Background: an optimization exercise with open tools, aiming at small area and a short achievable clock period. Do not read the settings as production practice.
Function was checked by simulation only, so behaviour that the tests miss may differ from the original.
Not every run is shown, and edits may drop behaviour that the tests do not exercise.

==> flow/config.mk <==
export PLATFORM = sky130hd
export DESIGN_NAME = DilatedCausal1DConv
export DESIGN_NICKNAME = DilatedCausal1DConv
export VERILOG_FILES = /design/flow/design.v
export SDC_FILE = /design/flow/constraint.sdc
export NUM_CORES = 4
export LEC_CHECK = 0
export CAP_MARGIN = 20
export CORE_MARGIN = 2
export CORE_UTILIZATION = 40
export SLEW_MARGIN = 20
==> flow/constraint.sdc <==
create_clock -name core_clock -period 7.0 [get_ports {clk}]
set_input_delay 1.4000 -clock core_clock [delete_from_list [all_inputs] [get_ports {clk}]]
set_output_delay 1.4000 -clock core_clock [all_outputs]
set_load 0.01 [all_outputs]
==> flow/design.v <==
`timescale 1ns / 1ps
module DilatedCausal1DConv #(
    parameter integer DILATION_FACTOR = 2,
    parameter integer KERNEL_SIZE = 3,
    parameter integer INPUT_CHANNELS = 16,
    parameter integer OUTPUT_CHANNELS = 16
)(
    input clk,
    input reset,
    input wire [INPUT_CHANNELS*8-1:0] x,  
    output reg [OUTPUT_CHANNELS*8-1:0] y,  
    input h_write,
    input [7:0] h_index_channel,
    input [7:0] h_index_filter,
    input [7:0] h_value    
    );
    localparam integer TAPS = DILATION_FACTOR*(KERNEL_SIZE-1) + 1;
    reg signed [7:0] h [0:INPUT_CHANNELS*KERNEL_SIZE-1];        
    reg signed [7:0] x_delay [0:INPUT_CHANNELS*TAPS-1];          
    reg signed [15:0] mul [0:INPUT_CHANNELS*KERNEL_SIZE-1];
    reg signed [15:0] sum [0:OUTPUT_CHANNELS-1];
    integer i,j;
    always @(posedge clk or posedge reset) begin
        if(reset) begin
        for(i = 0; i <= INPUT_CHANNELS-1; i= i+1) begin
            for (j = 0; j <= (DILATION_FACTOR*(KERNEL_SIZE-1)); j = j + 1) begin
                x_delay[i*TAPS+j] <= 8'sh0;
            end           
        end
    end
        else begin
        for(i = 0; i <= INPUT_CHANNELS-1; i= i+1) begin
            for(j=(DILATION_FACTOR*(KERNEL_SIZE-1)); j>0; j=j-1) begin
                x_delay[i*TAPS+j] <= x_delay[i*TAPS+j-1];
            end
            x_delay[i*TAPS] <= x[i*8 +: 8];
        end
    end
end
    always @ (posedge clk or posedge reset) begin  
        if(reset) begin
            for(i = 0; i <= INPUT_CHANNELS-1; i= i+1) begin
                for(j=0; j<KERNEL_SIZE; j=j+1) begin
                    h[i*KERNEL_SIZE+j] <= 8'd1 + j;
                end
            end
        end
        else begin
            for(i = 0; i <= INPUT_CHANNELS-1; i= i+1) begin
                for(j=0; j<KERNEL_SIZE; j=j+1) begin
                    if(h_write == 1 && h_index_channel == i && h_index_filter == j) begin
                        h[i*KERNEL_SIZE+j] <= h_value;
                    end
                end
            end
        end
    end    
always @(*) begin
    for(i = 0; i <= INPUT_CHANNELS-1; i= i+1) begin
        sum[i] = 0;
        for (j = 0; j < KERNEL_SIZE; j = j + 1) begin
            sum[i] = sum[i] + mul[i*KERNEL_SIZE+j];
        end
     end
end
always @(*) begin
    for(i = 0; i <= INPUT_CHANNELS-1; i= i+1) begin
        for(j=0; j< KERNEL_SIZE; j = j + 1) begin
            mul[i*KERNEL_SIZE+j] = x_delay[i*TAPS+DILATION_FACTOR * j] * h[i*KERNEL_SIZE+j];
        end
    end
end
always @(posedge clk or posedge reset) begin
    if (reset) begin
        for(i = 0; i <= OUTPUT_CHANNELS-1; i= i+1) begin
            y[i*8 +: 8] <= 8'sh0;
        end
    end
    else begin
        for(i = 0; i <= OUTPUT_CHANNELS-1; i= i+1) begin
            if(sum[i] >= 127) begin
                y[i*8 +: 8] <= 8'd127;
            end
            else if(sum[i] <=-128) begin
                y[i*8 +: 8] <= -8'd128;
            end
            else begin
                y[i*8 +: 8] <= sum[i][7:0];
            end
        end    
    end
end
endmodule
==> flow/run.sh <==
#!/bin/bash
# synth_recipe.tcl (not shown) runs the flow's synth.tcl, then flattens the netlist and writes it again
# the make line also repeats each setting of config.mk as NAME=value (left out here)
make -C /OpenROAD-flow-scripts/flow DESIGN_CONFIG=/design/flow/config.mk WORK_HOME=/design/flow/orfs CLKGATE_MAP_FILE= SYNTH_SCRIPT=/design/flow/synth_recipe.tcl finish
Run 1, sequential cells colored by netlist name:
Other cells in gray.
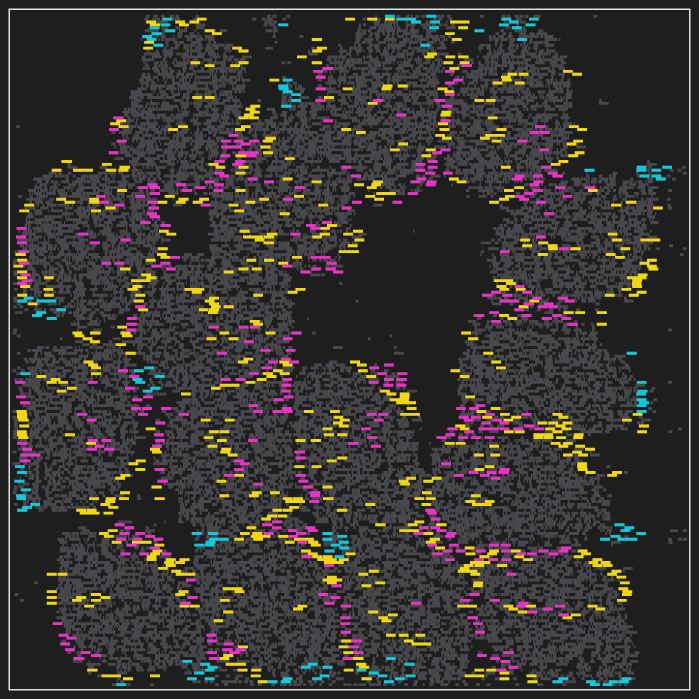
cyan -> y  # placed flops 128, where all over the die
magenta -> h  # placed flops 384, where all over the die
yellow -> x_delay  # placed flops 640, where all over the die

Run 1, critical path on the layout:
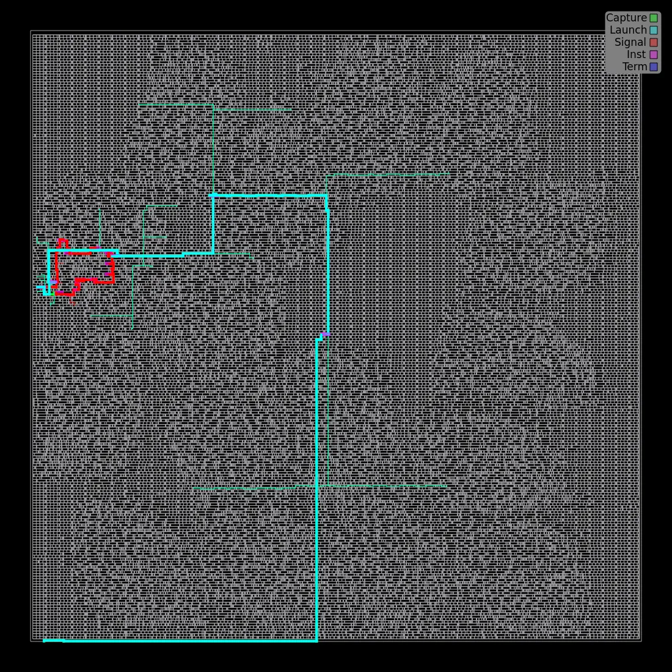
Setup TNS: 0 ps
final core utilization: 0.451
fin crit period: 6850 ps

==> results.yml, run 1 <==
outcome:
  outcome: "complete, no violations"
route:
  wire_per_inst_um: 18.5
  ant_nets: 0
  drt_iter0_markers: 5086
  post-route-drc-count: 0
  dr.pass1.iters: 5
  drt-total-wl_mm: 395
  route.vias.total: 101000
  avgViaCountPerCell: 4.74
critical_path:
  cp-endpoint: "y[36]"
  end_kind: "register"
  crit_arrival_ps: 7640
  crit_cells: 21
  crit_buf_inv: 4
  startpoint: "x_delay[20][2]"
  path_cells: "and2_1 -> fa_1 -> inv_1 -> fa_1 -> fa_1 -> inv_1 -> fa_1 -> inv_1 -> fa_1 -> fa_1 -> inv_1 -> fa_1 -> ha_2 -> or4_4 -> o21ai_2 -> or3_4 -> a21oi_2 -> or3b_4 -> or4_4 -> nor2b_4 -> or2_1"
  worstSetupPathType: "register to register"
  rr_worst_depth: 21
  reg2reg_from: "x_delay[20][2]"
  r2r-end: "y[36]"
  max_stage_delay_ps: 550
  path_delay_family: "adder cells"
finish:
  largest_class: "multi-input combinational cells"
  antenna_cells: 12
  mostFrequentLayoutCell: "inv_1"
  finalNetCount: 20700
  multi_input_gates: 9732
  bufAreaShareNonClock: 0.0375
  num-clock-buffers: 217
  register_area_mm2: 0.0290
  seq_cell_count: 1152
  fill_cells: 37700
  inverters: 4158
  seq_area_frac: 0.162
  syn2layout_area_growth_pct: 12.2
  mostFrequentLayoutCells: "inv_1 (4115), fa_1 (3379), and2_1 (1620), nand2_1 (1160), ha_1 (1145)"
synthesis:
  syn_area_per_cell_um2: 10.5
  synth_edf_count: 0
  syn-cell-area_mm2: 0.160
  muxShareOfSynthArea: 0.0253
  synthAdderAreaFrac: 0.519
  synth.distinct_cells: 89
  yosysSeqAreaShare: 0.181
  synth_seq_cells: 1152
  synth_cells: 15200
  synth_compound_area_frac: 0.0263
  synthFlopType: "dfrtp_1"
timing:
  whs_ps: 331
  fmax_ghz: 0.146
  fin_crit_sh: 0.978
  slew_violations: 0
  finalSetupViolCount: 0
  max_slew_margin: 0.288
placement:
  dpl.hpwl_mm: 325
  gp_congestion: 0.855
hold_path:
  hold_path_depth: 0
  holdCritStartpoint: "x_delay[61][1]"
cts:
  cts_setup_buffers: 0
  clock_path_buffers: 4
  cts_max_level: 4
  cts_tree: "built"
  path_clk_slew_ps: 70
  cts_hold_buf: 0
  clock-sinks: 1152
global_route:
  antenna_found_initial: 32
  grt_start_max_net_pins: 140
  grt_overflow: 0
  grt_pass1_wl_mm: 646
  grt_usage: 0.204
floorplanning:
  tap_cells: 5242
  die-area_mm2: 0.404
  coreArea_mm2: 0.397
  die_w_um: 635
  start_util: 0.402
  num_rows: 231
job:
  maxCapViolCount: 0
Run 1, M3 wires:
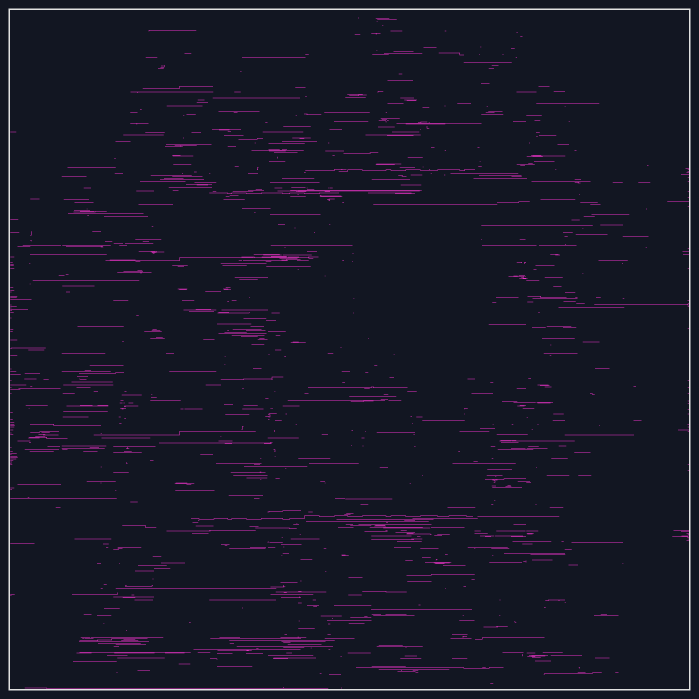
nets with wire on the layer = 648
main direction = horizontal

==> run 1: routing by layer <==
layer | up-vias | routed length (µm) | global-route usage
met5 | - | 22 | 0
met4 | 4 | 9710 | 0.0438
met3 | 441 | 16900 | 0.0235
met2 | 1800 | 193000 | 0.343
met1 | 53100 | 176000 | 0.284
li1 | 46100 | - | -
==> run 1: cells in the mapped netlist (6+ instances only) <==
cell / number / area (µm²)
a31o_2: 7 / 61.3
mux2_2: 356 / 4010
or3_1: 18 / 113
nor4b_1: 6 / 52.6
a211oi_1: 25 / 188
dfstp_2: 64 / 1680
o31a_1: 16 / 140
clkbuf_1: 118 / 443
nand3_1: 46 / 230
a21oi_1: 126 / 631
fa_1: 3408 / 68200
o21a_1: 65 / 488
o22ai_1: 14 / 87.6
or4_1: 20 / 150
and3_1: 13 / 81.3
a41oi_1: 8 / 70.1
nand4b_1: 10 / 87.6
o31ai_1: 14 / 105
xnor2_1: 409 / 3580
and2_1: 1621 / 10100
xor2_1: 87 / 762
o2111ai_1: 6 / 52.6
a31oi_1: 13 / 81.3
or2_2: 8 / 50.1
nand3b_1: 10 / 75.1
o211ai_1: 16 / 120
clkinv_1: 16 / 60.1
nor3b_1: 9 / 67.6
dfrtp_1: 1088 / 27200
nor3_1: 57 / 285
nand2_1: 1184 / 4440
nand4_1: 22 / 138
o41ai_1: 6 / 52.6
o21bai_1: 12 / 90.1
a2111oi_0: 9 / 78.8
nor2_1: 362 / 1360
ha_1: 1168 / 14600
nor2b_1: 37 / 231
a21o_1: 54 / 405
nor4_1: 34 / 213
inv_1: 4142 / 15500
nand2b_1: 198 / 1240
o21ai_0: 153 / 766
==> run 1: flip-flops by register name, summed over array words and instances (netlist names) <==
signal,flops
h,384
x_delay,640
y,128
==> run 1: through the flow <==
stage | worst slack [ps] | area (µm²) | instances | setup TNS, ps
floorplan | -10250 | 160000 | 15200 | -
global placement | -14.4 | 172000 | 21000 | -46.4
detailed placement | -31.5 | 172000 | 21000 | -91.1
CTS | 14.0 | 177000 | 21300 | 0
global route | -29.4 | 179000 | 21400 | -194
finish | 151 | 179000 | 21400 | 0
## Run 2: files that changed since run 1, shown whole
==> flow/design.v <==
module DilatedCausal1DConv (
    input clk,
    input reset,
    input wire [127:0] x,
    output wire [127:0] y,
    input h_write,
    input [7:0] h_index_channel,
    input [7:0] h_index_filter,
    input [7:0] h_value
);
    reg [39:0] xd [0:15];      
    reg [23:0] h [0:15];       
    reg [7:0] ys [0:15];       
    reg [15:0] sg;             
    reg [15:0] ir;             
    wire [7:0] s8 [0:15];
    wire [15:0] sg_n, ir_n;
    integer i;
    always @(posedge clk or posedge reset) begin
        if (reset) begin
            for (i = 0; i < 16; i = i + 1) xd[i] <= 40'd0;
        end else begin
            for (i = 0; i < 16; i = i + 1) xd[i] <= {xd[i][31:0], x[8*i +: 8]};
        end
    end
    wire wr_ok = h_write && (h_index_channel[7:4] == 4'd0);
    always @(posedge clk or posedge reset) begin
        if (reset) begin
            for (i = 0; i < 16; i = i + 1) h[i] <= {8'd3, 8'd2, 8'd1};
        end else begin
            for (i = 0; i < 16; i = i + 1) begin
                if (wr_ok && h_index_channel[3:0] == i && h_index_filter == 8'd0) h[i][7:0]   <= h_value;
                if (wr_ok && h_index_channel[3:0] == i && h_index_filter == 8'd1) h[i][15:8]  <= h_value;
                if (wr_ok && h_index_channel[3:0] == i && h_index_filter == 8'd2) h[i][23:16] <= h_value;
            end
        end
    end
    genvar c;
    generate
        for (c = 0; c < 16; c = c + 1) begin : ch
            dc_mac u_mac (
                .a0(xd[c][7:0]), .a1(xd[c][23:16]), .a2(xd[c][39:32]),
                .b0(h[c][7:0]), .b1(h[c][15:8]), .b2(h[c][23:16]),
                .s8(s8[c]), .sg(sg_n[c]), .ir(ir_n[c])
            );
            assign y[8*c +: 8] = ir[c] ? ys[c] : {sg[c], {7{~sg[c]}}};
        end
    endgenerate
    always @(posedge clk or posedge reset) begin
        if (reset) begin
            for (i = 0; i < 16; i = i + 1) ys[i] <= 8'd0;
            sg <= 16'd0;
            ir <= 16'hffff;
        end else begin
            for (i = 0; i < 16; i = i + 1) ys[i] <= s8[i];
            sg <= sg_n;
            ir <= ir_n;
        end
    end
endmodule
module dc_mac (
    input  [7:0] a0, a1, a2,
    input  [7:0] b0, b1, b2,
    output [7:0] s8,
    output sg,
    output ir
);
    wire p1 = ~(a0[0] & b0[0]);
    wire p2 = ~(a0[0] & b0[1]);
    wire p3 = ~(a0[0] & b0[2]);
    wire p4 = ~(a0[0] & b0[3]);
    wire p5 = ~(a0[0] & b0[4]);
    wire p6 = ~(a0[0] & b0[5]);
    wire p7 = ~(a0[0] & b0[6]);
    wire p8 = a0[0] & b0[7];
    wire p9 = ~(a0[1] & b0[0]);
    wire p10 = ~(a0[1] & b0[1]);
    wire p11 = ~(a0[1] & b0[2]);
    wire p12 = ~(a0[1] & b0[3]);
    wire p13 = ~(a0[1] & b0[4]);
    wire p14 = ~(a0[1] & b0[5]);
    wire p15 = ~(a0[1] & b0[6]);
    wire p16 = a0[1] & b0[7];
    wire p17 = ~(a0[2] & b0[0]);
    wire p18 = ~(a0[2] & b0[1]);
    wire p19 = ~(a0[2] & b0[2]);
    wire p20 = ~(a0[2] & b0[3]);
    wire p21 = ~(a0[2] & b0[4]);
    wire p22 = ~(a0[2] & b0[5]);
    wire p23 = ~(a0[2] & b0[6]);
    wire p24 = a0[2] & b0[7];
    wire p25 = ~(a0[3] & b0[0]);
    wire p26 = ~(a0[3] & b0[1]);
    wire p27 = ~(a0[3] & b0[2]);
    wire p28 = ~(a0[3] & b0[3]);
    wire p29 = ~(a0[3] & b0[4]);
    wire p30 = ~(a0[3] & b0[5]);
    wire p31 = ~(a0[3] & b0[6]);
    wire p32 = a0[3] & b0[7];
    wire p33 = ~(a0[4] & b0[0]);
    wire p34 = ~(a0[4] & b0[1]);
    wire p35 = ~(a0[4] & b0[2]);
    wire p36 = ~(a0[4] & b0[3]);
    wire p37 = ~(a0[4] & b0[4]);
    wire p38 = ~(a0[4] & b0[5]);
    wire p39 = ~(a0[4] & b0[6]);
    wire p40 = a0[4] & b0[7];
    wire p41 = ~(a0[5] & b0[0]);
    wire p42 = ~(a0[5] & b0[1]);
    wire p43 = ~(a0[5] & b0[2]);
    wire p44 = ~(a0[5] & b0[3]);
    wire p45 = ~(a0[5] & b0[4]);
    wire p46 = ~(a0[5] & b0[5]);
    wire p47 = ~(a0[5] & b0[6]);
    wire p48 = a0[5] & b0[7];
    wire p49 = ~(a0[6] & b0[0]);
    wire p50 = ~(a0[6] & b0[1]);
    wire p51 = ~(a0[6] & b0[2]);
    wire p52 = ~(a0[6] & b0[3]);
    wire p53 = ~(a0[6] & b0[4]);
    wire p54 = ~(a0[6] & b0[5]);
    wire p55 = ~(a0[6] & b0[6]);
    wire p56 = a0[6] & b0[7];
    wire p57 = a0[7] & b0[0];
    wire p58 = a0[7] & b0[1];
    wire p59 = a0[7] & b0[2];
    wire p60 = a0[7] & b0[3];
    wire p61 = a0[7] & b0[4];
    wire p62 = a0[7] & b0[5];
    wire p63 = a0[7] & b0[6];
    wire p64 = ~(a0[7] & b0[7]);
    wire p65 = ~(a1[0] & b1[0]);
    wire p66 = ~(a1[0] & b1[1]);
    wire p67 = ~(a1[0] & b1[2]);
    wire p68 = ~(a1[0] & b1[3]);
    wire p69 = ~(a1[0] & b1[4]);
    wire p70 = ~(a1[0] & b1[5]);
    wire p71 = ~(a1[0] & b1[6]);
    wire p72 = a1[0] & b1[7];
    wire p73 = ~(a1[1] & b1[0]);
    wire p74 = ~(a1[1] & b1[1]);
    wire p75 = ~(a1[1] & b1[2]);
    wire p76 = ~(a1[1] & b1[3]);
    wire p77 = ~(a1[1] & b1[4]);
    wire p78 = ~(a1[1] & b1[5]);
    wire p79 = ~(a1[1] & b1[6]);
    wire p80 = a1[1] & b1[7];
    wire p81 = ~(a1[2] & b1[0]);
    wire p82 = ~(a1[2] & b1[1]);
    wire p83 = ~(a1[2] & b1[2]);
    wire p84 = ~(a1[2] & b1[3]);
    wire p85 = ~(a1[2] & b1[4]);
    wire p86 = ~(a1[2] & b1[5]);
    wire p87 = ~(a1[2] & b1[6]);
    wire p88 = a1[2] & b1[7];
    wire p89 = ~(a1[3] & b1[0]);
    wire p90 = ~(a1[3] & b1[1]);
    wire p91 = ~(a1[3] & b1[2]);
    wire p92 = ~(a1[3] & b1[3]);
    wire p93 = ~(a1[3] & b1[4]);
    wire p94 = ~(a1[3] & b1[5]);
    wire p95 = ~(a1[3] & b1[6]);
    wire p96 = a1[3] & b1[7];
    wire p97 = ~(a1[4] & b1[0]);
    wire p98 = ~(a1[4] & b1[1]);
    wire p99 = ~(a1[4] & b1[2]);
    wire p100 = ~(a1[4] & b1[3]);
    wire p101 = ~(a1[4] & b1[4]);
    wire p102 = ~(a1[4] & b1[5]);
    wire p103 = ~(a1[4] & b1[6]);
    wire p104 = a1[4] & b1[7];
    wire p105 = ~(a1[5] & b1[0]);
    wire p106 = ~(a1[5] & b1[1]);
    wire p107 = ~(a1[5] & b1[2]);
    wire p108 = ~(a1[5] & b1[3]);
    wire p109 = ~(a1[5] & b1[4]);
    wire p110 = ~(a1[5] & b1[5]);
    wire p111 = ~(a1[5] & b1[6]);
    wire p112 = a1[5] & b1[7];
    wire p113 = ~(a1[6] & b1[0]);
    wire p114 = ~(a1[6] & b1[1]);
    wire p115 = ~(a1[6] & b1[2]);
    wire p116 = ~(a1[6] & b1[3]);
    wire p117 = ~(a1[6] & b1[4]);
    wire p118 = ~(a1[6] & b1[5]);
    wire p119 = ~(a1[6] & b1[6]);
    wire p120 = a1[6] & b1[7];
    wire p121 = a1[7] & b1[0];
    wire p122 = a1[7] & b1[1];
    wire p123 = a1[7] & b1[2];
    wire p124 = a1[7] & b1[3];
    wire p125 = a1[7] & b1[4];
    wire p126 = a1[7] & b1[5];
    wire p127 = a1[7] & b1[6];
    wire p128 = ~(a1[7] & b1[7]);
    wire p129 = ~(a2[0] & b2[0]);
    wire p130 = ~(a2[0] & b2[1]);
    wire p131 = ~(a2[0] & b2[2]);
    wire p132 = ~(a2[0] & b2[3]);
    wire p133 = ~(a2[0] & b2[4]);
    wire p134 = ~(a2[0] & b2[5]);
    wire p135 = ~(a2[0] & b2[6]);
    wire p136 = a2[0] & b2[7];
    wire p137 = ~(a2[1] & b2[0]);
    wire p138 = ~(a2[1] & b2[1]);
    wire p139 = ~(a2[1] & b2[2]);
    wire p140 = ~(a2[1] & b2[3]);
    wire p141 = ~(a2[1] & b2[4]);
    wire p142 = ~(a2[1] & b2[5]);
    wire p143 = ~(a2[1] & b2[6]);
    wire p144 = a2[1] & b2[7];
    wire p145 = ~(a2[2] & b2[0]);
    wire p146 = ~(a2[2] & b2[1]);
    wire p147 = ~(a2[2] & b2[2]);
    wire p148 = ~(a2[2] & b2[3]);
    wire p149 = ~(a2[2] & b2[4]);
    wire p150 = ~(a2[2] & b2[5]);
    wire p151 = ~(a2[2] & b2[6]);
    wire p152 = a2[2] & b2[7];
    wire p153 = ~(a2[3] & b2[0]);
    wire p154 = ~(a2[3] & b2[1]);
    wire p155 = ~(a2[3] & b2[2]);
    wire p156 = ~(a2[3] & b2[3]);
    wire p157 = ~(a2[3] & b2[4]);
    wire p158 = ~(a2[3] & b2[5]);
    wire p159 = ~(a2[3] & b2[6]);
    wire p160 = a2[3] & b2[7];
    wire p161 = ~(a2[4] & b2[0]);
    wire p162 = ~(a2[4] & b2[1]);
    wire p163 = ~(a2[4] & b2[2]);
    wire p164 = ~(a2[4] & b2[3]);
    wire p165 = ~(a2[4] & b2[4]);
    wire p166 = ~(a2[4] & b2[5]);
    wire p167 = ~(a2[4] & b2[6]);
    wire p168 = a2[4] & b2[7];
    wire p169 = ~(a2[5] & b2[0]);
    wire p170 = ~(a2[5] & b2[1]);
    wire p171 = ~(a2[5] & b2[2]);
    wire p172 = ~(a2[5] & b2[3]);
    wire p173 = ~(a2[5] & b2[4]);
    wire p174 = ~(a2[5] & b2[5]);
    wire p175 = ~(a2[5] & b2[6]);
    wire p176 = a2[5] & b2[7];
    wire p177 = ~(a2[6] & b2[0]);
    wire p178 = ~(a2[6] & b2[1]);
    wire p179 = ~(a2[6] & b2[2]);
    wire p180 = ~(a2[6] & b2[3]);
    wire p181 = ~(a2[6] & b2[4]);
    wire p182 = ~(a2[6] & b2[5]);
    wire p183 = ~(a2[6] & b2[6]);
    wire p184 = a2[6] & b2[7];
    wire p185 = a2[7] & b2[0];
    wire p186 = a2[7] & b2[1];
    wire p187 = a2[7] & b2[2];
    wire p188 = a2[7] & b2[3];
    wire p189 = a2[7] & b2[4];
    wire p190 = a2[7] & b2[5];
    wire p191 = a2[7] & b2[6];
    wire p192 = ~(a2[7] & b2[7]);
    wire s193, c194;
    dc_fa u194 (.a(p1), .b(p65), .c(1'b1), .s(s193), .co(c194));
    wire s195, c196;
    dc_fa u196 (.a(p2), .b(p9), .c(p66), .s(s195), .co(c196));
    wire s197, c198;
    dc_fa u198 (.a(p73), .b(p130), .c(p137), .s(s197), .co(c198));
    wire s199, c200;
    dc_fa u200 (.a(c194), .b(s195), .c(1'b1), .s(s199), .co(c200));
    wire s201, c202;
    dc_fa u202 (.a(p3), .b(p10), .c(p17), .s(s201), .co(c202));
    wire s203, c204;
    dc_fa u204 (.a(p67), .b(p74), .c(p81), .s(s203), .co(c204));
    wire s205, c206;
    dc_fa u206 (.a(p131), .b(p138), .c(p145), .s(s205), .co(c206));
    wire s207, c208;
    dc_fa u208 (.a(c196), .b(c198), .c(s201), .s(s207), .co(c208));
    wire s209, c210;
    dc_fa u210 (.a(s203), .b(s205), .c(c200), .s(s209), .co(c210));
    wire s211, c212;
    dc_fa u212 (.a(p4), .b(p11), .c(p18), .s(s211), .co(c212));
    wire s213, c214;
    dc_fa u214 (.a(p25), .b(p68), .c(p75), .s(s213), .co(c214));
    wire s215, c216;
    dc_fa u216 (.a(p82), .b(p89), .c(p132), .s(s215), .co(c216));
    wire s217, c218;
    dc_fa u218 (.a(p139), .b(p146), .c(p153), .s(s217), .co(c218));
    wire s219, c220;
    dc_fa u220 (.a(c202), .b(c204), .c(c206), .s(s219), .co(c220));
    wire s221, c222;
    dc_fa u222 (.a(s211), .b(s213), .c(s215), .s(s221), .co(c222));
    wire s223, c224;
    dc_fa u224 (.a(s217), .b(c208), .c(s219), .s(s223), .co(c224));
    wire s225, c226;
    dc_fa u226 (.a(s221), .b(c210), .c(1'b1), .s(s225), .co(c226));
    wire s227, c228;
    dc_fa u228 (.a(p5), .b(p12), .c(p19), .s(s227), .co(c228));
    wire s229, c230;
    dc_fa u230 (.a(p26), .b(p33), .c(p69), .s(s229), .co(c230));
    wire s231, c232;
    dc_fa u232 (.a(p76), .b(p83), .c(p90), .s(s231), .co(c232));
    wire s233, c234;
    dc_fa u234 (.a(p97), .b(p133), .c(p140), .s(s233), .co(c234));
    wire s235, c236;
    dc_fa u236 (.a(p147), .b(p154), .c(p161), .s(s235), .co(c236));
    wire s237, c238;
    dc_fa u238 (.a(c212), .b(c214), .c(c216), .s(s237), .co(c238));
    wire s239, c240;
    dc_fa u240 (.a(c218), .b(s227), .c(s229), .s(s239), .co(c240));
    wire s241, c242;
    dc_fa u242 (.a(s231), .b(s233), .c(s235), .s(s241), .co(c242));
    wire s243, c244;
    dc_fa u244 (.a(c220), .b(c222), .c(s237), .s(s243), .co(c244));
    wire s245, c246;
    dc_fa u246 (.a(s239), .b(s241), .c(c224), .s(s245), .co(c246));
    wire s247, c248;
    dc_fa u248 (.a(s243), .b(c226), .c(1'b1), .s(s247), .co(c248));
    wire s249, c250;
    dc_fa u250 (.a(p6), .b(p13), .c(p20), .s(s249), .co(c250));
    wire s251, c252;
    dc_fa u252 (.a(p27), .b(p34), .c(p41), .s(s251), .co(c252));
    wire s253, c254;
    dc_fa u254 (.a(p70), .b(p77), .c(p84), .s(s253), .co(c254));
    wire s255, c256;
    dc_fa u256 (.a(p91), .b(p98), .c(p105), .s(s255), .co(c256));
    wire s257, c258;
    dc_fa u258 (.a(p134), .b(p141), .c(p148), .s(s257), .co(c258));
    wire s259, c260;
    dc_fa u260 (.a(p155), .b(p162), .c(p169), .s(s259), .co(c260));
    wire s261, c262;
    dc_fa u262 (.a(c228), .b(c230), .c(c232), .s(s261), .co(c262));
    wire s263, c264;
    dc_fa u264 (.a(c234), .b(c236), .c(s249), .s(s263), .co(c264));
    wire s265, c266;
    dc_fa u266 (.a(s251), .b(s253), .c(s255), .s(s265), .co(c266));
    wire s267, c268;
    dc_fa u268 (.a(s257), .b(s259), .c(c238), .s(s267), .co(c268));
    wire s269, c270;
    dc_fa u270 (.a(c240), .b(c242), .c(s261), .s(s269), .co(c270));
    wire s271, c272;
    dc_fa u272 (.a(s263), .b(s265), .c(c244), .s(s271), .co(c272));
    wire s273, c274;
    dc_fa u274 (.a(s267), .b(s269), .c(c246), .s(s273), .co(c274));
    wire s275, c276;
    dc_fa u276 (.a(s271), .b(c248), .c(1'b1), .s(s275), .co(c276));
    wire s277, c278;
    dc_fa u278 (.a(p7), .b(p14), .c(p21), .s(s277), .co(c278));
    wire s279, c280;
    dc_fa u280 (.a(p28), .b(p35), .c(p42), .s(s279), .co(c280));
    wire s281, c282;
    dc_fa u282 (.a(p49), .b(p71), .c(p78), .s(s281), .co(c282));
    wire s283, c284;
    dc_fa u284 (.a(p85), .b(p92), .c(p99), .s(s283), .co(c284));
    wire s285, c286;
    dc_fa u286 (.a(p106), .b(p113), .c(p135), .s(s285), .co(c286));
    wire s287, c288;
    dc_fa u288 (.a(p142), .b(p149), .c(p156), .s(s287), .co(c288));
    wire s289, c290;
    dc_fa u290 (.a(p163), .b(p170), .c(p177), .s(s289), .co(c290));
    wire s291, c292;
    dc_fa u292 (.a(c250), .b(c252), .c(c254), .s(s291), .co(c292));
    wire s293, c294;
    dc_fa u294 (.a(c256), .b(c258), .c(c260), .s(s293), .co(c294));
    wire s295, c296;
    dc_fa u296 (.a(s277), .b(s279), .c(s281), .s(s295), .co(c296));
    wire s297, c298;
    dc_fa u298 (.a(s283), .b(s285), .c(s287), .s(s297), .co(c298));
    wire s299, c300;
    dc_fa u300 (.a(s289), .b(c262), .c(c264), .s(s299), .co(c300));
    wire s301, c302;
    dc_fa u302 (.a(c266), .b(s291), .c(s293), .s(s301), .co(c302));
    wire s303, c304;
    dc_fa u304 (.a(s295), .b(s297), .c(c268), .s(s303), .co(c304));
    wire s305, c306;
    dc_fa u306 (.a(c270), .b(s299), .c(s301), .s(s305), .co(c306));
    wire s307, c308;
    dc_fa u308 (.a(c272), .b(s303), .c(s305), .s(s307), .co(c308));
    wire s309, c310;
    dc_fa u310 (.a(c274), .b(s307), .c(1'b1), .s(s309), .co(c310));
    wire s311, c312;
    dc_fa u312 (.a(p8), .b(p15), .c(p22), .s(s311), .co(c312));
    wire s313, c314;
    dc_fa u314 (.a(p29), .b(p36), .c(p43), .s(s313), .co(c314));
    wire s315, c316;
    dc_fa u316 (.a(p50), .b(p57), .c(p72), .s(s315), .co(c316));
    wire s317, c318;
    dc_fa u318 (.a(p79), .b(p86), .c(p93), .s(s317), .co(c318));
    wire s319, c320;
    dc_fa u320 (.a(p100), .b(p107), .c(p114), .s(s319), .co(c320));
    wire s321, c322;
    dc_fa u322 (.a(p121), .b(p136), .c(p143), .s(s321), .co(c322));
    wire s323, c324;
    dc_fa u324 (.a(p150), .b(p157), .c(p164), .s(s323), .co(c324));
    wire s325, c326;
    dc_fa u326 (.a(p171), .b(p178), .c(p185), .s(s325), .co(c326));
    wire s327, c328;
    dc_fa u328 (.a(c278), .b(c280), .c(c282), .s(s327), .co(c328));
    wire s329, c330;
    dc_fa u330 (.a(c284), .b(c286), .c(c288), .s(s329), .co(c330));
    wire s331, c332;
    dc_fa u332 (.a(c290), .b(s311), .c(s313), .s(s331), .co(c332));
    wire s333, c334;
    dc_fa u334 (.a(s315), .b(s317), .c(s319), .s(s333), .co(c334));
    wire s335, c336;
    dc_fa u336 (.a(s321), .b(s323), .c(s325), .s(s335), .co(c336));
    wire s337, c338;
    dc_fa u338 (.a(c292), .b(c294), .c(c296), .s(s337), .co(c338));
    wire s339, c340;
    dc_fa u340 (.a(c298), .b(s327), .c(s329), .s(s339), .co(c340));
    wire s341, c342;
    dc_fa u342 (.a(s331), .b(s333), .c(s335), .s(s341), .co(c342));
    wire s343, c344;
    dc_fa u344 (.a(c300), .b(c302), .c(s337), .s(s343), .co(c344));
    wire s345, c346;
    dc_fa u346 (.a(s339), .b(s341), .c(c304), .s(s345), .co(c346));
    wire s347, c348;
    dc_fa u348 (.a(c306), .b(s343), .c(s345), .s(s347), .co(c348));
    wire s349, c350;
    dc_fa u350 (.a(c308), .b(s347), .c(1'b1), .s(s349), .co(c350));
    wire s351, c352;
    dc_ha u352 (.a(p16), .b(p23), .s(s351), .co(c352));
    wire s353, c354;
    dc_fa u354 (.a(p30), .b(p37), .c(p44), .s(s353), .co(c354));
    wire s355, c356;
    dc_fa u356 (.a(p51), .b(p58), .c(p80), .s(s355), .co(c356));
    wire s357, c358;
    dc_fa u358 (.a(p87), .b(p94), .c(p101), .s(s357), .co(c358));
    wire s359, c360;
    dc_fa u360 (.a(p108), .b(p115), .c(p122), .s(s359), .co(c360));
    wire s361, c362;
    dc_fa u362 (.a(p144), .b(p151), .c(p158), .s(s361), .co(c362));
    wire s363, c364;
    dc_fa u364 (.a(p165), .b(p172), .c(p179), .s(s363), .co(c364));
    wire s365, c366;
    dc_fa u366 (.a(p186), .b(s351), .c(c312), .s(s365), .co(c366));
    wire s367, c368;
    dc_fa u368 (.a(c314), .b(c316), .c(c318), .s(s367), .co(c368));
    wire s369, c370;
    dc_fa u370 (.a(c320), .b(c322), .c(c324), .s(s369), .co(c370));
    wire s371, c372;
    dc_fa u372 (.a(c326), .b(s353), .c(s355), .s(s371), .co(c372));
    wire s373, c374;
    dc_fa u374 (.a(s357), .b(s359), .c(s361), .s(s373), .co(c374));
    wire s375, c376;
    dc_fa u376 (.a(s363), .b(c328), .c(c330), .s(s375), .co(c376));
    wire s377, c378;
    dc_fa u378 (.a(c332), .b(c334), .c(c336), .s(s377), .co(c378));
    wire s379, c380;
    dc_fa u380 (.a(s365), .b(s367), .c(s369), .s(s379), .co(c380));
    wire s381, c382;
    dc_fa u382 (.a(s371), .b(s373), .c(c338), .s(s381), .co(c382));
    wire s383, c384;
    dc_fa u384 (.a(c340), .b(s375), .c(c342), .s(s383), .co(c384));
    wire s385, c386;
    dc_fa u386 (.a(s377), .b(s379), .c(c344), .s(s385), .co(c386));
    wire s387, c388;
    dc_fa u388 (.a(s381), .b(s383), .c(c346), .s(s387), .co(c388));
    wire s389, c390;
    dc_fa u390 (.a(s385), .b(c348), .c(s387), .s(s389), .co(c390));
    wire s391, c392;
    dc_ha u392 (.a(p24), .b(p31), .s(s391), .co(c392));
    wire s393, c394;
    dc_fa u394 (.a(p38), .b(p45), .c(p52), .s(s393), .co(c394));
    wire s395, c396;
    dc_fa u396 (.a(p59), .b(p88), .c(p95), .s(s395), .co(c396));
    wire s397, c398;
    dc_fa u398 (.a(p102), .b(p109), .c(p116), .s(s397), .co(c398));
    wire s399, c400;
    dc_fa u400 (.a(p123), .b(p152), .c(p159), .s(s399), .co(c400));
    wire s401, c402;
    dc_fa u402 (.a(p166), .b(p173), .c(p180), .s(s401), .co(c402));
    wire s403, c404;
    dc_fa u404 (.a(p187), .b(c352), .c(s391), .s(s403), .co(c404));
    wire s405, c406;
    dc_fa u406 (.a(c354), .b(c356), .c(c358), .s(s405), .co(c406));
    wire s407, c408;
    dc_fa u408 (.a(c360), .b(c362), .c(c364), .s(s407), .co(c408));
    wire s409, c410;
    dc_fa u410 (.a(s393), .b(s395), .c(s397), .s(s409), .co(c410));
    wire s411, c412;
    dc_fa u412 (.a(s399), .b(s401), .c(s403), .s(s411), .co(c412));
    wire s413, c414;
    dc_fa u414 (.a(c366), .b(c368), .c(c370), .s(s413), .co(c414));
    wire s415, c416;
    dc_fa u416 (.a(c372), .b(c374), .c(s405), .s(s415), .co(c416));
    wire s417, c418;
    dc_fa u418 (.a(s407), .b(s409), .c(c376), .s(s417), .co(c418));
    wire s419, c420;
    dc_fa u420 (.a(s411), .b(c378), .c(c380), .s(s419), .co(c420));
    wire s421, c422;
    dc_fa u422 (.a(s413), .b(s415), .c(c382), .s(s421), .co(c422));
    wire s423, c424;
    dc_fa u424 (.a(s417), .b(c384), .c(s419), .s(s423), .co(c424));
    wire s425, c426;
    dc_fa u426 (.a(c386), .b(s421), .c(s423), .s(s425), .co(c426));
    wire s427, c428;
    dc_fa u428 (.a(c388), .b(s425), .c(1'b1), .s(s427), .co(c428));
    wire s429, c430;
    dc_fa u430 (.a(p32), .b(p39), .c(p46), .s(s429), .co(c430));
    wire s431, c432;
    dc_fa u432 (.a(p53), .b(p60), .c(p96), .s(s431), .co(c432));
    wire s433, c434;
    dc_fa u434 (.a(p103), .b(p110), .c(p117), .s(s433), .co(c434));
    wire s435, c436;
    dc_fa u436 (.a(p124), .b(p160), .c(p167), .s(s435), .co(c436));
    wire s437, c438;
    dc_fa u438 (.a(p174), .b(p181), .c(p188), .s(s437), .co(c438));
    wire s439, c440;
    dc_fa u440 (.a(c392), .b(c394), .c(c396), .s(s439), .co(c440));
    wire s441, c442;
    dc_fa u442 (.a(c398), .b(c400), .c(c402), .s(s441), .co(c442));
    wire s443, c444;
    dc_fa u444 (.a(s429), .b(s431), .c(s433), .s(s443), .co(c444));
    wire s445, c446;
    dc_fa u446 (.a(s435), .b(s437), .c(c404), .s(s445), .co(c446));
    wire s447, c448;
    dc_fa u448 (.a(c406), .b(c408), .c(c410), .s(s447), .co(c448));
    wire s449, c450;
    dc_fa u450 (.a(s439), .b(s441), .c(s443), .s(s449), .co(c450));
    wire s451, c452;
    dc_fa u452 (.a(c412), .b(s445), .c(c414), .s(s451), .co(c452));
    wire s453, c454;
    dc_fa u454 (.a(c416), .b(s447), .c(s449), .s(s453), .co(c454));
    wire s455, c456;
    dc_fa u456 (.a(c418), .b(c420), .c(s451), .s(s455), .co(c456));
    wire s457, c458;
    dc_fa u458 (.a(s453), .b(c422), .c(c424), .s(s457), .co(c458));
    wire s459, c460;
    dc_fa u460 (.a(s455), .b(c426), .c(s457), .s(s459), .co(c460));
    wire s461, c462;
    dc_fa u462 (.a(p40), .b(p47), .c(p54), .s(s461), .co(c462));
    wire s463, c464;
    dc_fa u464 (.a(p61), .b(p104), .c(p111), .s(s463), .co(c464));
    wire s465, c466;
    dc_fa u466 (.a(p118), .b(p125), .c(p168), .s(s465), .co(c466));
    wire s467, c468;
    dc_fa u468 (.a(p175), .b(p182), .c(p189), .s(s467), .co(c468));
    wire s469, c470;
    dc_fa u470 (.a(c430), .b(c432), .c(c434), .s(s469), .co(c470));
    wire s471, c472;
    dc_fa u472 (.a(c436), .b(c438), .c(s461), .s(s471), .co(c472));
    wire s473, c474;
    dc_fa u474 (.a(s463), .b(s465), .c(s467), .s(s473), .co(c474));
    wire s475, c476;
    dc_fa u476 (.a(c440), .b(c442), .c(c444), .s(s475), .co(c476));
    wire s477, c478;
    dc_fa u478 (.a(s469), .b(s471), .c(s473), .s(s477), .co(c478));
    wire s479, c480;
    dc_fa u480 (.a(c446), .b(c448), .c(c450), .s(s479), .co(c480));
    wire s481, c482;
    dc_fa u482 (.a(s475), .b(s477), .c(c452), .s(s481), .co(c482));
    wire s483, c484;
    dc_fa u484 (.a(c454), .b(s479), .c(s481), .s(s483), .co(c484));
    wire s485, c486;
    dc_fa u486 (.a(c456), .b(c458), .c(s483), .s(s485), .co(c486));
    wire s487, c488;
    dc_fa u488 (.a(p48), .b(p55), .c(p62), .s(s487), .co(c488));
    wire s489, c490;
    dc_fa u490 (.a(p112), .b(p119), .c(p126), .s(s489), .co(c490));
    wire s491, c492;
    dc_fa u492 (.a(p176), .b(p183), .c(p190), .s(s491), .co(c492));
    wire s493, c494;
    dc_fa u494 (.a(c462), .b(c464), .c(c466), .s(s493), .co(c494));
    wire s495, c496;
    dc_fa u496 (.a(c468), .b(s487), .c(s489), .s(s495), .co(c496));
    wire s497, c498;
    dc_fa u498 (.a(s491), .b(c470), .c(c472), .s(s497), .co(c498));
    wire s499, c500;
    dc_fa u500 (.a(c474), .b(s493), .c(s495), .s(s499), .co(c500));
    wire s501, c502;
    dc_fa u502 (.a(c476), .b(c478), .c(s497), .s(s501), .co(c502));
    wire s503, c504;
    dc_fa u504 (.a(s499), .b(c480), .c(s501), .s(s503), .co(c504));
    wire s505, c506;
    dc_fa u506 (.a(c482), .b(s503), .c(c484), .s(s505), .co(c506));
    wire s507, c508;
    dc_fa u508 (.a(p56), .b(p63), .c(p120), .s(s507), .co(c508));
    wire s509, c510;
    dc_fa u510 (.a(p127), .b(p184), .c(p191), .s(s509), .co(c510));
    wire s511, c512;
    dc_fa u512 (.a(c488), .b(c490), .c(c492), .s(s511), .co(c512));
    wire s513, c514;
    dc_fa u514 (.a(s507), .b(s509), .c(c494), .s(s513), .co(c514));
    wire s515, c516;
    dc_fa u516 (.a(c496), .b(s511), .c(c498), .s(s515), .co(c516));
    wire s517, c518;
    dc_fa u518 (.a(s513), .b(c500), .c(c502), .s(s517), .co(c518));
    wire s519, c520;
    dc_fa u520 (.a(s515), .b(c504), .c(s517), .s(s519), .co(c520));
    wire s521, c522;
    dc_fa u522 (.a(p64), .b(p128), .c(p192), .s(s521), .co(c522));
    wire s523, c524;
    dc_fa u524 (.a(c508), .b(c510), .c(s521), .s(s523), .co(c524));
    wire s525, c526;
    dc_fa u526 (.a(c512), .b(s523), .c(c514), .s(s525), .co(c526));
    wire s527, c528;
    dc_fa u528 (.a(c516), .b(s525), .c(c518), .s(s527), .co(c528));
    wire s529 = ~c522;
    wire s530 = ~(s529 ^ c524);
    wire s531 = ~(s530 ^ c526);
    wire [15:0] ra = {~c528, ~c520, ~c506, ~c486, ~c460, ~c428, ~c390, ~c350, ~c310, ~c276, ~s273, ~s245, ~s223, ~s207, ~s197, ~p129};
    wire [15:0] rb = {~s531, ~s527, ~s519, ~s505, ~s485, ~s459, ~s427, ~s389, ~s349, ~s309, ~s275, ~s247, ~s225, ~s209, ~s199, ~s193};
    wire [15:0] g = ra & rb;
    wire [15:0] p = ra ^ rb;
    wire [15:0] t = ra | rb;
    wire [7:0] cy;
    assign cy[0] = 1'b0;
    assign cy[1] = (g[0]);
    assign cy[2] = (g[1]) | (g[0] & p[1]);
    assign cy[3] = (g[2]) | (g[1] & p[2]) | (g[0] & p[1] & p[2]);
    assign cy[4] = (g[3]) | (g[2] & p[3]) | (g[1] & p[2] & p[3]) | (g[0] & p[1] & p[2] & p[3]);
    assign cy[5] = (g[4]) | (g[3] & p[4]) | (g[2] & p[3] & p[4]) | (g[1] & p[2] & p[3] & p[4]) | (g[0] & p[1] & p[2] & p[3] & p[4]);
    assign cy[6] = (g[5]) | (g[4] & p[5]) | (g[3] & p[4] & p[5]) | (g[2] & p[3] & p[4] & p[5]) | (g[1] & p[2] & p[3] & p[4] & p[5]) | (g[0] & p[1] & p[2] & p[3] & p[4] & p[5]);
    assign cy[7] = (g[6]) | (g[5] & p[6]) | (g[4] & p[5] & p[6]) | (g[3] & p[4] & p[5] & p[6]) | (g[2] & p[3] & p[4] & p[5] & p[6]) | (g[1] & p[2] & p[3] & p[4] & p[5] & p[6]) | (g[0] & p[1] & p[2] & p[3] & p[4] & p[5] & p[6]);
    assign s8 = p[7:0] ^ cy[7:0];
    wire gh = (g[14]) | (g[13] & p[14]) | (g[12] & p[13] & p[14]) | (g[11] & p[12] & p[13] & p[14]) | (g[10] & p[11] & p[12] & p[13] & p[14]) | (g[9] & p[10] & p[11] & p[12] & p[13] & p[14]) | (g[8] & p[9] & p[10] & p[11] & p[12] & p[13] & p[14]) | (g[7] & p[8] & p[9] & p[10] & p[11] & p[12] & p[13] & p[14]);
    wire ph = &p[14:7];
    assign sg = p[15] ^ (gh | (ph & cy[7]));
    wire e0 = (p[7] ~^ 1'b0) & (p[8] ~^ t[7]) & (p[9] ~^ t[8]) & (p[10] ~^ t[9]) & (p[11] ~^ t[10]) & (p[12] ~^ t[11]) & (p[13] ~^ t[12]) & (p[14] ~^ t[13]) & (p[15] ~^ t[14]);
    wire e1 = &p[15:7];
    wire e2 = (p[7] ~^ 1'b0) & (p[8] ^ t[7]) & (p[9] ^ g[8]) & (p[10] ^ g[9]) & (p[11] ^ g[10]) & (p[12] ^ g[11]) & (p[13] ^ g[12]) & (p[14] ^ g[13]) & (p[15] ^ g[14]);
    assign ir = cy[7] ? (e1 | e2) : (e0 | e1);
endmodule
module dc_fa (input a, input b, input c, output s, output co);
    assign s = a ^ b ^ c;
    assign co = (a & b) | (a & c) | (b & c);
endmodule
module dc_hn (input a, input b, output s, output co);
    assign s = ~(a ^ b);
    assign co = a | b;
endmodule
module dc_ha (input a, input b, output s, output co);
    assign s = a ^ b;
    assign co = a & b;
endmodule
==> flow/config.mk <==
export PLATFORM = sky130hd
export DESIGN_NAME = DilatedCausal1DConv
export DESIGN_NICKNAME = DilatedCausal1DConv
export VERILOG_FILES = /design/flow/design.v
export SDC_FILE = /design/flow/constraint.sdc
export NUM_CORES = 4
export LEC_CHECK = 0
export CAP_MARGIN = 20
export CORE_MARGIN = 2
export CORE_UTILIZATION = 40
export SLEW_MARGIN = 20
export SYNTH_HIERARCHICAL = 1
Run 2, cells colored by class:
The bar under the picture is 200 µm long.
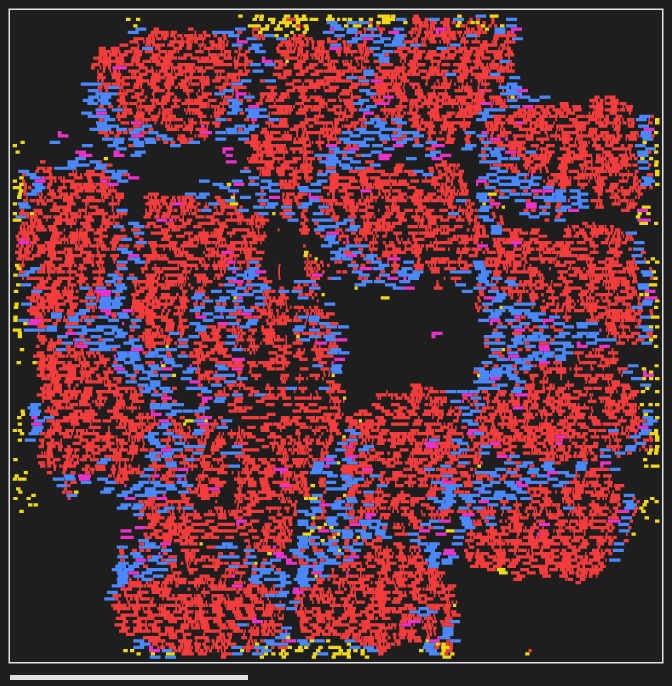
blue -> flip-flops  # cells 1184
yellow -> other buffers and delay cells  # cells 322
red -> all other logic  # cells 8341
magenta -> clock drivers and dummy loads  # cells 276

Run 2, sequential cells colored by netlist name:
Other sequential cells in the stronger gray, the rest of the logic in the fainter gray.
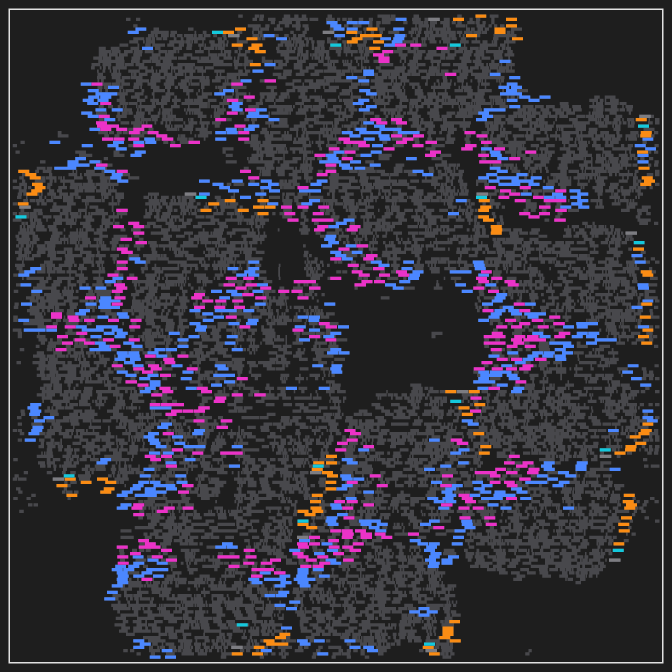
blue -> xd  # placed flops 640, where all over the die
orange -> ys  # placed flops 128, where all over the die
magenta -> h  # placed flops 384, where all over the die
cyan -> sg  # placed flops 16, where all over the die
not colored = 16

==> results.yml, run 2 <==
critical_path:
  crit_arrival_ps: 6560
  startpoint: "xd[7][0]"
  path_delay_family: "adder cells"
  worstSetupPathType: "register to register"
  reg2reg_from: "xd[7][0]"
  critPathRequiredTime_ps: 7730
  r2r-end: "sg[7]"
  rr_worst_depth: 16
  path_cells: "and2_1 -> fa_1 -> fa_1 -> fa_1 -> fa_1 -> fa_1 -> fa_1 -> fa_1 -> inv_1 -> ha_1 -> ha_1 -> a31oi_1 -> o221ai_1 -> nor2b_1 -> a311oi_2 -> xnor2_1"
  critPathSlowestCell: "fa_1"
  max_stage_delay_ps: 590
  end_kind: "register"
  crit_buf_inv: 1
synthesis:
  syn_area_per_cell_um2: 12.1
  synth.distinct_cells: 46
  yosysWarningCount: 13
  synth_cells: 9760
  yosysSeqAreaShare: 0.251
  synthTopCellsByArea: "fa_1 (46%), dfrtp_1 (23%), nand2_1 (7.8%)"
  synth_most_common_cell: "fa_1"
  synthArstFlopShare: 1.00
  synthFlopType: "dfrtp_1"
  synth_top_area_frac: 0.455
  synth_top_area_cell: "fa_1"
  syn-cell-area_mm2: 0.118
  synth_seq_cells: 1184
  synth_edf_count: 0
  ys_top_cells_by_count: "fa_1 (2688), nand2_1 (2460), dfrtp_1 (1104)"
hold_path:
  holdCritStartpoint: "xd[13][27]"
  hold_path_depth: 0
  hold_path_class: "register to register"
  hold_path_end: "xd[13][35]"
finish:
  fin_cells: 14100
  final_area_mm2: 0.131
  mostFrequentLayoutCells: "fa_1 (2688), nand2_1 (2460), dfrtp_1 (1104), and2_1 (688), inv_1 (512)"
  mostFrequentLayoutCell: "fa_1"
  largest_register_ffs: 640
  drive_above_1_share: 0.0811
  regMostFlops: "xd"
  finalNetCount: 13300
  top_regs: "xd (640), h (384), ys (128)"
  fill_cells: 27000
  syn2layout_area_growth_pct: 10.5
floorplanning:
  io_pins: 283
  num_rows: 199
  coreArea_mm2: 0.294
  die-area_mm2: 0.300
  die_w_um: 548
  start_util: 0.402
global_route:
  grt_start_max_net_pins: 149
  grt_pass1_wl_mm: 521
  grt_usage: 0.228
  grt_overflow: 0
  antenna_found_initial: 30
  grt_pass1_vias: 85400
outcome:
  outcome: "complete, no violations"
placement:
  gp_congestion: 0.957
  io_buffers: 282
  dp_cells: 13800
  place_ws_ps: 1190
  placed_area_mm2: 0.125
  dpl.hpwl_mm: 262
timing:
  tns_ps: 0
  finalSetupViolCount: 0
  slew_violations: 0
  fin_crit_sh: 0.832
  finalCriticalPeriod_ps: 5820
  worst_slack_ps: 1180
  grt_setup_unrepaired: "false"
  worstMarginPinSlew_ps: 1020
  max_slew_margin: 0.314
  skew_ps: 48.6
  fmax_ghz: 0.172
cts:
  path_clk_slew_ps: 60
  cts_max_level: 4
  clock_path_buffers: 4
  clk_latency_ps: 840
  clock-sinks: 1184
  cts_hold_buf: 0
  cts_tree: "built"
  cts_setup_buffers: 0
route:
  post-route-drc-count: 0
  avgViaCountPerCell: 5.25
  drt_iter0_markers: 5078
  dr.pass1.iters: 6
  ant_nets: 0
  wire_per_inst_um: 23.5
  drt-total-wl_mm: 330
  route.vias.total: 73800
job:
  maxCapViolCount: 0
Run 2, M3 wires:
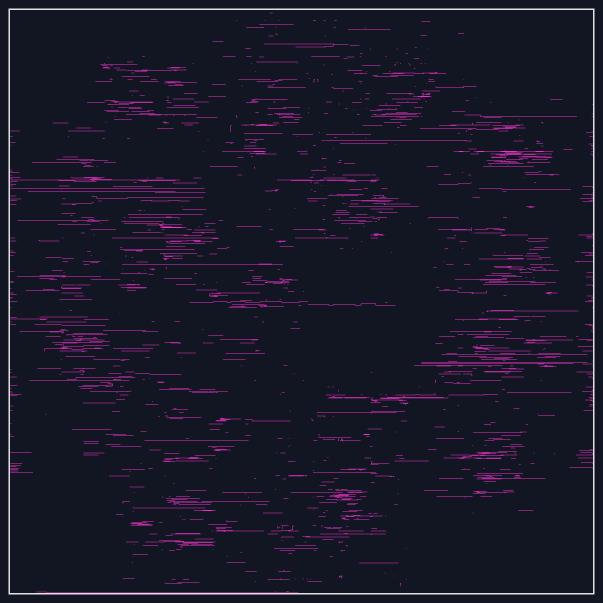
main direction = horizontal
wire length on this layer = 18400 µm
nets with wire on the layer = 910

Run 2, gate families picked out:
The bar under the picture is 200 µm long.
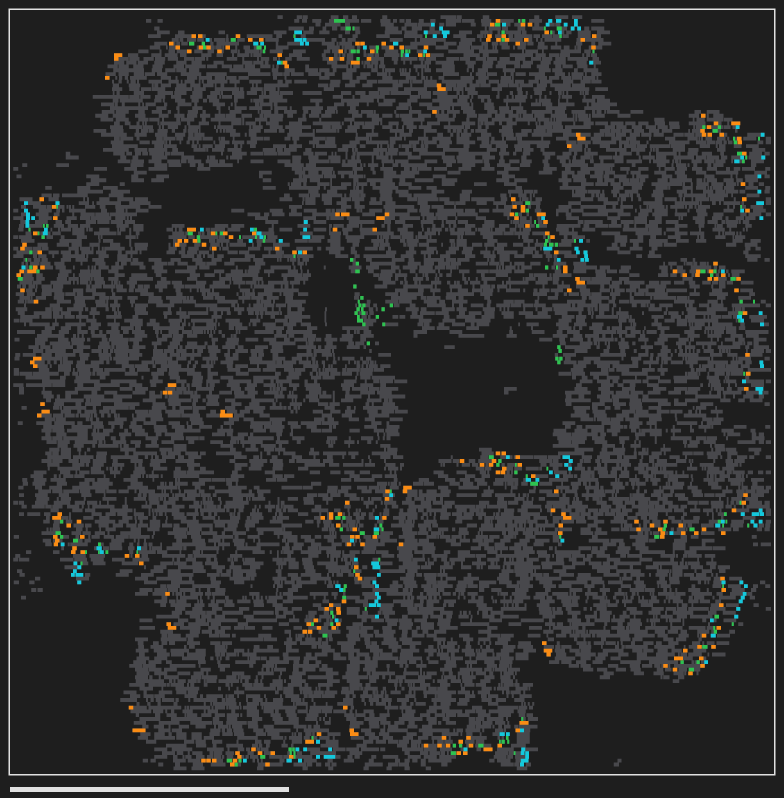
green -> NOR gates  # cells 209, where all over the die
cyan -> AND-OR and OR-AND gates  # cells 176, where all over the die
orange -> XOR/XNOR gates  # cells 288, where all over the die

-- run 2: per-module statistics from Yosys (local to each module, per instance) --
module	cells inside	times used	area [µm²]
dc_mac	325	16	1790
dc_fa	1	2656	20.0
DilatedCausal1DConv	1872	1	36000
dc_ha	1	32	12.5
-- run 2: worst register-to-register path, delay by kind of cell, from the launching register on --
family / cells / cell delay, ps
simple gates: 2 / 440
fa+ha+maj: 9 / 4050
flops: 1 / 550
xor+xnor: 1 / 170
compound gates: 3 / 500
buf+inv: 1 / 50
-- run 2: area by class of cell --
class	count	area [µm²]	share of cell area
Clock buffer	207	4230	0.0324
Sequential cell	1184	29700	0.227
Antenna cell	14	35.0	0.000268
Timing Repair Buffer	322	3200	0.0245
Inverter	513	1930	0.0148
Tap cell	3919	4900	0.0375
Clock inverter	69	953	0.00730
Multi-Input combinational cell	7828	85700	0.656
-- run 2: through the flow --
step | util | hold slack (ps)
finish | 0.444 | 317
CTS | 0.444 | 310
global placement | 0.427 | 331
detailed placement | 0.427 | 335
floorplan | - | 331
global route | 0.444 | 329
-- run 2: worst max-delay path by stage --
| stage | end | slack (ps) | cells past startpoint |
|---|---|---|---|
| 2_1_floorplan | h[0][10] | -10690 | 1 |
| 3_3_place_gp | sg[14] | 1200 | 16 |
| 3_5_place_dp | sg[7] | 1190 | 16 |
| 4_1_cts | sg[12] | 1190 | 16 |
| 5_1_grt | sg[11] | 930 | 16 |
| 6_report | sg[7] | 1180 | 16 |
-- run 2: cells by family (layout without fill, tap and decap cells) --
family / after synthesis / after routing / synth area share
AOI/OAI and AO/OA: 368 / 368 / 0.0229
muxes: 400 / 400 / 0.0383
adders and majority gates: 3184 / 3184 / 0.507
buffers and inverters: 860 / 1111 / 0.0275
and+or+nand+nor: 3460 / 3460 / 0.130
xor gates and xnor gates: 288 / 288 / 0.0223
other: 16 / 142 / 0.000508
DFF: 1184 / 1184 / 0.251
-- run 2: metal layers --
layer,share of wire,vias to the layer above,global-route usage,wire length [µm]
li1,-,30600,-,-
met3,0.056,679,0.0299,18400
met4,0.045,6,0.0937,14800
met5,0.00012,-,0,38
met1,0.41,39900,0.302,134000
met2,0.49,2567,0.380,162000
--- run 3 (changed files replaced; the others as in run 2) ---
==> flow/design.v <==
module DilatedCausal1DConv (
    input clk,
    input reset,
    input wire [127:0] x,
    output wire [127:0] y,
    input h_write,
    input [7:0] h_index_channel,
    input [7:0] h_index_filter,
    input [7:0] h_value
);
    reg [39:0] xd [0:15];      
    reg [23:0] h [0:15];       
    reg [24:0] rv [0:15];   
    wire [24:0] rn [0:15];
    integer i;
    always @(posedge clk or posedge reset) begin
        if (reset) begin
            for (i = 0; i < 16; i = i + 1) xd[i] <= 40'd0;
        end else begin
            for (i = 0; i < 16; i = i + 1) xd[i] <= {xd[i][31:0], x[8*i +: 8]};
        end
    end
    wire wr_ok = h_write && (h_index_channel[7:4] == 4'd0);
    always @(posedge clk or posedge reset) begin
        if (reset) begin
            for (i = 0; i < 16; i = i + 1) h[i] <= {8'd3, 8'd2, 8'd1};
        end else begin
            for (i = 0; i < 16; i = i + 1) begin
                if (wr_ok && h_index_channel[3:0] == i && h_index_filter == 8'd0) h[i][7:0]   <= h_value;
                if (wr_ok && h_index_channel[3:0] == i && h_index_filter == 8'd1) h[i][15:8]  <= h_value;
                if (wr_ok && h_index_channel[3:0] == i && h_index_filter == 8'd2) h[i][23:16] <= h_value;
            end
        end
    end
    always @(posedge clk or posedge reset) begin
        if (reset) begin
            for (i = 0; i < 16; i = i + 1) rv[i] <= 25'b0010101010101010100000011;
        end else begin
            for (i = 0; i < 16; i = i + 1) rv[i] <= rn[i];
        end
    end
    genvar c;
    generate
        for (c = 0; c < 16; c = c + 1) begin : ch
            dc_mac u_mac (
                .a0(xd[c][7:0]), .a1(xd[c][23:16]), .a2(xd[c][39:32]),
                .b0(h[c][7:0]), .b1(h[c][15:8]), .b2(h[c][23:16]),
                .r(rn[c])
            );
            dc_out u_out (.r(rv[c]), .y(y[8*c +: 8]));
        end
    endgenerate
endmodule
module dc_mac (
    input  [7:0] a0, a1, a2,
    input  [7:0] b0, b1, b2,
    output [24:0] r
);
    wire p1 = ~(a0[0] & b0[0]);
    wire p2 = ~(a0[0] & b0[1]);
    wire p3 = ~(a0[0] & b0[2]);
    wire p4 = ~(a0[0] & b0[3]);
    wire p5 = ~(a0[0] & b0[4]);
    wire p6 = ~(a0[0] & b0[5]);
    wire p7 = ~(a0[0] & b0[6]);
    wire p8 = a0[0] & b0[7];
    wire p9 = ~(a0[1] & b0[0]);
    wire p10 = ~(a0[1] & b0[1]);
    wire p11 = ~(a0[1] & b0[2]);
    wire p12 = ~(a0[1] & b0[3]);
    wire p13 = ~(a0[1] & b0[4]);
    wire p14 = ~(a0[1] & b0[5]);
    wire p15 = ~(a0[1] & b0[6]);
    wire p16 = a0[1] & b0[7];
    wire p17 = ~(a0[2] & b0[0]);
    wire p18 = ~(a0[2] & b0[1]);
    wire p19 = ~(a0[2] & b0[2]);
    wire p20 = ~(a0[2] & b0[3]);
    wire p21 = ~(a0[2] & b0[4]);
    wire p22 = ~(a0[2] & b0[5]);
    wire p23 = ~(a0[2] & b0[6]);
    wire p24 = a0[2] & b0[7];
    wire p25 = ~(a0[3] & b0[0]);
    wire p26 = ~(a0[3] & b0[1]);
    wire p27 = ~(a0[3] & b0[2]);
    wire p28 = ~(a0[3] & b0[3]);
    wire p29 = ~(a0[3] & b0[4]);
    wire p30 = ~(a0[3] & b0[5]);
    wire p31 = ~(a0[3] & b0[6]);
    wire p32 = a0[3] & b0[7];
    wire p33 = ~(a0[4] & b0[0]);
    wire p34 = ~(a0[4] & b0[1]);
    wire p35 = ~(a0[4] & b0[2]);
    wire p36 = ~(a0[4] & b0[3]);
    wire p37 = ~(a0[4] & b0[4]);
    wire p38 = ~(a0[4] & b0[5]);
    wire p39 = ~(a0[4] & b0[6]);
    wire p40 = a0[4] & b0[7];
    wire p41 = ~(a0[5] & b0[0]);
    wire p42 = ~(a0[5] & b0[1]);
    wire p43 = ~(a0[5] & b0[2]);
    wire p44 = ~(a0[5] & b0[3]);
    wire p45 = ~(a0[5] & b0[4]);
    wire p46 = ~(a0[5] & b0[5]);
    wire p47 = ~(a0[5] & b0[6]);
    wire p48 = a0[5] & b0[7];
    wire p49 = ~(a0[6] & b0[0]);
    wire p50 = ~(a0[6] & b0[1]);
    wire p51 = ~(a0[6] & b0[2]);
    wire p52 = ~(a0[6] & b0[3]);
    wire p53 = ~(a0[6] & b0[4]);
    wire p54 = ~(a0[6] & b0[5]);
    wire p55 = ~(a0[6] & b0[6]);
    wire p56 = a0[6] & b0[7];
    wire p57 = a0[7] & b0[0];
    wire p58 = a0[7] & b0[1];
    wire p59 = a0[7] & b0[2];
    wire p60 = a0[7] & b0[3];
    wire p61 = a0[7] & b0[4];
    wire p62 = a0[7] & b0[5];
    wire p63 = a0[7] & b0[6];
    wire p64 = ~(a0[7] & b0[7]);
    wire p65 = ~(a1[0] & b1[0]);
    wire p66 = ~(a1[0] & b1[1]);
    wire p67 = ~(a1[0] & b1[2]);
    wire p68 = ~(a1[0] & b1[3]);
    wire p69 = ~(a1[0] & b1[4]);
    wire p70 = ~(a1[0] & b1[5]);
    wire p71 = ~(a1[0] & b1[6]);
    wire p72 = a1[0] & b1[7];
    wire p73 = ~(a1[1] & b1[0]);
    wire p74 = ~(a1[1] & b1[1]);
    wire p75 = ~(a1[1] & b1[2]);
    wire p76 = ~(a1[1] & b1[3]);
    wire p77 = ~(a1[1] & b1[4]);
    wire p78 = ~(a1[1] & b1[5]);
    wire p79 = ~(a1[1] & b1[6]);
    wire p80 = a1[1] & b1[7];
    wire p81 = ~(a1[2] & b1[0]);
    wire p82 = ~(a1[2] & b1[1]);
    wire p83 = ~(a1[2] & b1[2]);
    wire p84 = ~(a1[2] & b1[3]);
    wire p85 = ~(a1[2] & b1[4]);
    wire p86 = ~(a1[2] & b1[5]);
    wire p87 = ~(a1[2] & b1[6]);
    wire p88 = a1[2] & b1[7];
    wire p89 = ~(a1[3] & b1[0]);
    wire p90 = ~(a1[3] & b1[1]);
    wire p91 = ~(a1[3] & b1[2]);
    wire p92 = ~(a1[3] & b1[3]);
    wire p93 = ~(a1[3] & b1[4]);
    wire p94 = ~(a1[3] & b1[5]);
    wire p95 = ~(a1[3] & b1[6]);
    wire p96 = a1[3] & b1[7];
    wire p97 = ~(a1[4] & b1[0]);
    wire p98 = ~(a1[4] & b1[1]);
    wire p99 = ~(a1[4] & b1[2]);
    wire p100 = ~(a1[4] & b1[3]);
    wire p101 = ~(a1[4] & b1[4]);
    wire p102 = ~(a1[4] & b1[5]);
    wire p103 = ~(a1[4] & b1[6]);
    wire p104 = a1[4] & b1[7];
    wire p105 = ~(a1[5] & b1[0]);
    wire p106 = ~(a1[5] & b1[1]);
    wire p107 = ~(a1[5] & b1[2]);
    wire p108 = ~(a1[5] & b1[3]);
    wire p109 = ~(a1[5] & b1[4]);
    wire p110 = ~(a1[5] & b1[5]);
    wire p111 = ~(a1[5] & b1[6]);
    wire p112 = a1[5] & b1[7];
    wire p113 = ~(a1[6] & b1[0]);
    wire p114 = ~(a1[6] & b1[1]);
    wire p115 = ~(a1[6] & b1[2]);
    wire p116 = ~(a1[6] & b1[3]);
    wire p117 = ~(a1[6] & b1[4]);
    wire p118 = ~(a1[6] & b1[5]);
    wire p119 = ~(a1[6] & b1[6]);
    wire p120 = a1[6] & b1[7];
    wire p121 = a1[7] & b1[0];
    wire p122 = a1[7] & b1[1];
    wire p123 = a1[7] & b1[2];
    wire p124 = a1[7] & b1[3];
    wire p125 = a1[7] & b1[4];
    wire p126 = a1[7] & b1[5];
    wire p127 = a1[7] & b1[6];
    wire p128 = ~(a1[7] & b1[7]);
    wire p129 = ~(a2[0] & b2[0]);
    wire p130 = ~(a2[0] & b2[1]);
    wire p131 = ~(a2[0] & b2[2]);
    wire p132 = ~(a2[0] & b2[3]);
    wire p133 = ~(a2[0] & b2[4]);
    wire p134 = ~(a2[0] & b2[5]);
    wire p135 = ~(a2[0] & b2[6]);
    wire p136 = a2[0] & b2[7];
    wire p137 = ~(a2[1] & b2[0]);
    wire p138 = ~(a2[1] & b2[1]);
    wire p139 = ~(a2[1] & b2[2]);
    wire p140 = ~(a2[1] & b2[3]);
    wire p141 = ~(a2[1] & b2[4]);
    wire p142 = ~(a2[1] & b2[5]);
    wire p143 = ~(a2[1] & b2[6]);
    wire p144 = a2[1] & b2[7];
    wire p145 = ~(a2[2] & b2[0]);
    wire p146 = ~(a2[2] & b2[1]);
    wire p147 = ~(a2[2] & b2[2]);
    wire p148 = ~(a2[2] & b2[3]);
    wire p149 = ~(a2[2] & b2[4]);
    wire p150 = ~(a2[2] & b2[5]);
    wire p151 = ~(a2[2] & b2[6]);
    wire p152 = a2[2] & b2[7];
    wire p153 = ~(a2[3] & b2[0]);
    wire p154 = ~(a2[3] & b2[1]);
    wire p155 = ~(a2[3] & b2[2]);
    wire p156 = ~(a2[3] & b2[3]);
    wire p157 = ~(a2[3] & b2[4]);
    wire p158 = ~(a2[3] & b2[5]);
    wire p159 = ~(a2[3] & b2[6]);
    wire p160 = a2[3] & b2[7];
    wire p161 = ~(a2[4] & b2[0]);
    wire p162 = ~(a2[4] & b2[1]);
    wire p163 = ~(a2[4] & b2[2]);
    wire p164 = ~(a2[4] & b2[3]);
    wire p165 = ~(a2[4] & b2[4]);
    wire p166 = ~(a2[4] & b2[5]);
    wire p167 = ~(a2[4] & b2[6]);
    wire p168 = a2[4] & b2[7];
    wire p169 = ~(a2[5] & b2[0]);
    wire p170 = ~(a2[5] & b2[1]);
    wire p171 = ~(a2[5] & b2[2]);
    wire p172 = ~(a2[5] & b2[3]);
    wire p173 = ~(a2[5] & b2[4]);
    wire p174 = ~(a2[5] & b2[5]);
    wire p175 = ~(a2[5] & b2[6]);
    wire p176 = a2[5] & b2[7];
    wire p177 = ~(a2[6] & b2[0]);
    wire p178 = ~(a2[6] & b2[1]);
    wire p179 = ~(a2[6] & b2[2]);
    wire p180 = ~(a2[6] & b2[3]);
    wire p181 = ~(a2[6] & b2[4]);
    wire p182 = ~(a2[6] & b2[5]);
    wire p183 = ~(a2[6] & b2[6]);
    wire p184 = a2[6] & b2[7];
    wire p185 = a2[7] & b2[0];
    wire p186 = a2[7] & b2[1];
    wire p187 = a2[7] & b2[2];
    wire p188 = a2[7] & b2[3];
    wire p189 = a2[7] & b2[4];
    wire p190 = a2[7] & b2[5];
    wire p191 = a2[7] & b2[6];
    wire p192 = ~(a2[7] & b2[7]);
    wire s193, c194;
    dc_fa u194 (.a(p65), .b(p1), .c(p129), .s(s193), .co(c194));
    wire s195, c196;
    dc_fa u196 (.a(p2), .b(p73), .c(p9), .s(s195), .co(c196));
    wire s197, c198;
    dc_fa u198 (.a(p66), .b(p130), .c(p137), .s(s197), .co(c198));
    wire s199, c200;
    dc_fa u200 (.a(c194), .b(s195), .c(s197), .s(s199), .co(c200));
    wire s201, c202;
    dc_fa u202 (.a(p3), .b(p10), .c(p67), .s(s201), .co(c202));
    wire s203, c204;
    dc_fa u204 (.a(p81), .b(p131), .c(p17), .s(s203), .co(c204));
    wire s205, c206;
    dc_fa u206 (.a(p74), .b(p138), .c(p145), .s(s205), .co(c206));
    wire s207, c208;
    dc_fa u208 (.a(s201), .b(c196), .c(c198), .s(s207), .co(c208));
    wire s209, c210;
    dc_fa u210 (.a(s203), .b(s205), .c(s207), .s(s209), .co(c210));
    wire s211, c212;
    dc_fa u212 (.a(p4), .b(p11), .c(p18), .s(s211), .co(c212));
    wire s213, c214;
    dc_fa u214 (.a(p68), .b(p75), .c(p89), .s(s213), .co(c214));
    wire s215, c216;
    dc_fa u216 (.a(p132), .b(p139), .c(p25), .s(s215), .co(c216));
    wire s217, c218;
    dc_fa u218 (.a(p82), .b(p146), .c(p153), .s(s217), .co(c218));
    wire s219, c220;
    dc_fa u220 (.a(c202), .b(s211), .c(s213), .s(s219), .co(c220));
    wire s221, c222;
    dc_fa u222 (.a(c204), .b(c206), .c(s215), .s(s221), .co(c222));
    wire s223, c224;
    dc_fa u224 (.a(s217), .b(s219), .c(c208), .s(s223), .co(c224));
    wire s225, c226;
    dc_fa u226 (.a(s221), .b(c210), .c(s223), .s(s225), .co(c226));
    wire s227, c228;
    dc_fa u228 (.a(p5), .b(p12), .c(p19), .s(s227), .co(c228));
    wire s229, c230;
    dc_fa u230 (.a(p26), .b(p69), .c(p76), .s(s229), .co(c230));
    wire s231, c232;
    dc_fa u232 (.a(p83), .b(p97), .c(p133), .s(s231), .co(c232));
    wire s233, c234;
    dc_fa u234 (.a(p140), .b(p147), .c(p33), .s(s233), .co(c234));
    wire s235, c236;
    dc_fa u236 (.a(p90), .b(p154), .c(p161), .s(s235), .co(c236));
    wire s237, c238;
    dc_fa u238 (.a(c212), .b(c214), .c(s227), .s(s237), .co(c238));
    wire s239, c240;
    dc_fa u240 (.a(s229), .b(s231), .c(c216), .s(s239), .co(c240));
    wire s241, c242;
    dc_fa u242 (.a(c218), .b(s233), .c(s235), .s(s241), .co(c242));
    wire s243, c244;
    dc_fa u244 (.a(c220), .b(s237), .c(s239), .s(s243), .co(c244));
    wire s245, c246;
    dc_fa u246 (.a(c222), .b(s241), .c(c224), .s(s245), .co(c246));
    wire s247, c248;
    dc_fa u248 (.a(s243), .b(c226), .c(s245), .s(s247), .co(c248));
    wire s249, c250;
    dc_fa u250 (.a(p6), .b(p13), .c(p20), .s(s249), .co(c250));
    wire s251, c252;
    dc_fa u252 (.a(p27), .b(p34), .c(p70), .s(s251), .co(c252));
    wire s253, c254;
    dc_fa u254 (.a(p77), .b(p84), .c(p91), .s(s253), .co(c254));
    wire s255, c256;
    dc_fa u256 (.a(p105), .b(p134), .c(p141), .s(s255), .co(c256));
    wire s257, c258;
    dc_fa u258 (.a(p148), .b(p155), .c(p41), .s(s257), .co(c258));
    wire s259, c260;
    dc_fa u260 (.a(p98), .b(p162), .c(p169), .s(s259), .co(c260));
    wire s261, c262;
    dc_fa u262 (.a(c228), .b(c230), .c(c232), .s(s261), .co(c262));
    wire s263, c264;
    dc_fa u264 (.a(s249), .b(s251), .c(s253), .s(s263), .co(c264));
    wire s265, c266;
    dc_fa u266 (.a(s255), .b(c234), .c(c236), .s(s265), .co(c266));
    wire s267, c268;
    dc_fa u268 (.a(s257), .b(s259), .c(c238), .s(s267), .co(c268));
    wire s269, c270;
    dc_fa u270 (.a(s261), .b(s263), .c(c240), .s(s269), .co(c270));
    wire s271, c272;
    dc_fa u272 (.a(s265), .b(c242), .c(s267), .s(s271), .co(c272));
    wire s273, c274;
    dc_fa u274 (.a(c244), .b(s269), .c(c246), .s(s273), .co(c274));
    wire s275, c276;
    dc_fa u276 (.a(s271), .b(s273), .c(c248), .s(s275), .co(c276));
    wire s277, c278;
    dc_fa u278 (.a(p7), .b(p14), .c(p21), .s(s277), .co(c278));
    wire s279, c280;
    dc_fa u280 (.a(p28), .b(p35), .c(p42), .s(s279), .co(c280));
    wire s281, c282;
    dc_fa u282 (.a(p71), .b(p78), .c(p85), .s(s281), .co(c282));
    wire s283, c284;
    dc_fa u284 (.a(p92), .b(p99), .c(p113), .s(s283), .co(c284));
    wire s285, c286;
    dc_fa u286 (.a(p135), .b(p142), .c(p149), .s(s285), .co(c286));
    wire s287, c288;
    dc_fa u288 (.a(p156), .b(p163), .c(p49), .s(s287), .co(c288));
    wire s289, c290;
    dc_fa u290 (.a(p106), .b(p170), .c(p177), .s(s289), .co(c290));
    wire s291, c292;
    dc_fa u292 (.a(c250), .b(c252), .c(c254), .s(s291), .co(c292));
    wire s293, c294;
    dc_fa u294 (.a(c256), .b(s277), .c(s279), .s(s293), .co(c294));
    wire s295, c296;
    dc_fa u296 (.a(s281), .b(s283), .c(s285), .s(s295), .co(c296));
    wire s297, c298;
    dc_fa u298 (.a(c258), .b(c260), .c(s287), .s(s297), .co(c298));
    wire s299, c300;
    dc_fa u300 (.a(s289), .b(c262), .c(c264), .s(s299), .co(c300));
    wire s301, c302;
    dc_fa u302 (.a(s291), .b(s293), .c(s295), .s(s301), .co(c302));
    wire s303, c304;
    dc_fa u304 (.a(c266), .b(s297), .c(c268), .s(s303), .co(c304));
    wire s305, c306;
    dc_fa u306 (.a(s299), .b(c270), .c(s301), .s(s305), .co(c306));
    wire s307, c308;
    dc_fa u308 (.a(c272), .b(s303), .c(s305), .s(s307), .co(c308));
    wire s309, c310;
    dc_fa u310 (.a(c274), .b(s307), .c(c276), .s(s309), .co(c310));
    wire s311, c312;
    dc_fa u312 (.a(p8), .b(p15), .c(p22), .s(s311), .co(c312));
    wire s313, c314;
    dc_fa u314 (.a(p29), .b(p36), .c(p43), .s(s313), .co(c314));
    wire s315, c316;
    dc_fa u316 (.a(p50), .b(p72), .c(p79), .s(s315), .co(c316));
    wire s317, c318;
    dc_fa u318 (.a(p86), .b(p93), .c(p100), .s(s317), .co(c318));
    wire s319, c320;
    dc_fa u320 (.a(p107), .b(p121), .c(p136), .s(s319), .co(c320));
    wire s321, c322;
    dc_fa u322 (.a(p143), .b(p150), .c(p157), .s(s321), .co(c322));
    wire s323, c324;
    dc_fa u324 (.a(p164), .b(p171), .c(p57), .s(s323), .co(c324));
    wire s325, c326;
    dc_fa u326 (.a(p114), .b(p178), .c(p185), .s(s325), .co(c326));
    wire s327, c328;
    dc_fa u328 (.a(c278), .b(c280), .c(c282), .s(s327), .co(c328));
    wire s329, c330;
    dc_fa u330 (.a(c284), .b(c286), .c(s311), .s(s329), .co(c330));
    wire s331, c332;
    dc_fa u332 (.a(s313), .b(s315), .c(s317), .s(s331), .co(c332));
    wire s333, c334;
    dc_fa u334 (.a(s319), .b(s321), .c(c288), .s(s333), .co(c334));
    wire s335, c336;
    dc_fa u336 (.a(c290), .b(s323), .c(s325), .s(s335), .co(c336));
    wire s337, c338;
    dc_fa u338 (.a(c292), .b(c294), .c(c296), .s(s337), .co(c338));
    wire s339, c340;
    dc_fa u340 (.a(s327), .b(s329), .c(s331), .s(s339), .co(c340));
    wire s341, c342;
    dc_fa u342 (.a(s333), .b(c298), .c(s335), .s(s341), .co(c342));
    wire s343, c344;
    dc_fa u344 (.a(c300), .b(c302), .c(s337), .s(s343), .co(c344));
    wire s345, c346;
    dc_fa u346 (.a(s339), .b(s341), .c(c304), .s(s345), .co(c346));
    wire s347, c348;
    dc_fa u348 (.a(c306), .b(s343), .c(s345), .s(s347), .co(c348));
    wire s349, c350;
    dc_fa u350 (.a(c308), .b(s347), .c(1'b1), .s(s349), .co(c350));
    wire s351, c352;
    dc_ha u352 (.a(p16), .b(p23), .s(s351), .co(c352));
    wire s353, c354;
    dc_fa u354 (.a(p30), .b(p37), .c(p44), .s(s353), .co(c354));
    wire s355, c356;
    dc_fa u356 (.a(p51), .b(p58), .c(p80), .s(s355), .co(c356));
    wire s357, c358;
    dc_fa u358 (.a(p87), .b(p94), .c(p101), .s(s357), .co(c358));
    wire s359, c360;
    dc_fa u360 (.a(p108), .b(p115), .c(p144), .s(s359), .co(c360));
    wire s361, c362;
    dc_fa u362 (.a(p151), .b(p158), .c(p165), .s(s361), .co(c362));
    wire s363, c364;
    dc_fa u364 (.a(p172), .b(p179), .c(p122), .s(s363), .co(c364));
    wire s365, c366;
    dc_fa u366 (.a(p186), .b(c312), .c(c314), .s(s365), .co(c366));
    wire s367, c368;
    dc_fa u368 (.a(c316), .b(c318), .c(c320), .s(s367), .co(c368));
    wire s369, c370;
    dc_fa u370 (.a(c322), .b(s351), .c(s353), .s(s369), .co(c370));
    wire s371, c372;
    dc_fa u372 (.a(s355), .b(s357), .c(s359), .s(s371), .co(c372));
    wire s373, c374;
    dc_fa u374 (.a(s361), .b(c324), .c(c326), .s(s373), .co(c374));
    wire s375, c376;
    dc_fa u376 (.a(s363), .b(c328), .c(c330), .s(s375), .co(c376));
    wire s377, c378;
    dc_fa u378 (.a(c332), .b(s365), .c(s367), .s(s377), .co(c378));
    wire s379, c380;
    dc_fa u380 (.a(s369), .b(s371), .c(c334), .s(s379), .co(c380));
    wire s381, c382;
    dc_fa u382 (.a(s373), .b(c336), .c(c338), .s(s381), .co(c382));
    wire s383, c384;
    dc_fa u384 (.a(c340), .b(s375), .c(s377), .s(s383), .co(c384));
    wire s385, c386;
    dc_fa u386 (.a(s379), .b(c342), .c(c344), .s(s385), .co(c386));
    wire s387, c388;
    dc_fa u388 (.a(s381), .b(s383), .c(c346), .s(s387), .co(c388));
    wire s389, c390;
    dc_fa u390 (.a(s385), .b(c348), .c(s387), .s(s389), .co(c390));
    wire s391, c392;
    dc_ha u392 (.a(p24), .b(p31), .s(s391), .co(c392));
    wire s393, c394;
    dc_fa u394 (.a(p38), .b(p45), .c(p52), .s(s393), .co(c394));
    wire s395, c396;
    dc_fa u396 (.a(p59), .b(p88), .c(p95), .s(s395), .co(c396));
    wire s397, c398;
    dc_fa u398 (.a(p102), .b(p109), .c(p116), .s(s397), .co(c398));
    wire s399, c400;
    dc_fa u400 (.a(p123), .b(p152), .c(p159), .s(s399), .co(c400));
    wire s401, c402;
    dc_fa u402 (.a(p166), .b(p173), .c(p180), .s(s401), .co(c402));
    wire s403, c404;
    dc_fa u404 (.a(p187), .b(c352), .c(c354), .s(s403), .co(c404));
    wire s405, c406;
    dc_fa u406 (.a(c356), .b(c358), .c(c360), .s(s405), .co(c406));
    wire s407, c408;
    dc_fa u408 (.a(c362), .b(s391), .c(s393), .s(s407), .co(c408));
    wire s409, c410;
    dc_fa u410 (.a(s395), .b(s397), .c(s399), .s(s409), .co(c410));
    wire s411, c412;
    dc_fa u412 (.a(s401), .b(c364), .c(c366), .s(s411), .co(c412));
    wire s413, c414;
    dc_fa u414 (.a(c368), .b(c370), .c(c372), .s(s413), .co(c414));
    wire s415, c416;
    dc_fa u416 (.a(s403), .b(s405), .c(s407), .s(s415), .co(c416));
    wire s417, c418;
    dc_fa u418 (.a(s409), .b(c374), .c(c376), .s(s417), .co(c418));
    wire s419, c420;
    dc_fa u420 (.a(c378), .b(s411), .c(s413), .s(s419), .co(c420));
    wire s421, c422;
    dc_fa u422 (.a(c380), .b(s415), .c(c382), .s(s421), .co(c422));
    wire s423, c424;
    dc_fa u424 (.a(c384), .b(s417), .c(s419), .s(s423), .co(c424));
    wire s425, c426;
    dc_fa u426 (.a(c386), .b(s421), .c(s423), .s(s425), .co(c426));
    wire s427, c428;
    dc_fa u428 (.a(c388), .b(s425), .c(1'b1), .s(s427), .co(c428));
    wire s429, c430;
    dc_fa u430 (.a(p32), .b(p39), .c(p46), .s(s429), .co(c430));
    wire s431, c432;
    dc_fa u432 (.a(p53), .b(p60), .c(p96), .s(s431), .co(c432));
    wire s433, c434;
    dc_fa u434 (.a(p103), .b(p110), .c(p117), .s(s433), .co(c434));
    wire s435, c436;
    dc_fa u436 (.a(p124), .b(p160), .c(p167), .s(s435), .co(c436));
    wire s437, c438;
    dc_fa u438 (.a(p174), .b(p181), .c(p188), .s(s437), .co(c438));
    wire s439, c440;
    dc_fa u440 (.a(c392), .b(c394), .c(c396), .s(s439), .co(c440));
    wire s441, c442;
    dc_fa u442 (.a(c398), .b(c400), .c(c402), .s(s441), .co(c442));
    wire s443, c444;
    dc_fa u444 (.a(s429), .b(s431), .c(s433), .s(s443), .co(c444));
    wire s445, c446;
    dc_fa u446 (.a(s435), .b(s437), .c(c404), .s(s445), .co(c446));
    wire s447, c448;
    dc_fa u448 (.a(c406), .b(c408), .c(c410), .s(s447), .co(c448));
    wire s449, c450;
    dc_fa u450 (.a(s439), .b(s441), .c(s443), .s(s449), .co(c450));
    wire s451, c452;
    dc_fa u452 (.a(c412), .b(c414), .c(s445), .s(s451), .co(c452));
    wire s453, c454;
    dc_fa u454 (.a(c416), .b(s447), .c(s449), .s(s453), .co(c454));
    wire s455, c456;
    dc_fa u456 (.a(c418), .b(c420), .c(s451), .s(s455), .co(c456));
    wire s457, c458;
    dc_fa u458 (.a(s453), .b(c422), .c(c424), .s(s457), .co(c458));
    wire s459, c460;
    dc_fa u460 (.a(s455), .b(c426), .c(s457), .s(s459), .co(c460));
    wire s461, c462;
    dc_fa u462 (.a(p40), .b(p47), .c(p54), .s(s461), .co(c462));
    wire s463, c464;
    dc_fa u464 (.a(p61), .b(p104), .c(p111), .s(s463), .co(c464));
    wire s465, c466;
    dc_fa u466 (.a(p118), .b(p125), .c(p168), .s(s465), .co(c466));
    wire s467, c468;
    dc_fa u468 (.a(p175), .b(p182), .c(p189), .s(s467), .co(c468));
    wire s469, c470;
    dc_fa u470 (.a(c430), .b(c432), .c(c434), .s(s469), .co(c470));
    wire s471, c472;
    dc_fa u472 (.a(c436), .b(c438), .c(s461), .s(s471), .co(c472));
    wire s473, c474;
    dc_fa u474 (.a(s463), .b(s465), .c(s467), .s(s473), .co(c474));
    wire s475, c476;
    dc_fa u476 (.a(c440), .b(c442), .c(c444), .s(s475), .co(c476));
    wire s477, c478;
    dc_fa u478 (.a(s469), .b(s471), .c(s473), .s(s477), .co(c478));
    wire s479, c480;
    dc_fa u480 (.a(c446), .b(c448), .c(c450), .s(s479), .co(c480));
    wire s481, c482;
    dc_fa u482 (.a(s475), .b(s477), .c(c452), .s(s481), .co(c482));
    wire s483, c484;
    dc_fa u484 (.a(c454), .b(s479), .c(c456), .s(s483), .co(c484));
    wire s485, c486;
    dc_fa u486 (.a(s481), .b(c458), .c(s483), .s(s485), .co(c486));
    wire s487, c488;
    dc_fa u488 (.a(p48), .b(p55), .c(p62), .s(s487), .co(c488));
    wire s489, c490;
    dc_fa u490 (.a(p112), .b(p119), .c(p126), .s(s489), .co(c490));
    wire s491, c492;
    dc_fa u492 (.a(p176), .b(p183), .c(p190), .s(s491), .co(c492));
    wire s493, c494;
    dc_fa u494 (.a(c462), .b(c464), .c(c466), .s(s493), .co(c494));
    wire s495, c496;
    dc_fa u496 (.a(c468), .b(s487), .c(s489), .s(s495), .co(c496));
    wire s497, c498;
    dc_fa u498 (.a(s491), .b(c470), .c(c472), .s(s497), .co(c498));
    wire s499, c500;
    dc_fa u500 (.a(c474), .b(s493), .c(s495), .s(s499), .co(c500));
    wire s501, c502;
    dc_fa u502 (.a(c476), .b(c478), .c(s497), .s(s501), .co(c502));
    wire s503, c504;
    dc_fa u504 (.a(s499), .b(c480), .c(s501), .s(s503), .co(c504));
    wire s505, c506;
    dc_fa u506 (.a(c482), .b(s503), .c(c484), .s(s505), .co(c506));
    wire s507, c508;
    dc_fa u508 (.a(p56), .b(p63), .c(p120), .s(s507), .co(c508));
    wire s509, c510;
    dc_fa u510 (.a(p127), .b(p184), .c(p191), .s(s509), .co(c510));
    wire s511, c512;
    dc_fa u512 (.a(c488), .b(c490), .c(c492), .s(s511), .co(c512));
    wire s513, c514;
    dc_fa u514 (.a(s507), .b(s509), .c(c494), .s(s513), .co(c514));
    wire s515, c516;
    dc_fa u516 (.a(c496), .b(s511), .c(c498), .s(s515), .co(c516));
    wire s517, c518;
    dc_fa u518 (.a(s513), .b(c500), .c(c502), .s(s517), .co(c518));
    wire s519, c520;
    dc_fa u520 (.a(s515), .b(c504), .c(s517), .s(s519), .co(c520));
    wire s521, c522;
    dc_fa u522 (.a(p64), .b(p128), .c(p192), .s(s521), .co(c522));
    wire s523, c524;
    dc_fa u524 (.a(c508), .b(c510), .c(s521), .s(s523), .co(c524));
    wire s525, c526;
    dc_fa u526 (.a(c512), .b(s523), .c(c514), .s(s525), .co(c526));
    wire s527, c528;
    dc_fa u528 (.a(c516), .b(s525), .c(c518), .s(s527), .co(c528));
    wire s529 = ~c522;
    wire s530 = ~(s529 ^ c524);
    wire s531 = ~(s530 ^ c526);
    wire s532 = ~(s531 ^ c528);
    assign r = {s532, s527, c520, s519, c506, s505, c486, s485, c460, s459, c428, s427, c390, s389, c350, s349, c310, s309, s275, s247, s225, s209, c200, s199, s193};
endmodule
module dc_out (
    input  [24:0] r,
    output [7:0] y
);
    wire [15:0] ra = {~r[24], ~r[22], ~r[20], ~r[18], ~r[16], ~r[14], ~r[12], ~r[10], ~r[8], ~r[7], ~r[6], ~r[5], ~r[4], ~r[2], ~r[1], ~r[0]};
    wire [15:0] rb = {1'b0, ~r[23], ~r[21], ~r[19], ~r[17], ~r[15], ~r[13], ~r[11], ~r[9], 1'b0, 1'b0, 1'b0, 1'b0, ~r[3], 1'b0, 1'b0};
    wire [15:0] g = ra & rb;
    wire [15:0] p = ra ^ rb;
    wire [15:0] t = ra | rb;
    wire [7:0] cy;
    assign cy[0] = 1'b0;
    assign cy[1] = (g[0]);
    assign cy[2] = (g[1]) | (g[0] & p[1]);
    assign cy[3] = (g[2]) | (g[1] & p[2]) | (g[0] & p[1] & p[2]);
    assign cy[4] = (g[3]) | (g[2] & p[3]) | (g[1] & p[2] & p[3]) | (g[0] & p[1] & p[2] & p[3]);
    assign cy[5] = (g[4]) | (g[3] & p[4]) | (g[2] & p[3] & p[4]) | (g[1] & p[2] & p[3] & p[4]) | (g[0] & p[1] & p[2] & p[3] & p[4]);
    assign cy[6] = (g[5]) | (g[4] & p[5]) | (g[3] & p[4] & p[5]) | (g[2] & p[3] & p[4] & p[5]) | (g[1] & p[2] & p[3] & p[4] & p[5]) | (g[0] & p[1] & p[2] & p[3] & p[4] & p[5]);
    assign cy[7] = (g[6]) | (g[5] & p[6]) | (g[4] & p[5] & p[6]) | (g[3] & p[4] & p[5] & p[6]) | (g[2] & p[3] & p[4] & p[5] & p[6]) | (g[1] & p[2] & p[3] & p[4] & p[5] & p[6]) | (g[0] & p[1] & p[2] & p[3] & p[4] & p[5] & p[6]);
    wire [7:0] s8 = p[7:0] ^ cy[7:0];
    wire gh = (g[14]) | (g[13] & p[14]) | (g[12] & p[13] & p[14]) | (g[11] & p[12] & p[13] & p[14]) | (g[10] & p[11] & p[12] & p[13] & p[14]) | (g[9] & p[10] & p[11] & p[12] & p[13] & p[14]) | (g[8] & p[9] & p[10] & p[11] & p[12] & p[13] & p[14]) | (g[7] & p[8] & p[9] & p[10] & p[11] & p[12] & p[13] & p[14]);
    wire ph = &p[14:7];
    wire sg = p[15] ^ (gh | (ph & cy[7]));
    wire e0 = (p[7] ~^ 1'b0) & (p[8] ~^ t[7]) & (p[9] ~^ t[8]) & (p[10] ~^ t[9]) & (p[11] ~^ t[10]) & (p[12] ~^ t[11]) & (p[13] ~^ t[12]) & (p[14] ~^ t[13]) & (p[15] ~^ t[14]);
    wire e1 = &p[15:7];
    wire e2 = (p[7] ~^ 1'b0) & (p[8] ^ t[7]) & (p[9] ^ g[8]) & (p[10] ^ g[9]) & (p[11] ^ g[10]) & (p[12] ^ g[11]) & (p[13] ^ g[12]) & (p[14] ^ g[13]) & (p[15] ^ g[14]);
    wire ir = cy[7] ? (e1 | e2) : (e0 | e1);
    assign y = ir ? s8 : {sg, {7{~sg}}};
endmodule
module dc_fa (input a, input b, input c, output s, output co);
    assign s = a ^ b ^ c;
    assign co = (a & b) | (a & c) | (b & c);
endmodule
module dc_ha (input a, input b, output s, output co);
    assign s = a ^ b;
    assign co = a & b;
endmodule
Run 3, sequential cells colored by netlist name:
Other cells in gray.
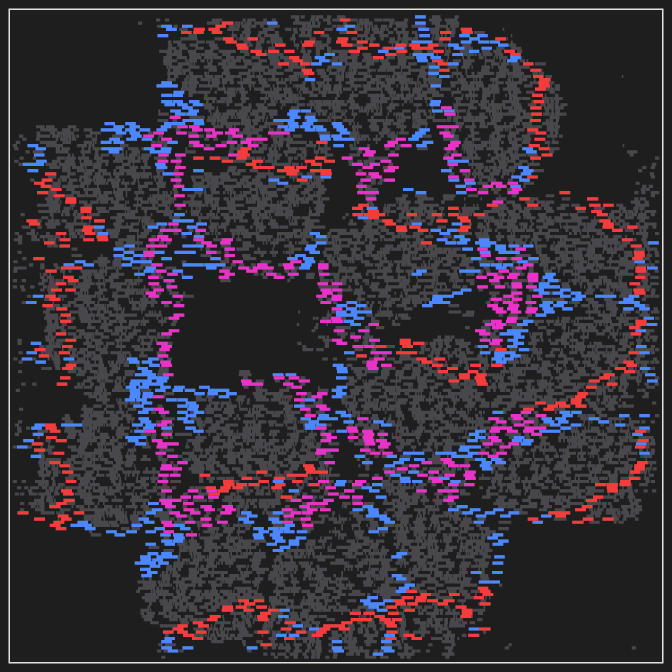
blue -> xd  # placed flops 640, where all over the die
red -> rv  # placed flops 400, where all over the die
magenta -> h  # placed flops 384
final core utilization: 0.434

Run 3, gate families picked out:
The bar under the picture is 200 µm long.
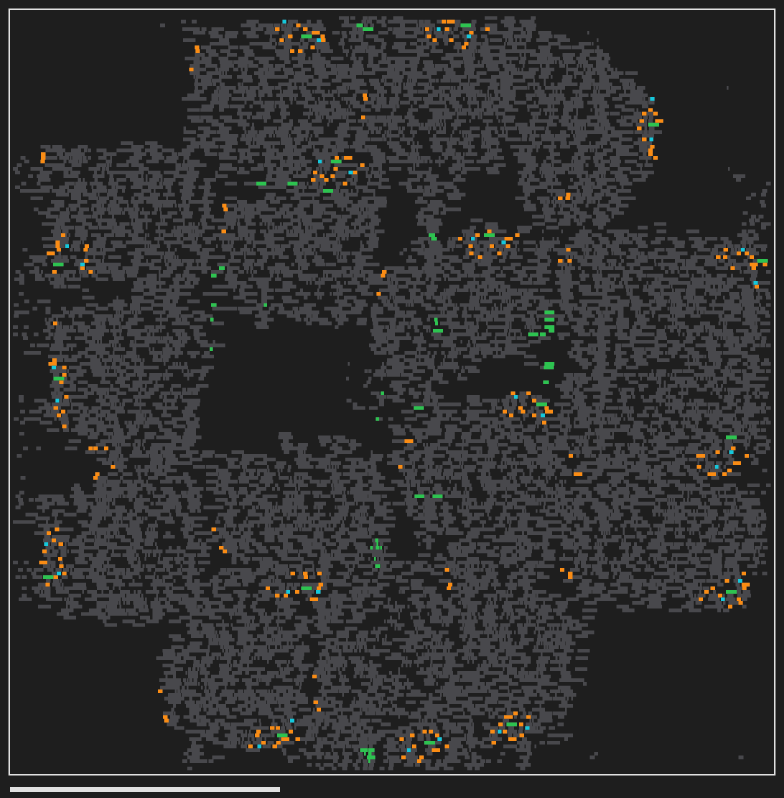
green -> NOR gates  # cells 61
orange -> XOR/XNOR gates  # cells 224, where all over the die
cyan -> AND-OR and OR-AND gates  # cells 32, where all over the die

Run 3, critical path on the layout:
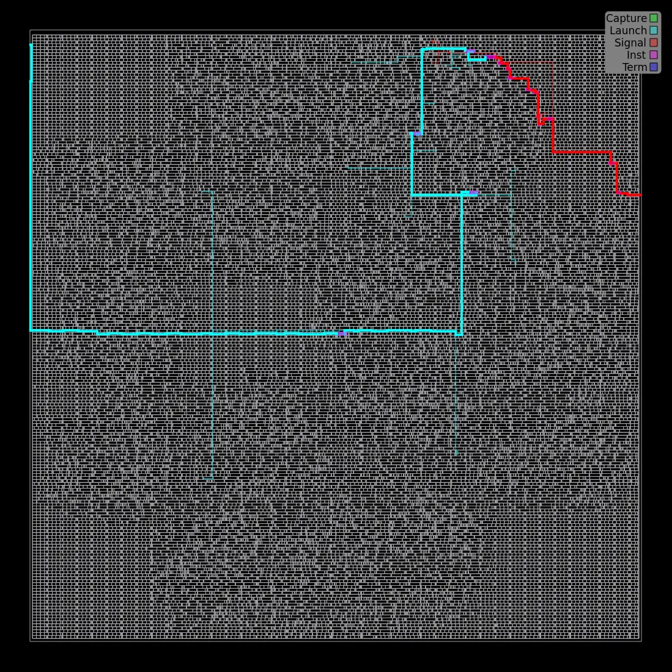
Finished Layout Cells: 14000
Setup WS post-layout: 1500 ps

Run 3, close-up of the layout:
The bar under the picture is 5 µm long. Region (131, 414) to (151, 434) µm. Cells in gray, sequential cells in the stronger gray; small squares are vias.
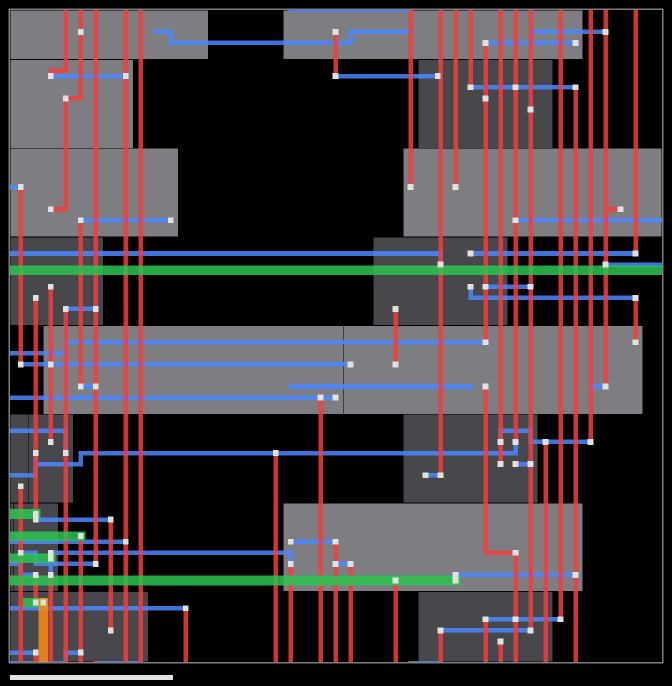
green -> met3
orange -> met4
blue -> met1
red -> met2
sequential cells in the window = 7
most frequent = dfrtp_1 (7), mux2_2 (4), nand2_1 (2)
netlist names of flops here include = h (5), xd (2)
cells with their middle in the window = 14

==> results.yml, run 3 <==
global_route:
  grt_pass1_vias: 85400
  antenna_found_initial: 21
  grt_pass1_wl_mm: 523
  grt_overflow: 0
finish:
  top_regs: "xd (640), rv (400), h (384)"
  syn2layout_area_growth_pct: 7.81
  mostFrequentLayoutCells: "fa_1 (2672), nand2_1 (2428), dfrtp_1 (1200), and2_1 (672), ha_1 (448)"
  finalNetCount: 13000
  regMostFlops: "xd"
timing:
  worstMarginPinSlew_ps: 1110
  finalCriticalPeriod_ps: 5500
  finalSetupViolCount: 0
  skew_ps: 28.5
  tns_ps: 0
hold_path:
  hold_path_class: "register to register"
critical_path:
  worstSetupPathType: "register to output port"
  path_delay_family: "adder cells"
  crit_arrival_ps: 4100
  critPathRequiredTime_ps: 5600
  end_kind: "output port"
  path_cells: "inv_1 -> ha_1 -> ha_1 -> ha_1 -> ha_1 -> ha_1 -> a221oi_1 -> o21ai_1 -> xnor2_2 -> mux2_4 -> clkdlybuf4s50_1"
synthesis:
  ys_top_cells_by_count: "fa_1 (2672), nand2_1 (2428), dfrtp_1 (1200)"
  synth_most_common_cell: "fa_1"
  syn-cell-area_mm2: 0.126
  syn_area_per_cell_um2: 12.7
  synthFlopType: "dfrtp_1"
  synth_seq_cells: 1424
  synth_cells: 9934
  synth_top_area_frac: 0.425
  yosysSeqAreaShare: 0.285
route:
  wire_per_inst_um: 23.6
  avgViaCountPerCell: 5.23
  post-route-drc-count: 0
cts:
  clk_latency_ps: 850
  path_clk_slew_ps: 60
  cts_hold_buf: 0
  clock_path_buffers: 4
floorplanning:
  io_pins: 283
outcome:
  outcome: "complete, no violations"
==> run 3: changes by cell type after synthesis, sizes merged, moves of 96 or more <==
cell / change
dfstp: +144
dfrtp: +96
mux2i: +112
xnor2: -144
clkbuf: -299
a21o: -112
buf: +724
==> run 3: Yosys stat by module, one instance, submodules excluded <==
module | flip-flops and latches | cells inside
dc_fa | 0 | 1
dc_ha | 0 | 1
dc_mac | 0 | 241
dc_out | 0 | 90
DilatedCausal1DConv | 1424 | 1950
==> run 3: metal layers <==
layer	vias up	track usage	part of all wire
met5	-	0	0.00021
met4	8	0.0940	0.048
met3	771	0.0362	0.067
met2	2920	0.354	0.49
met1	39800	0.284	0.40
li1	29700	-	-
==> run 3: area by class of cell <==
class,count,share of cell area
clock buffers,232,0.0359
well taps,4140,0.0382
clock inverters,95,0.00952
multi-input cells,7321,0.616
repair buffers,323,0.0237
flip-flops and latches,1424,0.265
diodes,16,0.000295
inverters,433,0.0120
==> run 3: path summary, 6_finish.rpt <==
| check | startpoint | endpoint | cells after the start |
|---|---|---|---|
| worst max-delay path | rv[13][2] | y[111] | 11 |
| worst min-delay path | xd[9][29] | xd[9][37] | 0 |
| worst max register to register | xd[7][6] | rv[7][13] | 8 |
| worst min register to register | xd[9][29] | xd[9][37] | 0 |
| max in group asynchronous | reset | rv[9][17] | 5 |
| min in group asynchronous | reset | h[10][15] | 3 |
==> run 3: cells by family after synthesis <==
family / Yosys count / share of synthesized area
buffers and inverters: 1205 / 0.0515
AO/OA/AOI/OAI: 128 / 0.00970
multiplexers: 512 / 0.0452
other: 16 / 0.000477
AND/OR/NAND/NOR: 3305 / 0.122
adder cells (fa/ha/maj): 3120 / 0.470
XOR/XNOR: 224 / 0.0165
flip-flops: 1424 / 0.285
==> run 3: through the flow <==
| step | cells | hold WS [ps] | util | instance area [µm²] | setup WS, ps |
|---|---|---|---|---|---|
| floorplan | 9950 | 331 | - | 126000 | -13930 |
| global placement | 13600 | 331 | 0.414 | 129000 | 1790 |
| detailed placement | 13600 | 335 | 0.414 | 129000 | 2230 |
| CTS | 14000 | 328 | 0.434 | 136000 | 1290 |
| global route | 14000 | 335 | 0.434 | 136000 | 1180 |
| finish | 14000 | 333 | 0.434 | 136000 | 1500 |
Run 3, M3 wires:
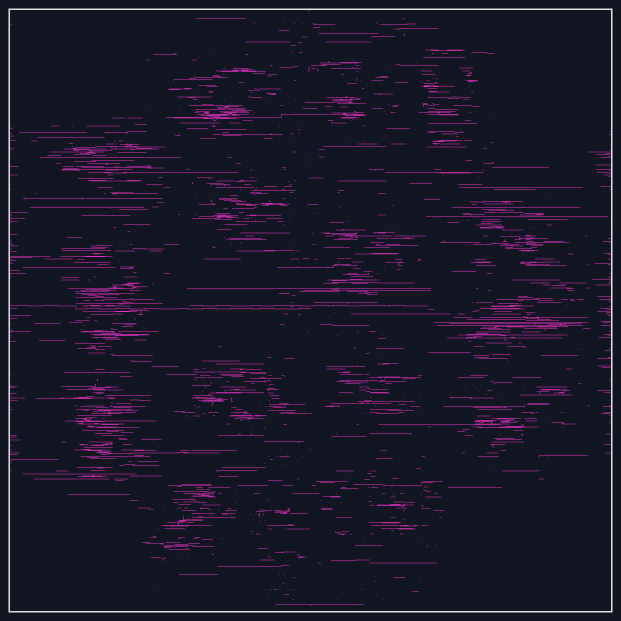

==> run 4: too many edits to list; what changed since run 3 <==
flow/design.v: 628 -> 637 lines; modules unchanged: 2
  DilatedCausal1DConv: edited, 53 -> 54 lines
  dc_mac: edited, 539 -> 547 lines
  dc_out: edited, 28 -> 28 lines
==> module dc_out as of run 4 <==
module dc_out (
    input  [24:0] r,
    output [7:0] y
);
    wire [15:0] ra = {~r[24], r[22], r[20], r[18], r[16], r[14], r[12], r[10], r[8], ~r[6], r[5], r[4], r[3], r[2], r[1], r[0]};
    wire [15:0] rb = {1'b0, ~r[23], ~r[21], ~r[19], ~r[17], ~r[15], ~r[13], ~r[11], ~r[9], ~r[7], 1'b0, 1'b0, 1'b0, 1'b0, 1'b0, 1'b0};
    wire [15:0] g = ra & rb;
    wire [15:0] p = ra ^ rb;
    wire [15:0] t = ra | rb;
    wire [7:0] cy;
    assign cy[0] = 1'b0;
    assign cy[1] = (g[0]);
    assign cy[2] = (g[1]) | (g[0] & p[1]);
    assign cy[3] = (g[2]) | (g[1] & p[2]) | (g[0] & p[1] & p[2]);
    assign cy[4] = (g[3]) | (g[2] & p[3]) | (g[1] & p[2] & p[3]) | (g[0] & p[1] & p[2] & p[3]);
    assign cy[5] = (g[4]) | (g[3] & p[4]) | (g[2] & p[3] & p[4]) | (g[1] & p[2] & p[3] & p[4]) | (g[0] & p[1] & p[2] & p[3] & p[4]);
    assign cy[6] = (g[5]) | (g[4] & p[5]) | (g[3] & p[4] & p[5]) | (g[2] & p[3] & p[4] & p[5]) | (g[1] & p[2] & p[3] & p[4] & p[5]) | (g[0] & p[1] & p[2] & p[3] & p[4] & p[5]);
    assign cy[7] = (g[6]) | (g[5] & p[6]) | (g[4] & p[5] & p[6]) | (g[3] & p[4] & p[5] & p[6]) | (g[2] & p[3] & p[4] & p[5] & p[6]) | (g[1] & p[2] & p[3] & p[4] & p[5] & p[6]) | (g[0] & p[1] & p[2] & p[3] & p[4] & p[5] & p[6]);
    wire [7:0] s8 = p[7:0] ^ cy[7:0];
    wire gh = (g[14]) | (g[13] & p[14]) | (g[12] & p[13] & p[14]) | (g[11] & p[12] & p[13] & p[14]) | (g[10] & p[11] & p[12] & p[13] & p[14]) | (g[9] & p[10] & p[11] & p[12] & p[13] & p[14]) | (g[8] & p[9] & p[10] & p[11] & p[12] & p[13] & p[14]) | (g[7] & p[8] & p[9] & p[10] & p[11] & p[12] & p[13] & p[14]);
    wire ph = &p[14:7];
    wire sg = p[15] ^ (gh | (ph & cy[7]));
    wire e0 = (p[7] ~^ 1'b0) & (p[8] ~^ t[7]) & (p[9] ~^ t[8]) & (p[10] ~^ t[9]) & (p[11] ~^ t[10]) & (p[12] ~^ t[11]) & (p[13] ~^ t[12]) & (p[14] ~^ t[13]) & (p[15] ~^ t[14]);
    wire e1 = &p[15:7];
    wire e2 = (p[7] ~^ 1'b0) & (p[8] ^ t[7]) & (p[9] ^ g[8]) & (p[10] ^ g[9]) & (p[11] ^ g[10]) & (p[12] ^ g[11]) & (p[13] ^ g[12]) & (p[14] ^ g[13]) & (p[15] ^ g[14]);
    wire ir = cy[7] ? (e1 | e2) : (e0 | e1);
    assign y = ir ? s8 : {sg, {7{~sg}}};
endmodule
==> module DilatedCausal1DConv as of run 4 <==
module DilatedCausal1DConv (
    input clk,
    input reset,
    input wire [127:0] x,
    output wire [127:0] y,
    input h_write,
    input [7:0] h_index_channel,
    input [7:0] h_index_filter,
    input [7:0] h_value
);
    reg [39:0] xd [0:15];      
    reg [23:0] h [0:15];       
    reg [24:0] rv [0:15];   
    wire [24:0] rn [0:15];
    integer i;
    always @(posedge clk or posedge reset) begin
        if (reset) begin
            for (i = 0; i < 16; i = i + 1) xd[i] <= 40'd0;
        end else begin
            for (i = 0; i < 16; i = i + 1) xd[i] <= {xd[i][31:0], x[8*i +: 8]};
        end
    end
    localparam [23:0] HINV = {8'd3, 8'd2, 8'd1};
    wire wr_ok = h_write && (h_index_channel[7:4] == 4'd0);
    always @(posedge clk or posedge reset) begin
        if (reset) begin
            for (i = 0; i < 16; i = i + 1) h[i] <= 24'd0;
        end else begin
            for (i = 0; i < 16; i = i + 1) begin
                if (wr_ok && h_index_channel[3:0] == i && h_index_filter == 8'd0) h[i][7:0]   <= h_value ^ HINV[7:0];
                if (wr_ok && h_index_channel[3:0] == i && h_index_filter == 8'd1) h[i][15:8]  <= h_value ^ HINV[15:8];
                if (wr_ok && h_index_channel[3:0] == i && h_index_filter == 8'd2) h[i][23:16] <= h_value ^ HINV[23:16];
            end
        end
    end
    always @(posedge clk or posedge reset) begin
        if (reset) begin
            for (i = 0; i < 16; i = i + 1) rv[i] <= 25'd0;
        end else begin
            for (i = 0; i < 16; i = i + 1) rv[i] <= rn[i];
        end
    end
    genvar c;
    generate
        for (c = 0; c < 16; c = c + 1) begin : ch
            dc_mac u_mac (
                .a0(xd[c][7:0]), .a1(xd[c][23:16]), .a2(xd[c][39:32]),
                .b0(h[c][7:0]), .b1(h[c][15:8]), .b2(h[c][23:16]),
                .r(rn[c])
            );
            dc_out u_out (.r(rv[c]), .y(y[8*c +: 8]));
        end
    endgenerate
endmodule
Run 4, M3 wires:
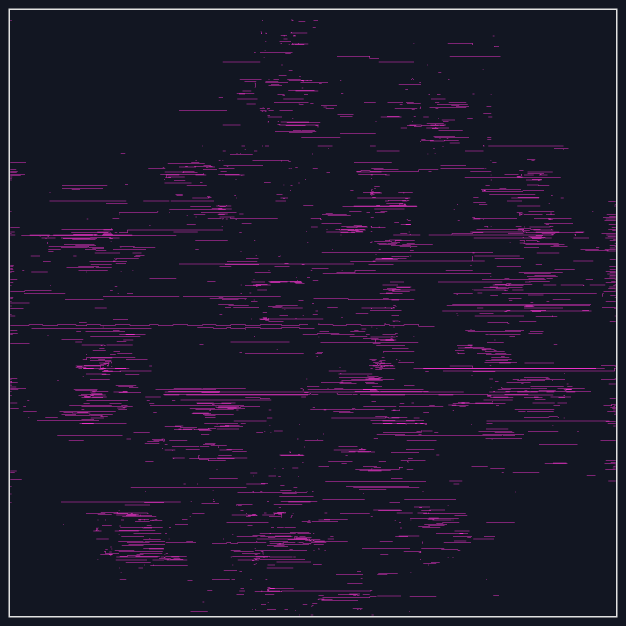
share of all routed wire = 7.0%
longest straight run = 242 µm
main direction = horizontal

Run 4, gate families picked out:
The bar under the picture is 200 µm long.
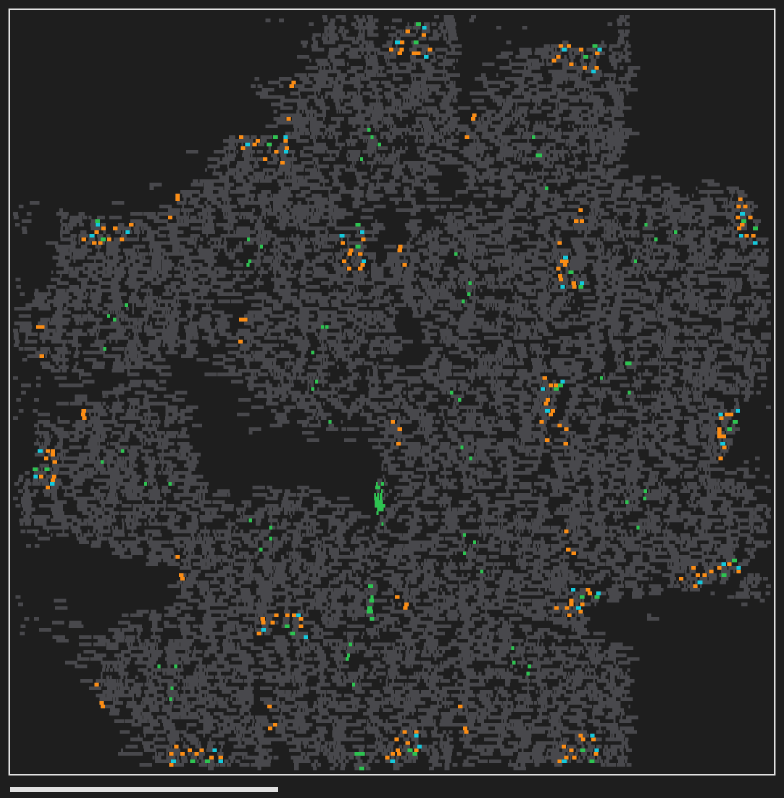
orange -> XOR/XNOR gates  # cells 192, where all over the die
cyan -> AND-OR and OR-AND gates  # cells 48, where all over the die
green -> NOR gates  # cells 122, where all over the die

==> results.yml, run 4 <==
floorplanning:
  tap_cells: 4180
  start_util: 0.402
outcome:
  outcome: "complete, no violations"
cts:
  clock_path_buffers: 4
  clk_latency_ps: 870
  cts_hold_buf: 0
  path_clk_slew_ps: 50
synthesis:
  synthTopCellsByArea: "fa_1 (43%), dfrtp_1 (28%), nand2_1 (6.0%)"
  ys_top_cells_by_count: "fa_1 (2736), nand2_1 (2032), dfrtp_1 (1424)"
  syn-cell-area_mm2: 0.128
  yosysSeqAreaShare: 0.279
  synth_cells: 10200
  synth_seq_cells: 1424
  synthFlopType: "dfrtp_1"
  syn_area_per_cell_um2: 12.6
global_route:
  grt_pass1_vias: 89300
  antenna_found_initial: 30
  grt_overflow: 0
  grt_pass1_wl_mm: 542
finish:
  seq_cell_count: 1424
  regMostFlops: "xd"
  seq_area_frac: 0.255
  bufAreaShareNonClock: 0.0230
  n_all_buffers: 318
  mostFrequentLayoutCells: "fa_1 (2736), nand2_1 (2032), dfrtp_1 (1424), and2_1 (609), inv_1 (550)"
  finalNetCount: 13500
  multi_input_gates: 7777
  clock_cell_area_share: 0.0434
  largest_class: "multi-input combinational cells"
timing:
  finalSetupViolCount: 0
  tns_ps: 0
  skew_ps: 47.8
  worstMarginPinSlew_ps: 1080
  whs_ps: 315
route:
  post-route-drc-count: 0
  ant_nets: 0
  avgViaCountPerCell: 5.28
  wire_per_inst_um: 23.5
  drt-total-wl_mm: 343
critical_path:
  critPathRequiredTime_ps: 5600
  worstSetupPathType: "register to output port"
  r2r-end: "rv[13][13]"
  reg2reg_from: "xd[13][3]"
  path_cells: "inv_1 -> ha_1 -> xnor2_1 -> or3_1 -> nor3_2 -> and3b_1 -> or3_1 -> clkdlybuf4s50_1"
  crit_arrival_ps: 3920
hold_path:
  hold_path_class: "register to register"
  holdCritStartpoint: "xd[7][29]"
  hold_path_depth: 0
  hold_path_end: "xd[7][37]"
Run 4, critical path on the layout:
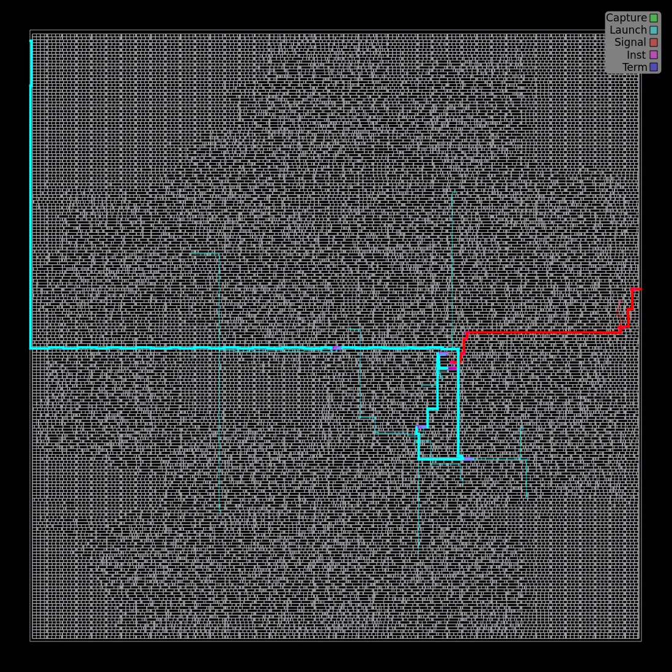
fin crit period: 5320 ps
Finished Layout Cells: 14600
Setup WS post-layout: 1680 ps
final core utilization: 0.439

Run 4, sequential cells colored by netlist name:
Other cells in gray.
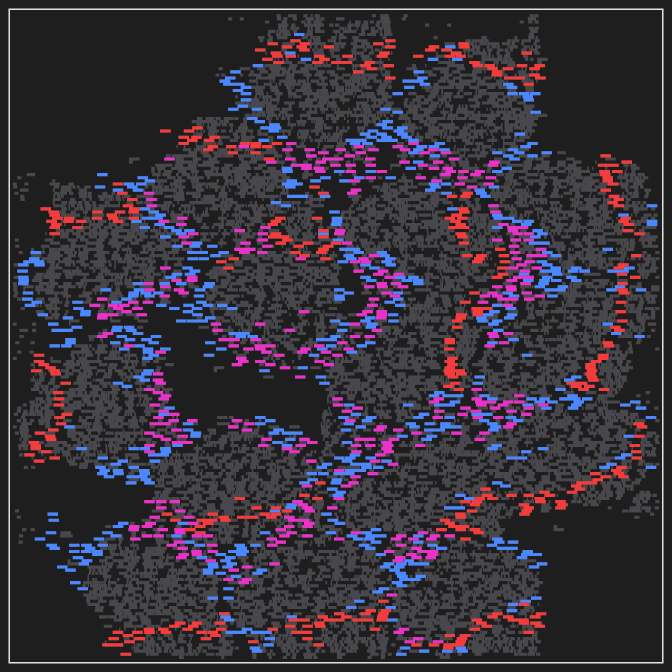
red -> rv  # placed flops 400, where all over the die
magenta -> h  # placed flops 384
blue -> xd  # placed flops 640, where all over the die

-- run 4: changes by cell type in the layout (fill, tap and decap cells not counted), sizes merged, moves of 80 or more --
cell,previous run,this run
dfrtp,1200,1424
dfstp,224,0
inv,452,567
mux2,400,320
mux2i,112,22
nand2,2428,2078
nand2b,21,451
nand3b,0,112
nand4,51,147
o21ai,32,212
-- run 4: worst max-delay path: cells and delay by family (launching register included) --
kind / cells / cell delay, ps
adder cells (fa/ha/maj): 1 / 350
buffers and inverters: 2 / 550
AND/OR/NAND/NOR: 4 / 1700
flip-flops: 1 / 350
XOR/XNOR: 1 / 150
-- run 4: worst max-delay path by stage --
| stage | startpoint | slack (ps) | cells after the start | endpoint |
|---|---|---|---|---|
| 2_1_floorplan | reset | -14110 | 1 | h[0][0] |
| 3_3_place_gp | rv[11][21] | 2570 | 10 | y[90] |
| 3_5_place_dp | rv[11][21] | 2560 | 10 | y[91] |
| 4_1_cts | rv[11][21] | 1630 | 10 | y[91] |
| 5_1_grt | rv[7][21] | 1450 | 10 | y[57] |
| 6_report | rv[7][18] | 1680 | 8 | y[63] |
-- run 4: metal layers --
metal	track usage	wire, µm	up-vias
met5	0	13	-
met4	0.0962	16300	2
met3	0.0379	23900	756
met2	0.357	165000	3015
met1	0.289	137000	41600
li1	-	-	31600
-- run 4: cell families (layout without fill, tap and decap cells) --
| family | Yosys count | count (layout) | share of synthesized area |
|---|---|---|---|
| mux | 342 | 342 | 0.0301 |
| buf+inv | 1030 | 1183 | 0.0396 |
| xor+xnor | 192 | 192 | 0.0131 |
| flops | 1424 | 1424 | 0.279 |
| simple gates | 3719 | 3719 | 0.156 |
| compound gates | 308 | 308 | 0.0158 |
| other cells | 16 | 117 | 0.000470 |
| fa+ha+maj | 3120 | 3120 | 0.466 |
-- run 4: stage by stage --
stage / area (µm²) / cells / worst slack, ps
floorplan: 128000 / 10200 / -14110
global placement: 134000 / 14200 / 2570
detailed placement: 134000 / 14200 / 2560
CTS: 140000 / 14600 / 1630
global route: 140000 / 14600 / 1450
finish: 140000 / 14600 / 1680
==> run 5: changes to the inputs <==
--- a/flow/config.mk
+++ b/flow/config.mk
@@ -9,4 +9,5 @@
 export CORE_MARGIN = 2
 export CORE_UTILIZATION = 40
+export SETUP_SLACK_MARGIN = 2.5
 export SLEW_MARGIN = 20
 export SYNTH_HIERARCHICAL = 1
Run 5, M3 wires:
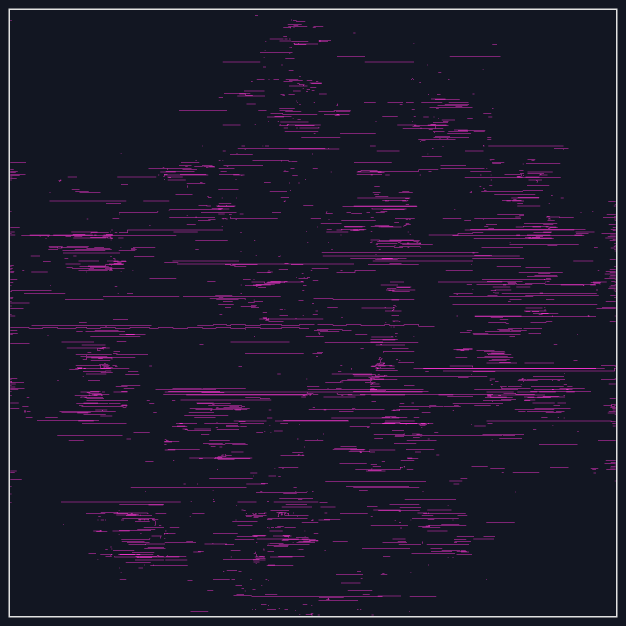
longest straight run = 242 µm
share of all routed wire = 6.8%

Run 5, sequential cells colored by netlist name:
Other cells in gray.
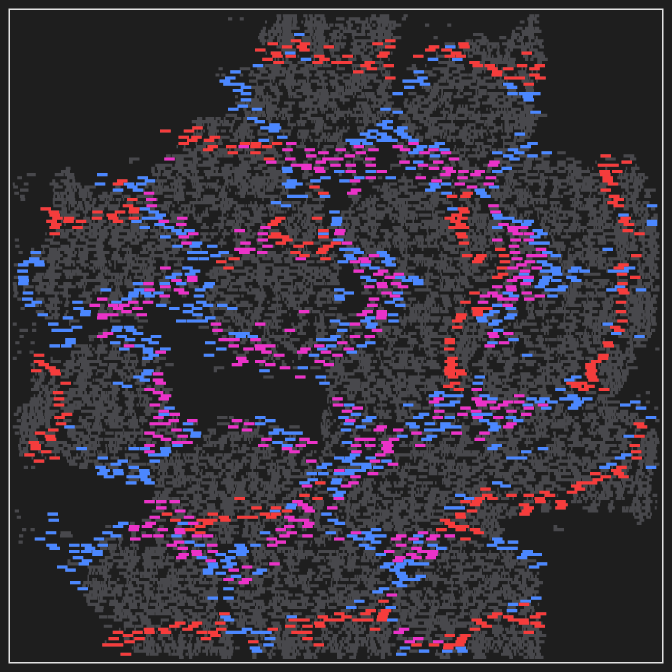
red -> rv  # placed flops 400, where all over the die
blue -> xd  # placed flops 640, where all over the die
magenta -> h  # placed flops 384
final core utilization: 0.452
Sequential cell area: 0.0356 mm²
Seq area share: 0.248

==> results.yml, run 5 <==
timing:
  slew_violations: 0
  fmax_ghz: 0.207
  whs_ps: 315
  hold_violations: 0
  skew_ps: 45.3
  max_slew_margin: 0.271
  finalCriticalPeriod_ps: 4820
  fin_crit_sh: 0.689
  grt_setup_unrepaired: "true"
  tns_ps: 0
  worstMarginPinSlew_ps: 1090
  finalSetupViolCount: 0
finish:
  syn2layout_area_growth_pct: 12.3
  mostFrequentLayoutCells: "fa_1 (2736), nand2_1 (2017), dfrtp_1 (1416), and2_1 (609), inv_1 (529)"
  mostFrequentLayoutCell: "fa_1"
  fill_cells: 28700
  regMostFlops: "xd"
  largest_register_ffs: 640
  top_regs: "xd (640), rv (400), h (384)"
  finalNetCount: 13700
  drive_above_1_share: 0.136
critical_path:
  end_kind: "output port"
  crit_arrival_ps: 3420
  path_cells: "inv_1 -> ha_2 -> inv_2 -> fa_1 -> and4bb_2 -> nand2_2 -> nor3_4 -> buf_12 -> or4b_4 -> buf_6 -> nand4_4 -> buf_6"
  max_stage_delay_ps: 590
  reg2reg_from: "xd[2][3]"
  cp_max_fo: 5
  worstSetupPathType: "register to output port"
  crit_buf_inv: 5
  critPathLaunchType: "register"
  startpoint: "rv[11][21]"
  path_delay_family: "simple AND/OR/NAND/NOR gates"
  crit_top_cell: "buf_6"
  critPathSlowestCell: "or4b_4"
  critPathRequiredTime_ps: 5600
synthesis:
  synthArstFlopShare: 1.00
  synth_most_common_cell: "fa_1"
  synth_top_area_cell: "fa_1"
  synth_top_family_by_area: "adder cells"
  synth_seq_cells: 1424
  synthTopCellsByArea: "fa_1 (43%), dfrtp_1 (28%), nand2_1 (6.0%)"
  synth.distinct_cells: 61
  yosysSeqAreaShare: 0.279
  synthSimpleGateAreaFrac: 0.156
  synth_top_area_frac: 0.428
  muxShareOfSynthArea: 0.0301
  synth_compound_area_frac: 0.0158
  synth_xor_area_frac: 0.0131
  syn_area_per_cell_um2: 12.6
  synth_edf_count: 0
  yosysWarningCount: 13
  syn-cell-area_mm2: 0.128
  synthAdderAreaFrac: 0.466
  ys_top_cells_by_count: "fa_1 (2736), nand2_1 (2032), dfrtp_1 (1424)"
  synth_cells: 10200
  synthFlopType: "dfrtp_1"
global_route:
  grt_overflow: 0
  antenna_found_initial: 30
  grt_start_max_net_pins: 157
  grt_pass1_vias: 90600
  grt_pass1_wl_mm: 549
  grt_usage: 0.222
route:
  wire_per_inst_um: 23.5
  post-route-drc-count: 0
  dr.pass1.iters: 6
  route.vias.total: 78100
  drt-total-wl_mm: 347
  ant_nets: 1
  avgViaCountPerCell: 5.28
  drt_iter0_markers: 5724
cts:
  cts_max_level: 4
  cts_tree: "built"
  cts_buffers: 174
  clock_path_buffers: 4
  clock-sinks: 1424
  cts-root-buf: "clkbuf_16"
  clk_latency_ps: 870
  path_clk_slew_ps: 60
hold_path:
  hold_path_class: "register to register"
  holdCritStartpoint: "xd[7][29]"
placement:
  dpl.hpwl_mm: 268
  io_buffers: 282
  gp_congestion: 0.967
floorplanning:
  start_util: 0.402
  die_w_um: 569
  die-area_mm2: 0.324
  num_rows: 207
  io_pins: 283
  coreArea_mm2: 0.318
  die_h_um: 569
outcome:
  outcome: "failed layout checks"
  failed_checks: "antenna violations"
job:
  maxCapViolCount: 0
Run 5, close-up of the layout:
The bar under the picture is 5 µm long. Region (132, 417) to (152, 437) µm. Cells in gray, sequential cells in the stronger gray; small squares are vias.
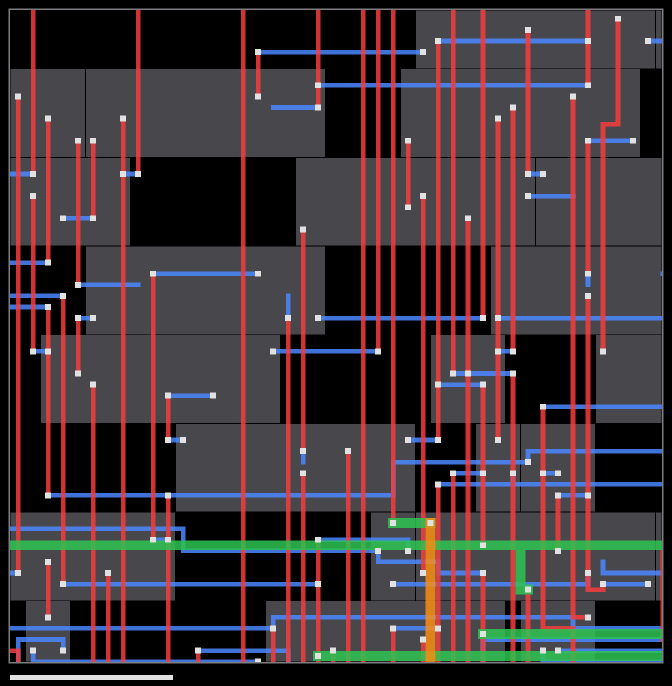
orange -> met4
blue -> met1
green -> met3
red -> met2
most frequent = fa_1 (13), and2_1 (3), nand2_1 (3)
sequential cells in the window = 0
cells with their middle in the window = 19

Run 5, gate families picked out:
The bar under the picture is 200 µm long.
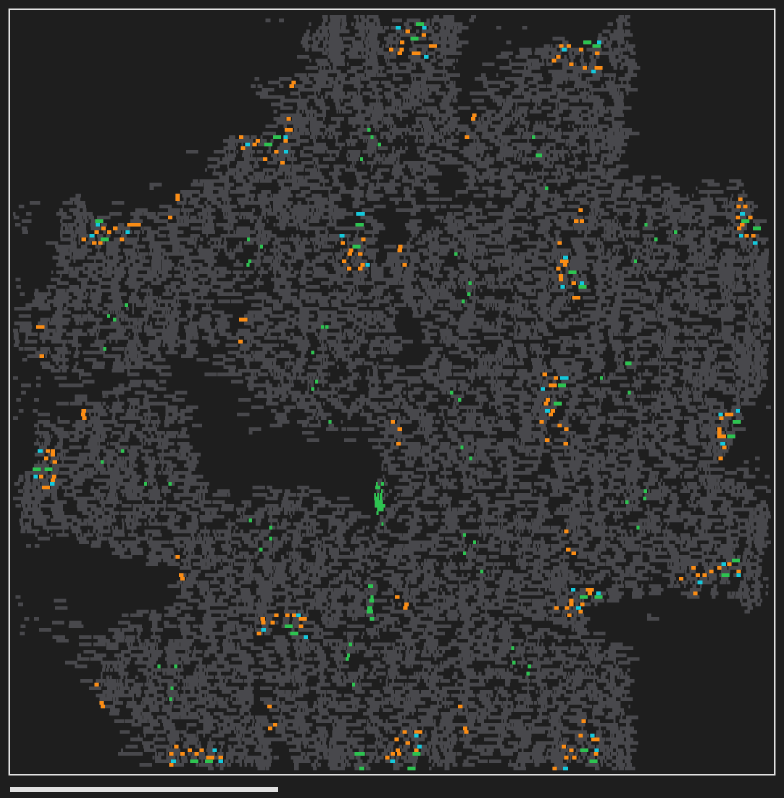
orange -> XOR/XNOR gates  # cells 192, where all over the die
green -> NOR gates  # cells 122, where all over the die
cyan -> AND-OR and OR-AND gates  # cells 48, where all over the die
multi-input gate share of total cell area: 0.621
Finished Layout Cells: 14800

==> run 5: layer usage <==
layer,routed length (µm),GRT usage
met5,13,0
met4,16200,0.0974
met3,23400,0.0388
met2,169000,0.362
met1,139000,0.291
==> run 5: worst reg2reg max path: cells and delay by family, from the launching register on <==
kind	cells	cell delay (ps)
AND/OR/NAND/NOR	1	170
adder cells (fa/ha/maj)	7	3350
flip-flops	1	680
==> run 5: path summary, 6_finish.rpt <==
path	to	slack, ps	depth (start not counted)
worst min register to register	xd[7][37]	320	0
worst max register to register	rv[2][13]	2620	8
min in group asynchronous	xd[3][9]	1040	2
max in group asynchronous	xd[14][1]	4280	4
worst max-delay path	y[91]	2180	12
worst min-delay path	xd[7][37]	320	0
==> run 5: timing repair <==
item | 4_1_cts | 5_1_grt
cloned | 0 | 0
setup endpoints to repair | 128 | 132
hold buffers | 0 | 0
resized for setup | 808 | 183
buffers inserted | 163 | 48
pin swaps | 132 | 86
==> run 5: cells by family (layout without fill, tap and decap cells) <==
group	count (synthesis)	after routing
other cells	16	125
flops	1424	1424
compound gates	308	308
mux	342	342
xor+xnor	192	192
fa+ha+maj	3120	3120
simple gates	3719	3719
buf+inv	1030	1394
==> run 5: cell type report <==
type / instances / area [µm²] / area share
multi-input combinational: 7777 / 89300 / 0.621
sequential: 1424 / 35600 / 0.248
timing repair buffer: 529 / 5330 / 0.0371
tap: 4180 / 5230 / 0.0364
clock buffer: 224 / 4830 / 0.0336
inverter: 551 / 2070 / 0.0144
clock inverter: 90 / 1230 / 0.00854
antenna: 29 / 72.6 / 0.000505
==> run 5: Yosys stat by module, one instance, submodules excluded <==
module / cells inside / copies in the design
DilatedCausal1DConv: 2039 / 1
dc_fa: 1 / 2720
dc_ha: 1 / 32
dc_mac: 232 / 16
dc_out: 103 / 16
==> run 5: metrics by stage <==
stage                     cell area [µm²]  cells  setup slack (ps)   util
after detailed placement           134000  14200              2560  0.420
after global placement             134000  14200              2570  0.420
after floorplan                    128000  10200            -14110      -
after global routing               144000  14800              2050  0.452
after CTS                          142000  14700              2100  0.448
final                              144000  14800              2180  0.452

==> re-timing with driven ports <==
Ports are ideal in the flow. The routed layouts listed here were re-timed in OpenROAD. Step 1 (the two cells are an assumption about what drives the block):
set clk [get_ports {clk}]
set_driving_cell -lib_cell sky130_fd_sc_hd__clkbuf_16 $clk
set_driving_cell -lib_cell sky130_fd_sc_hd__buf_2 [delete_from_list [all_inputs] $clk]
Step 2 also shifts input and output timing later by t, the mid clock arrival at the registers, as if the neighbouring blocks saw the same clock. a / b / c = ideal / step 1 / step 2; a / b = the first two.
| run | t, ns | setup WS [ns] | hold slack, ns | clock arrival spread, ns |
|---|---|---|---|---|
| run 1 | 0.978 | 0.151 / 0.151 / 0.151 | 0.331 / 0.331 / 0.331 | 0.089 / 0.088 |
| run 2 | 0.920 | 1.176 / 1.176 / 1.176 | 0.317 / 0.317 / 0.317 | 0.070 / 0.070 |
| run 3 | 0.931 | 1.498 / 1.404 / 2.218 | 0.333 / 0.333 / 0.333 | 0.037 / 0.038 |
| run 4 | 0.942 | 1.676 / 1.579 / 2.520 | 0.315 / 0.315 / 0.315 | 0.069 / 0.069 |
| run 5 | 0.941 | 2.179 / 2.083 / 2.602 | 0.315 / 0.315 / 0.315 | 0.071 / 0.071 |
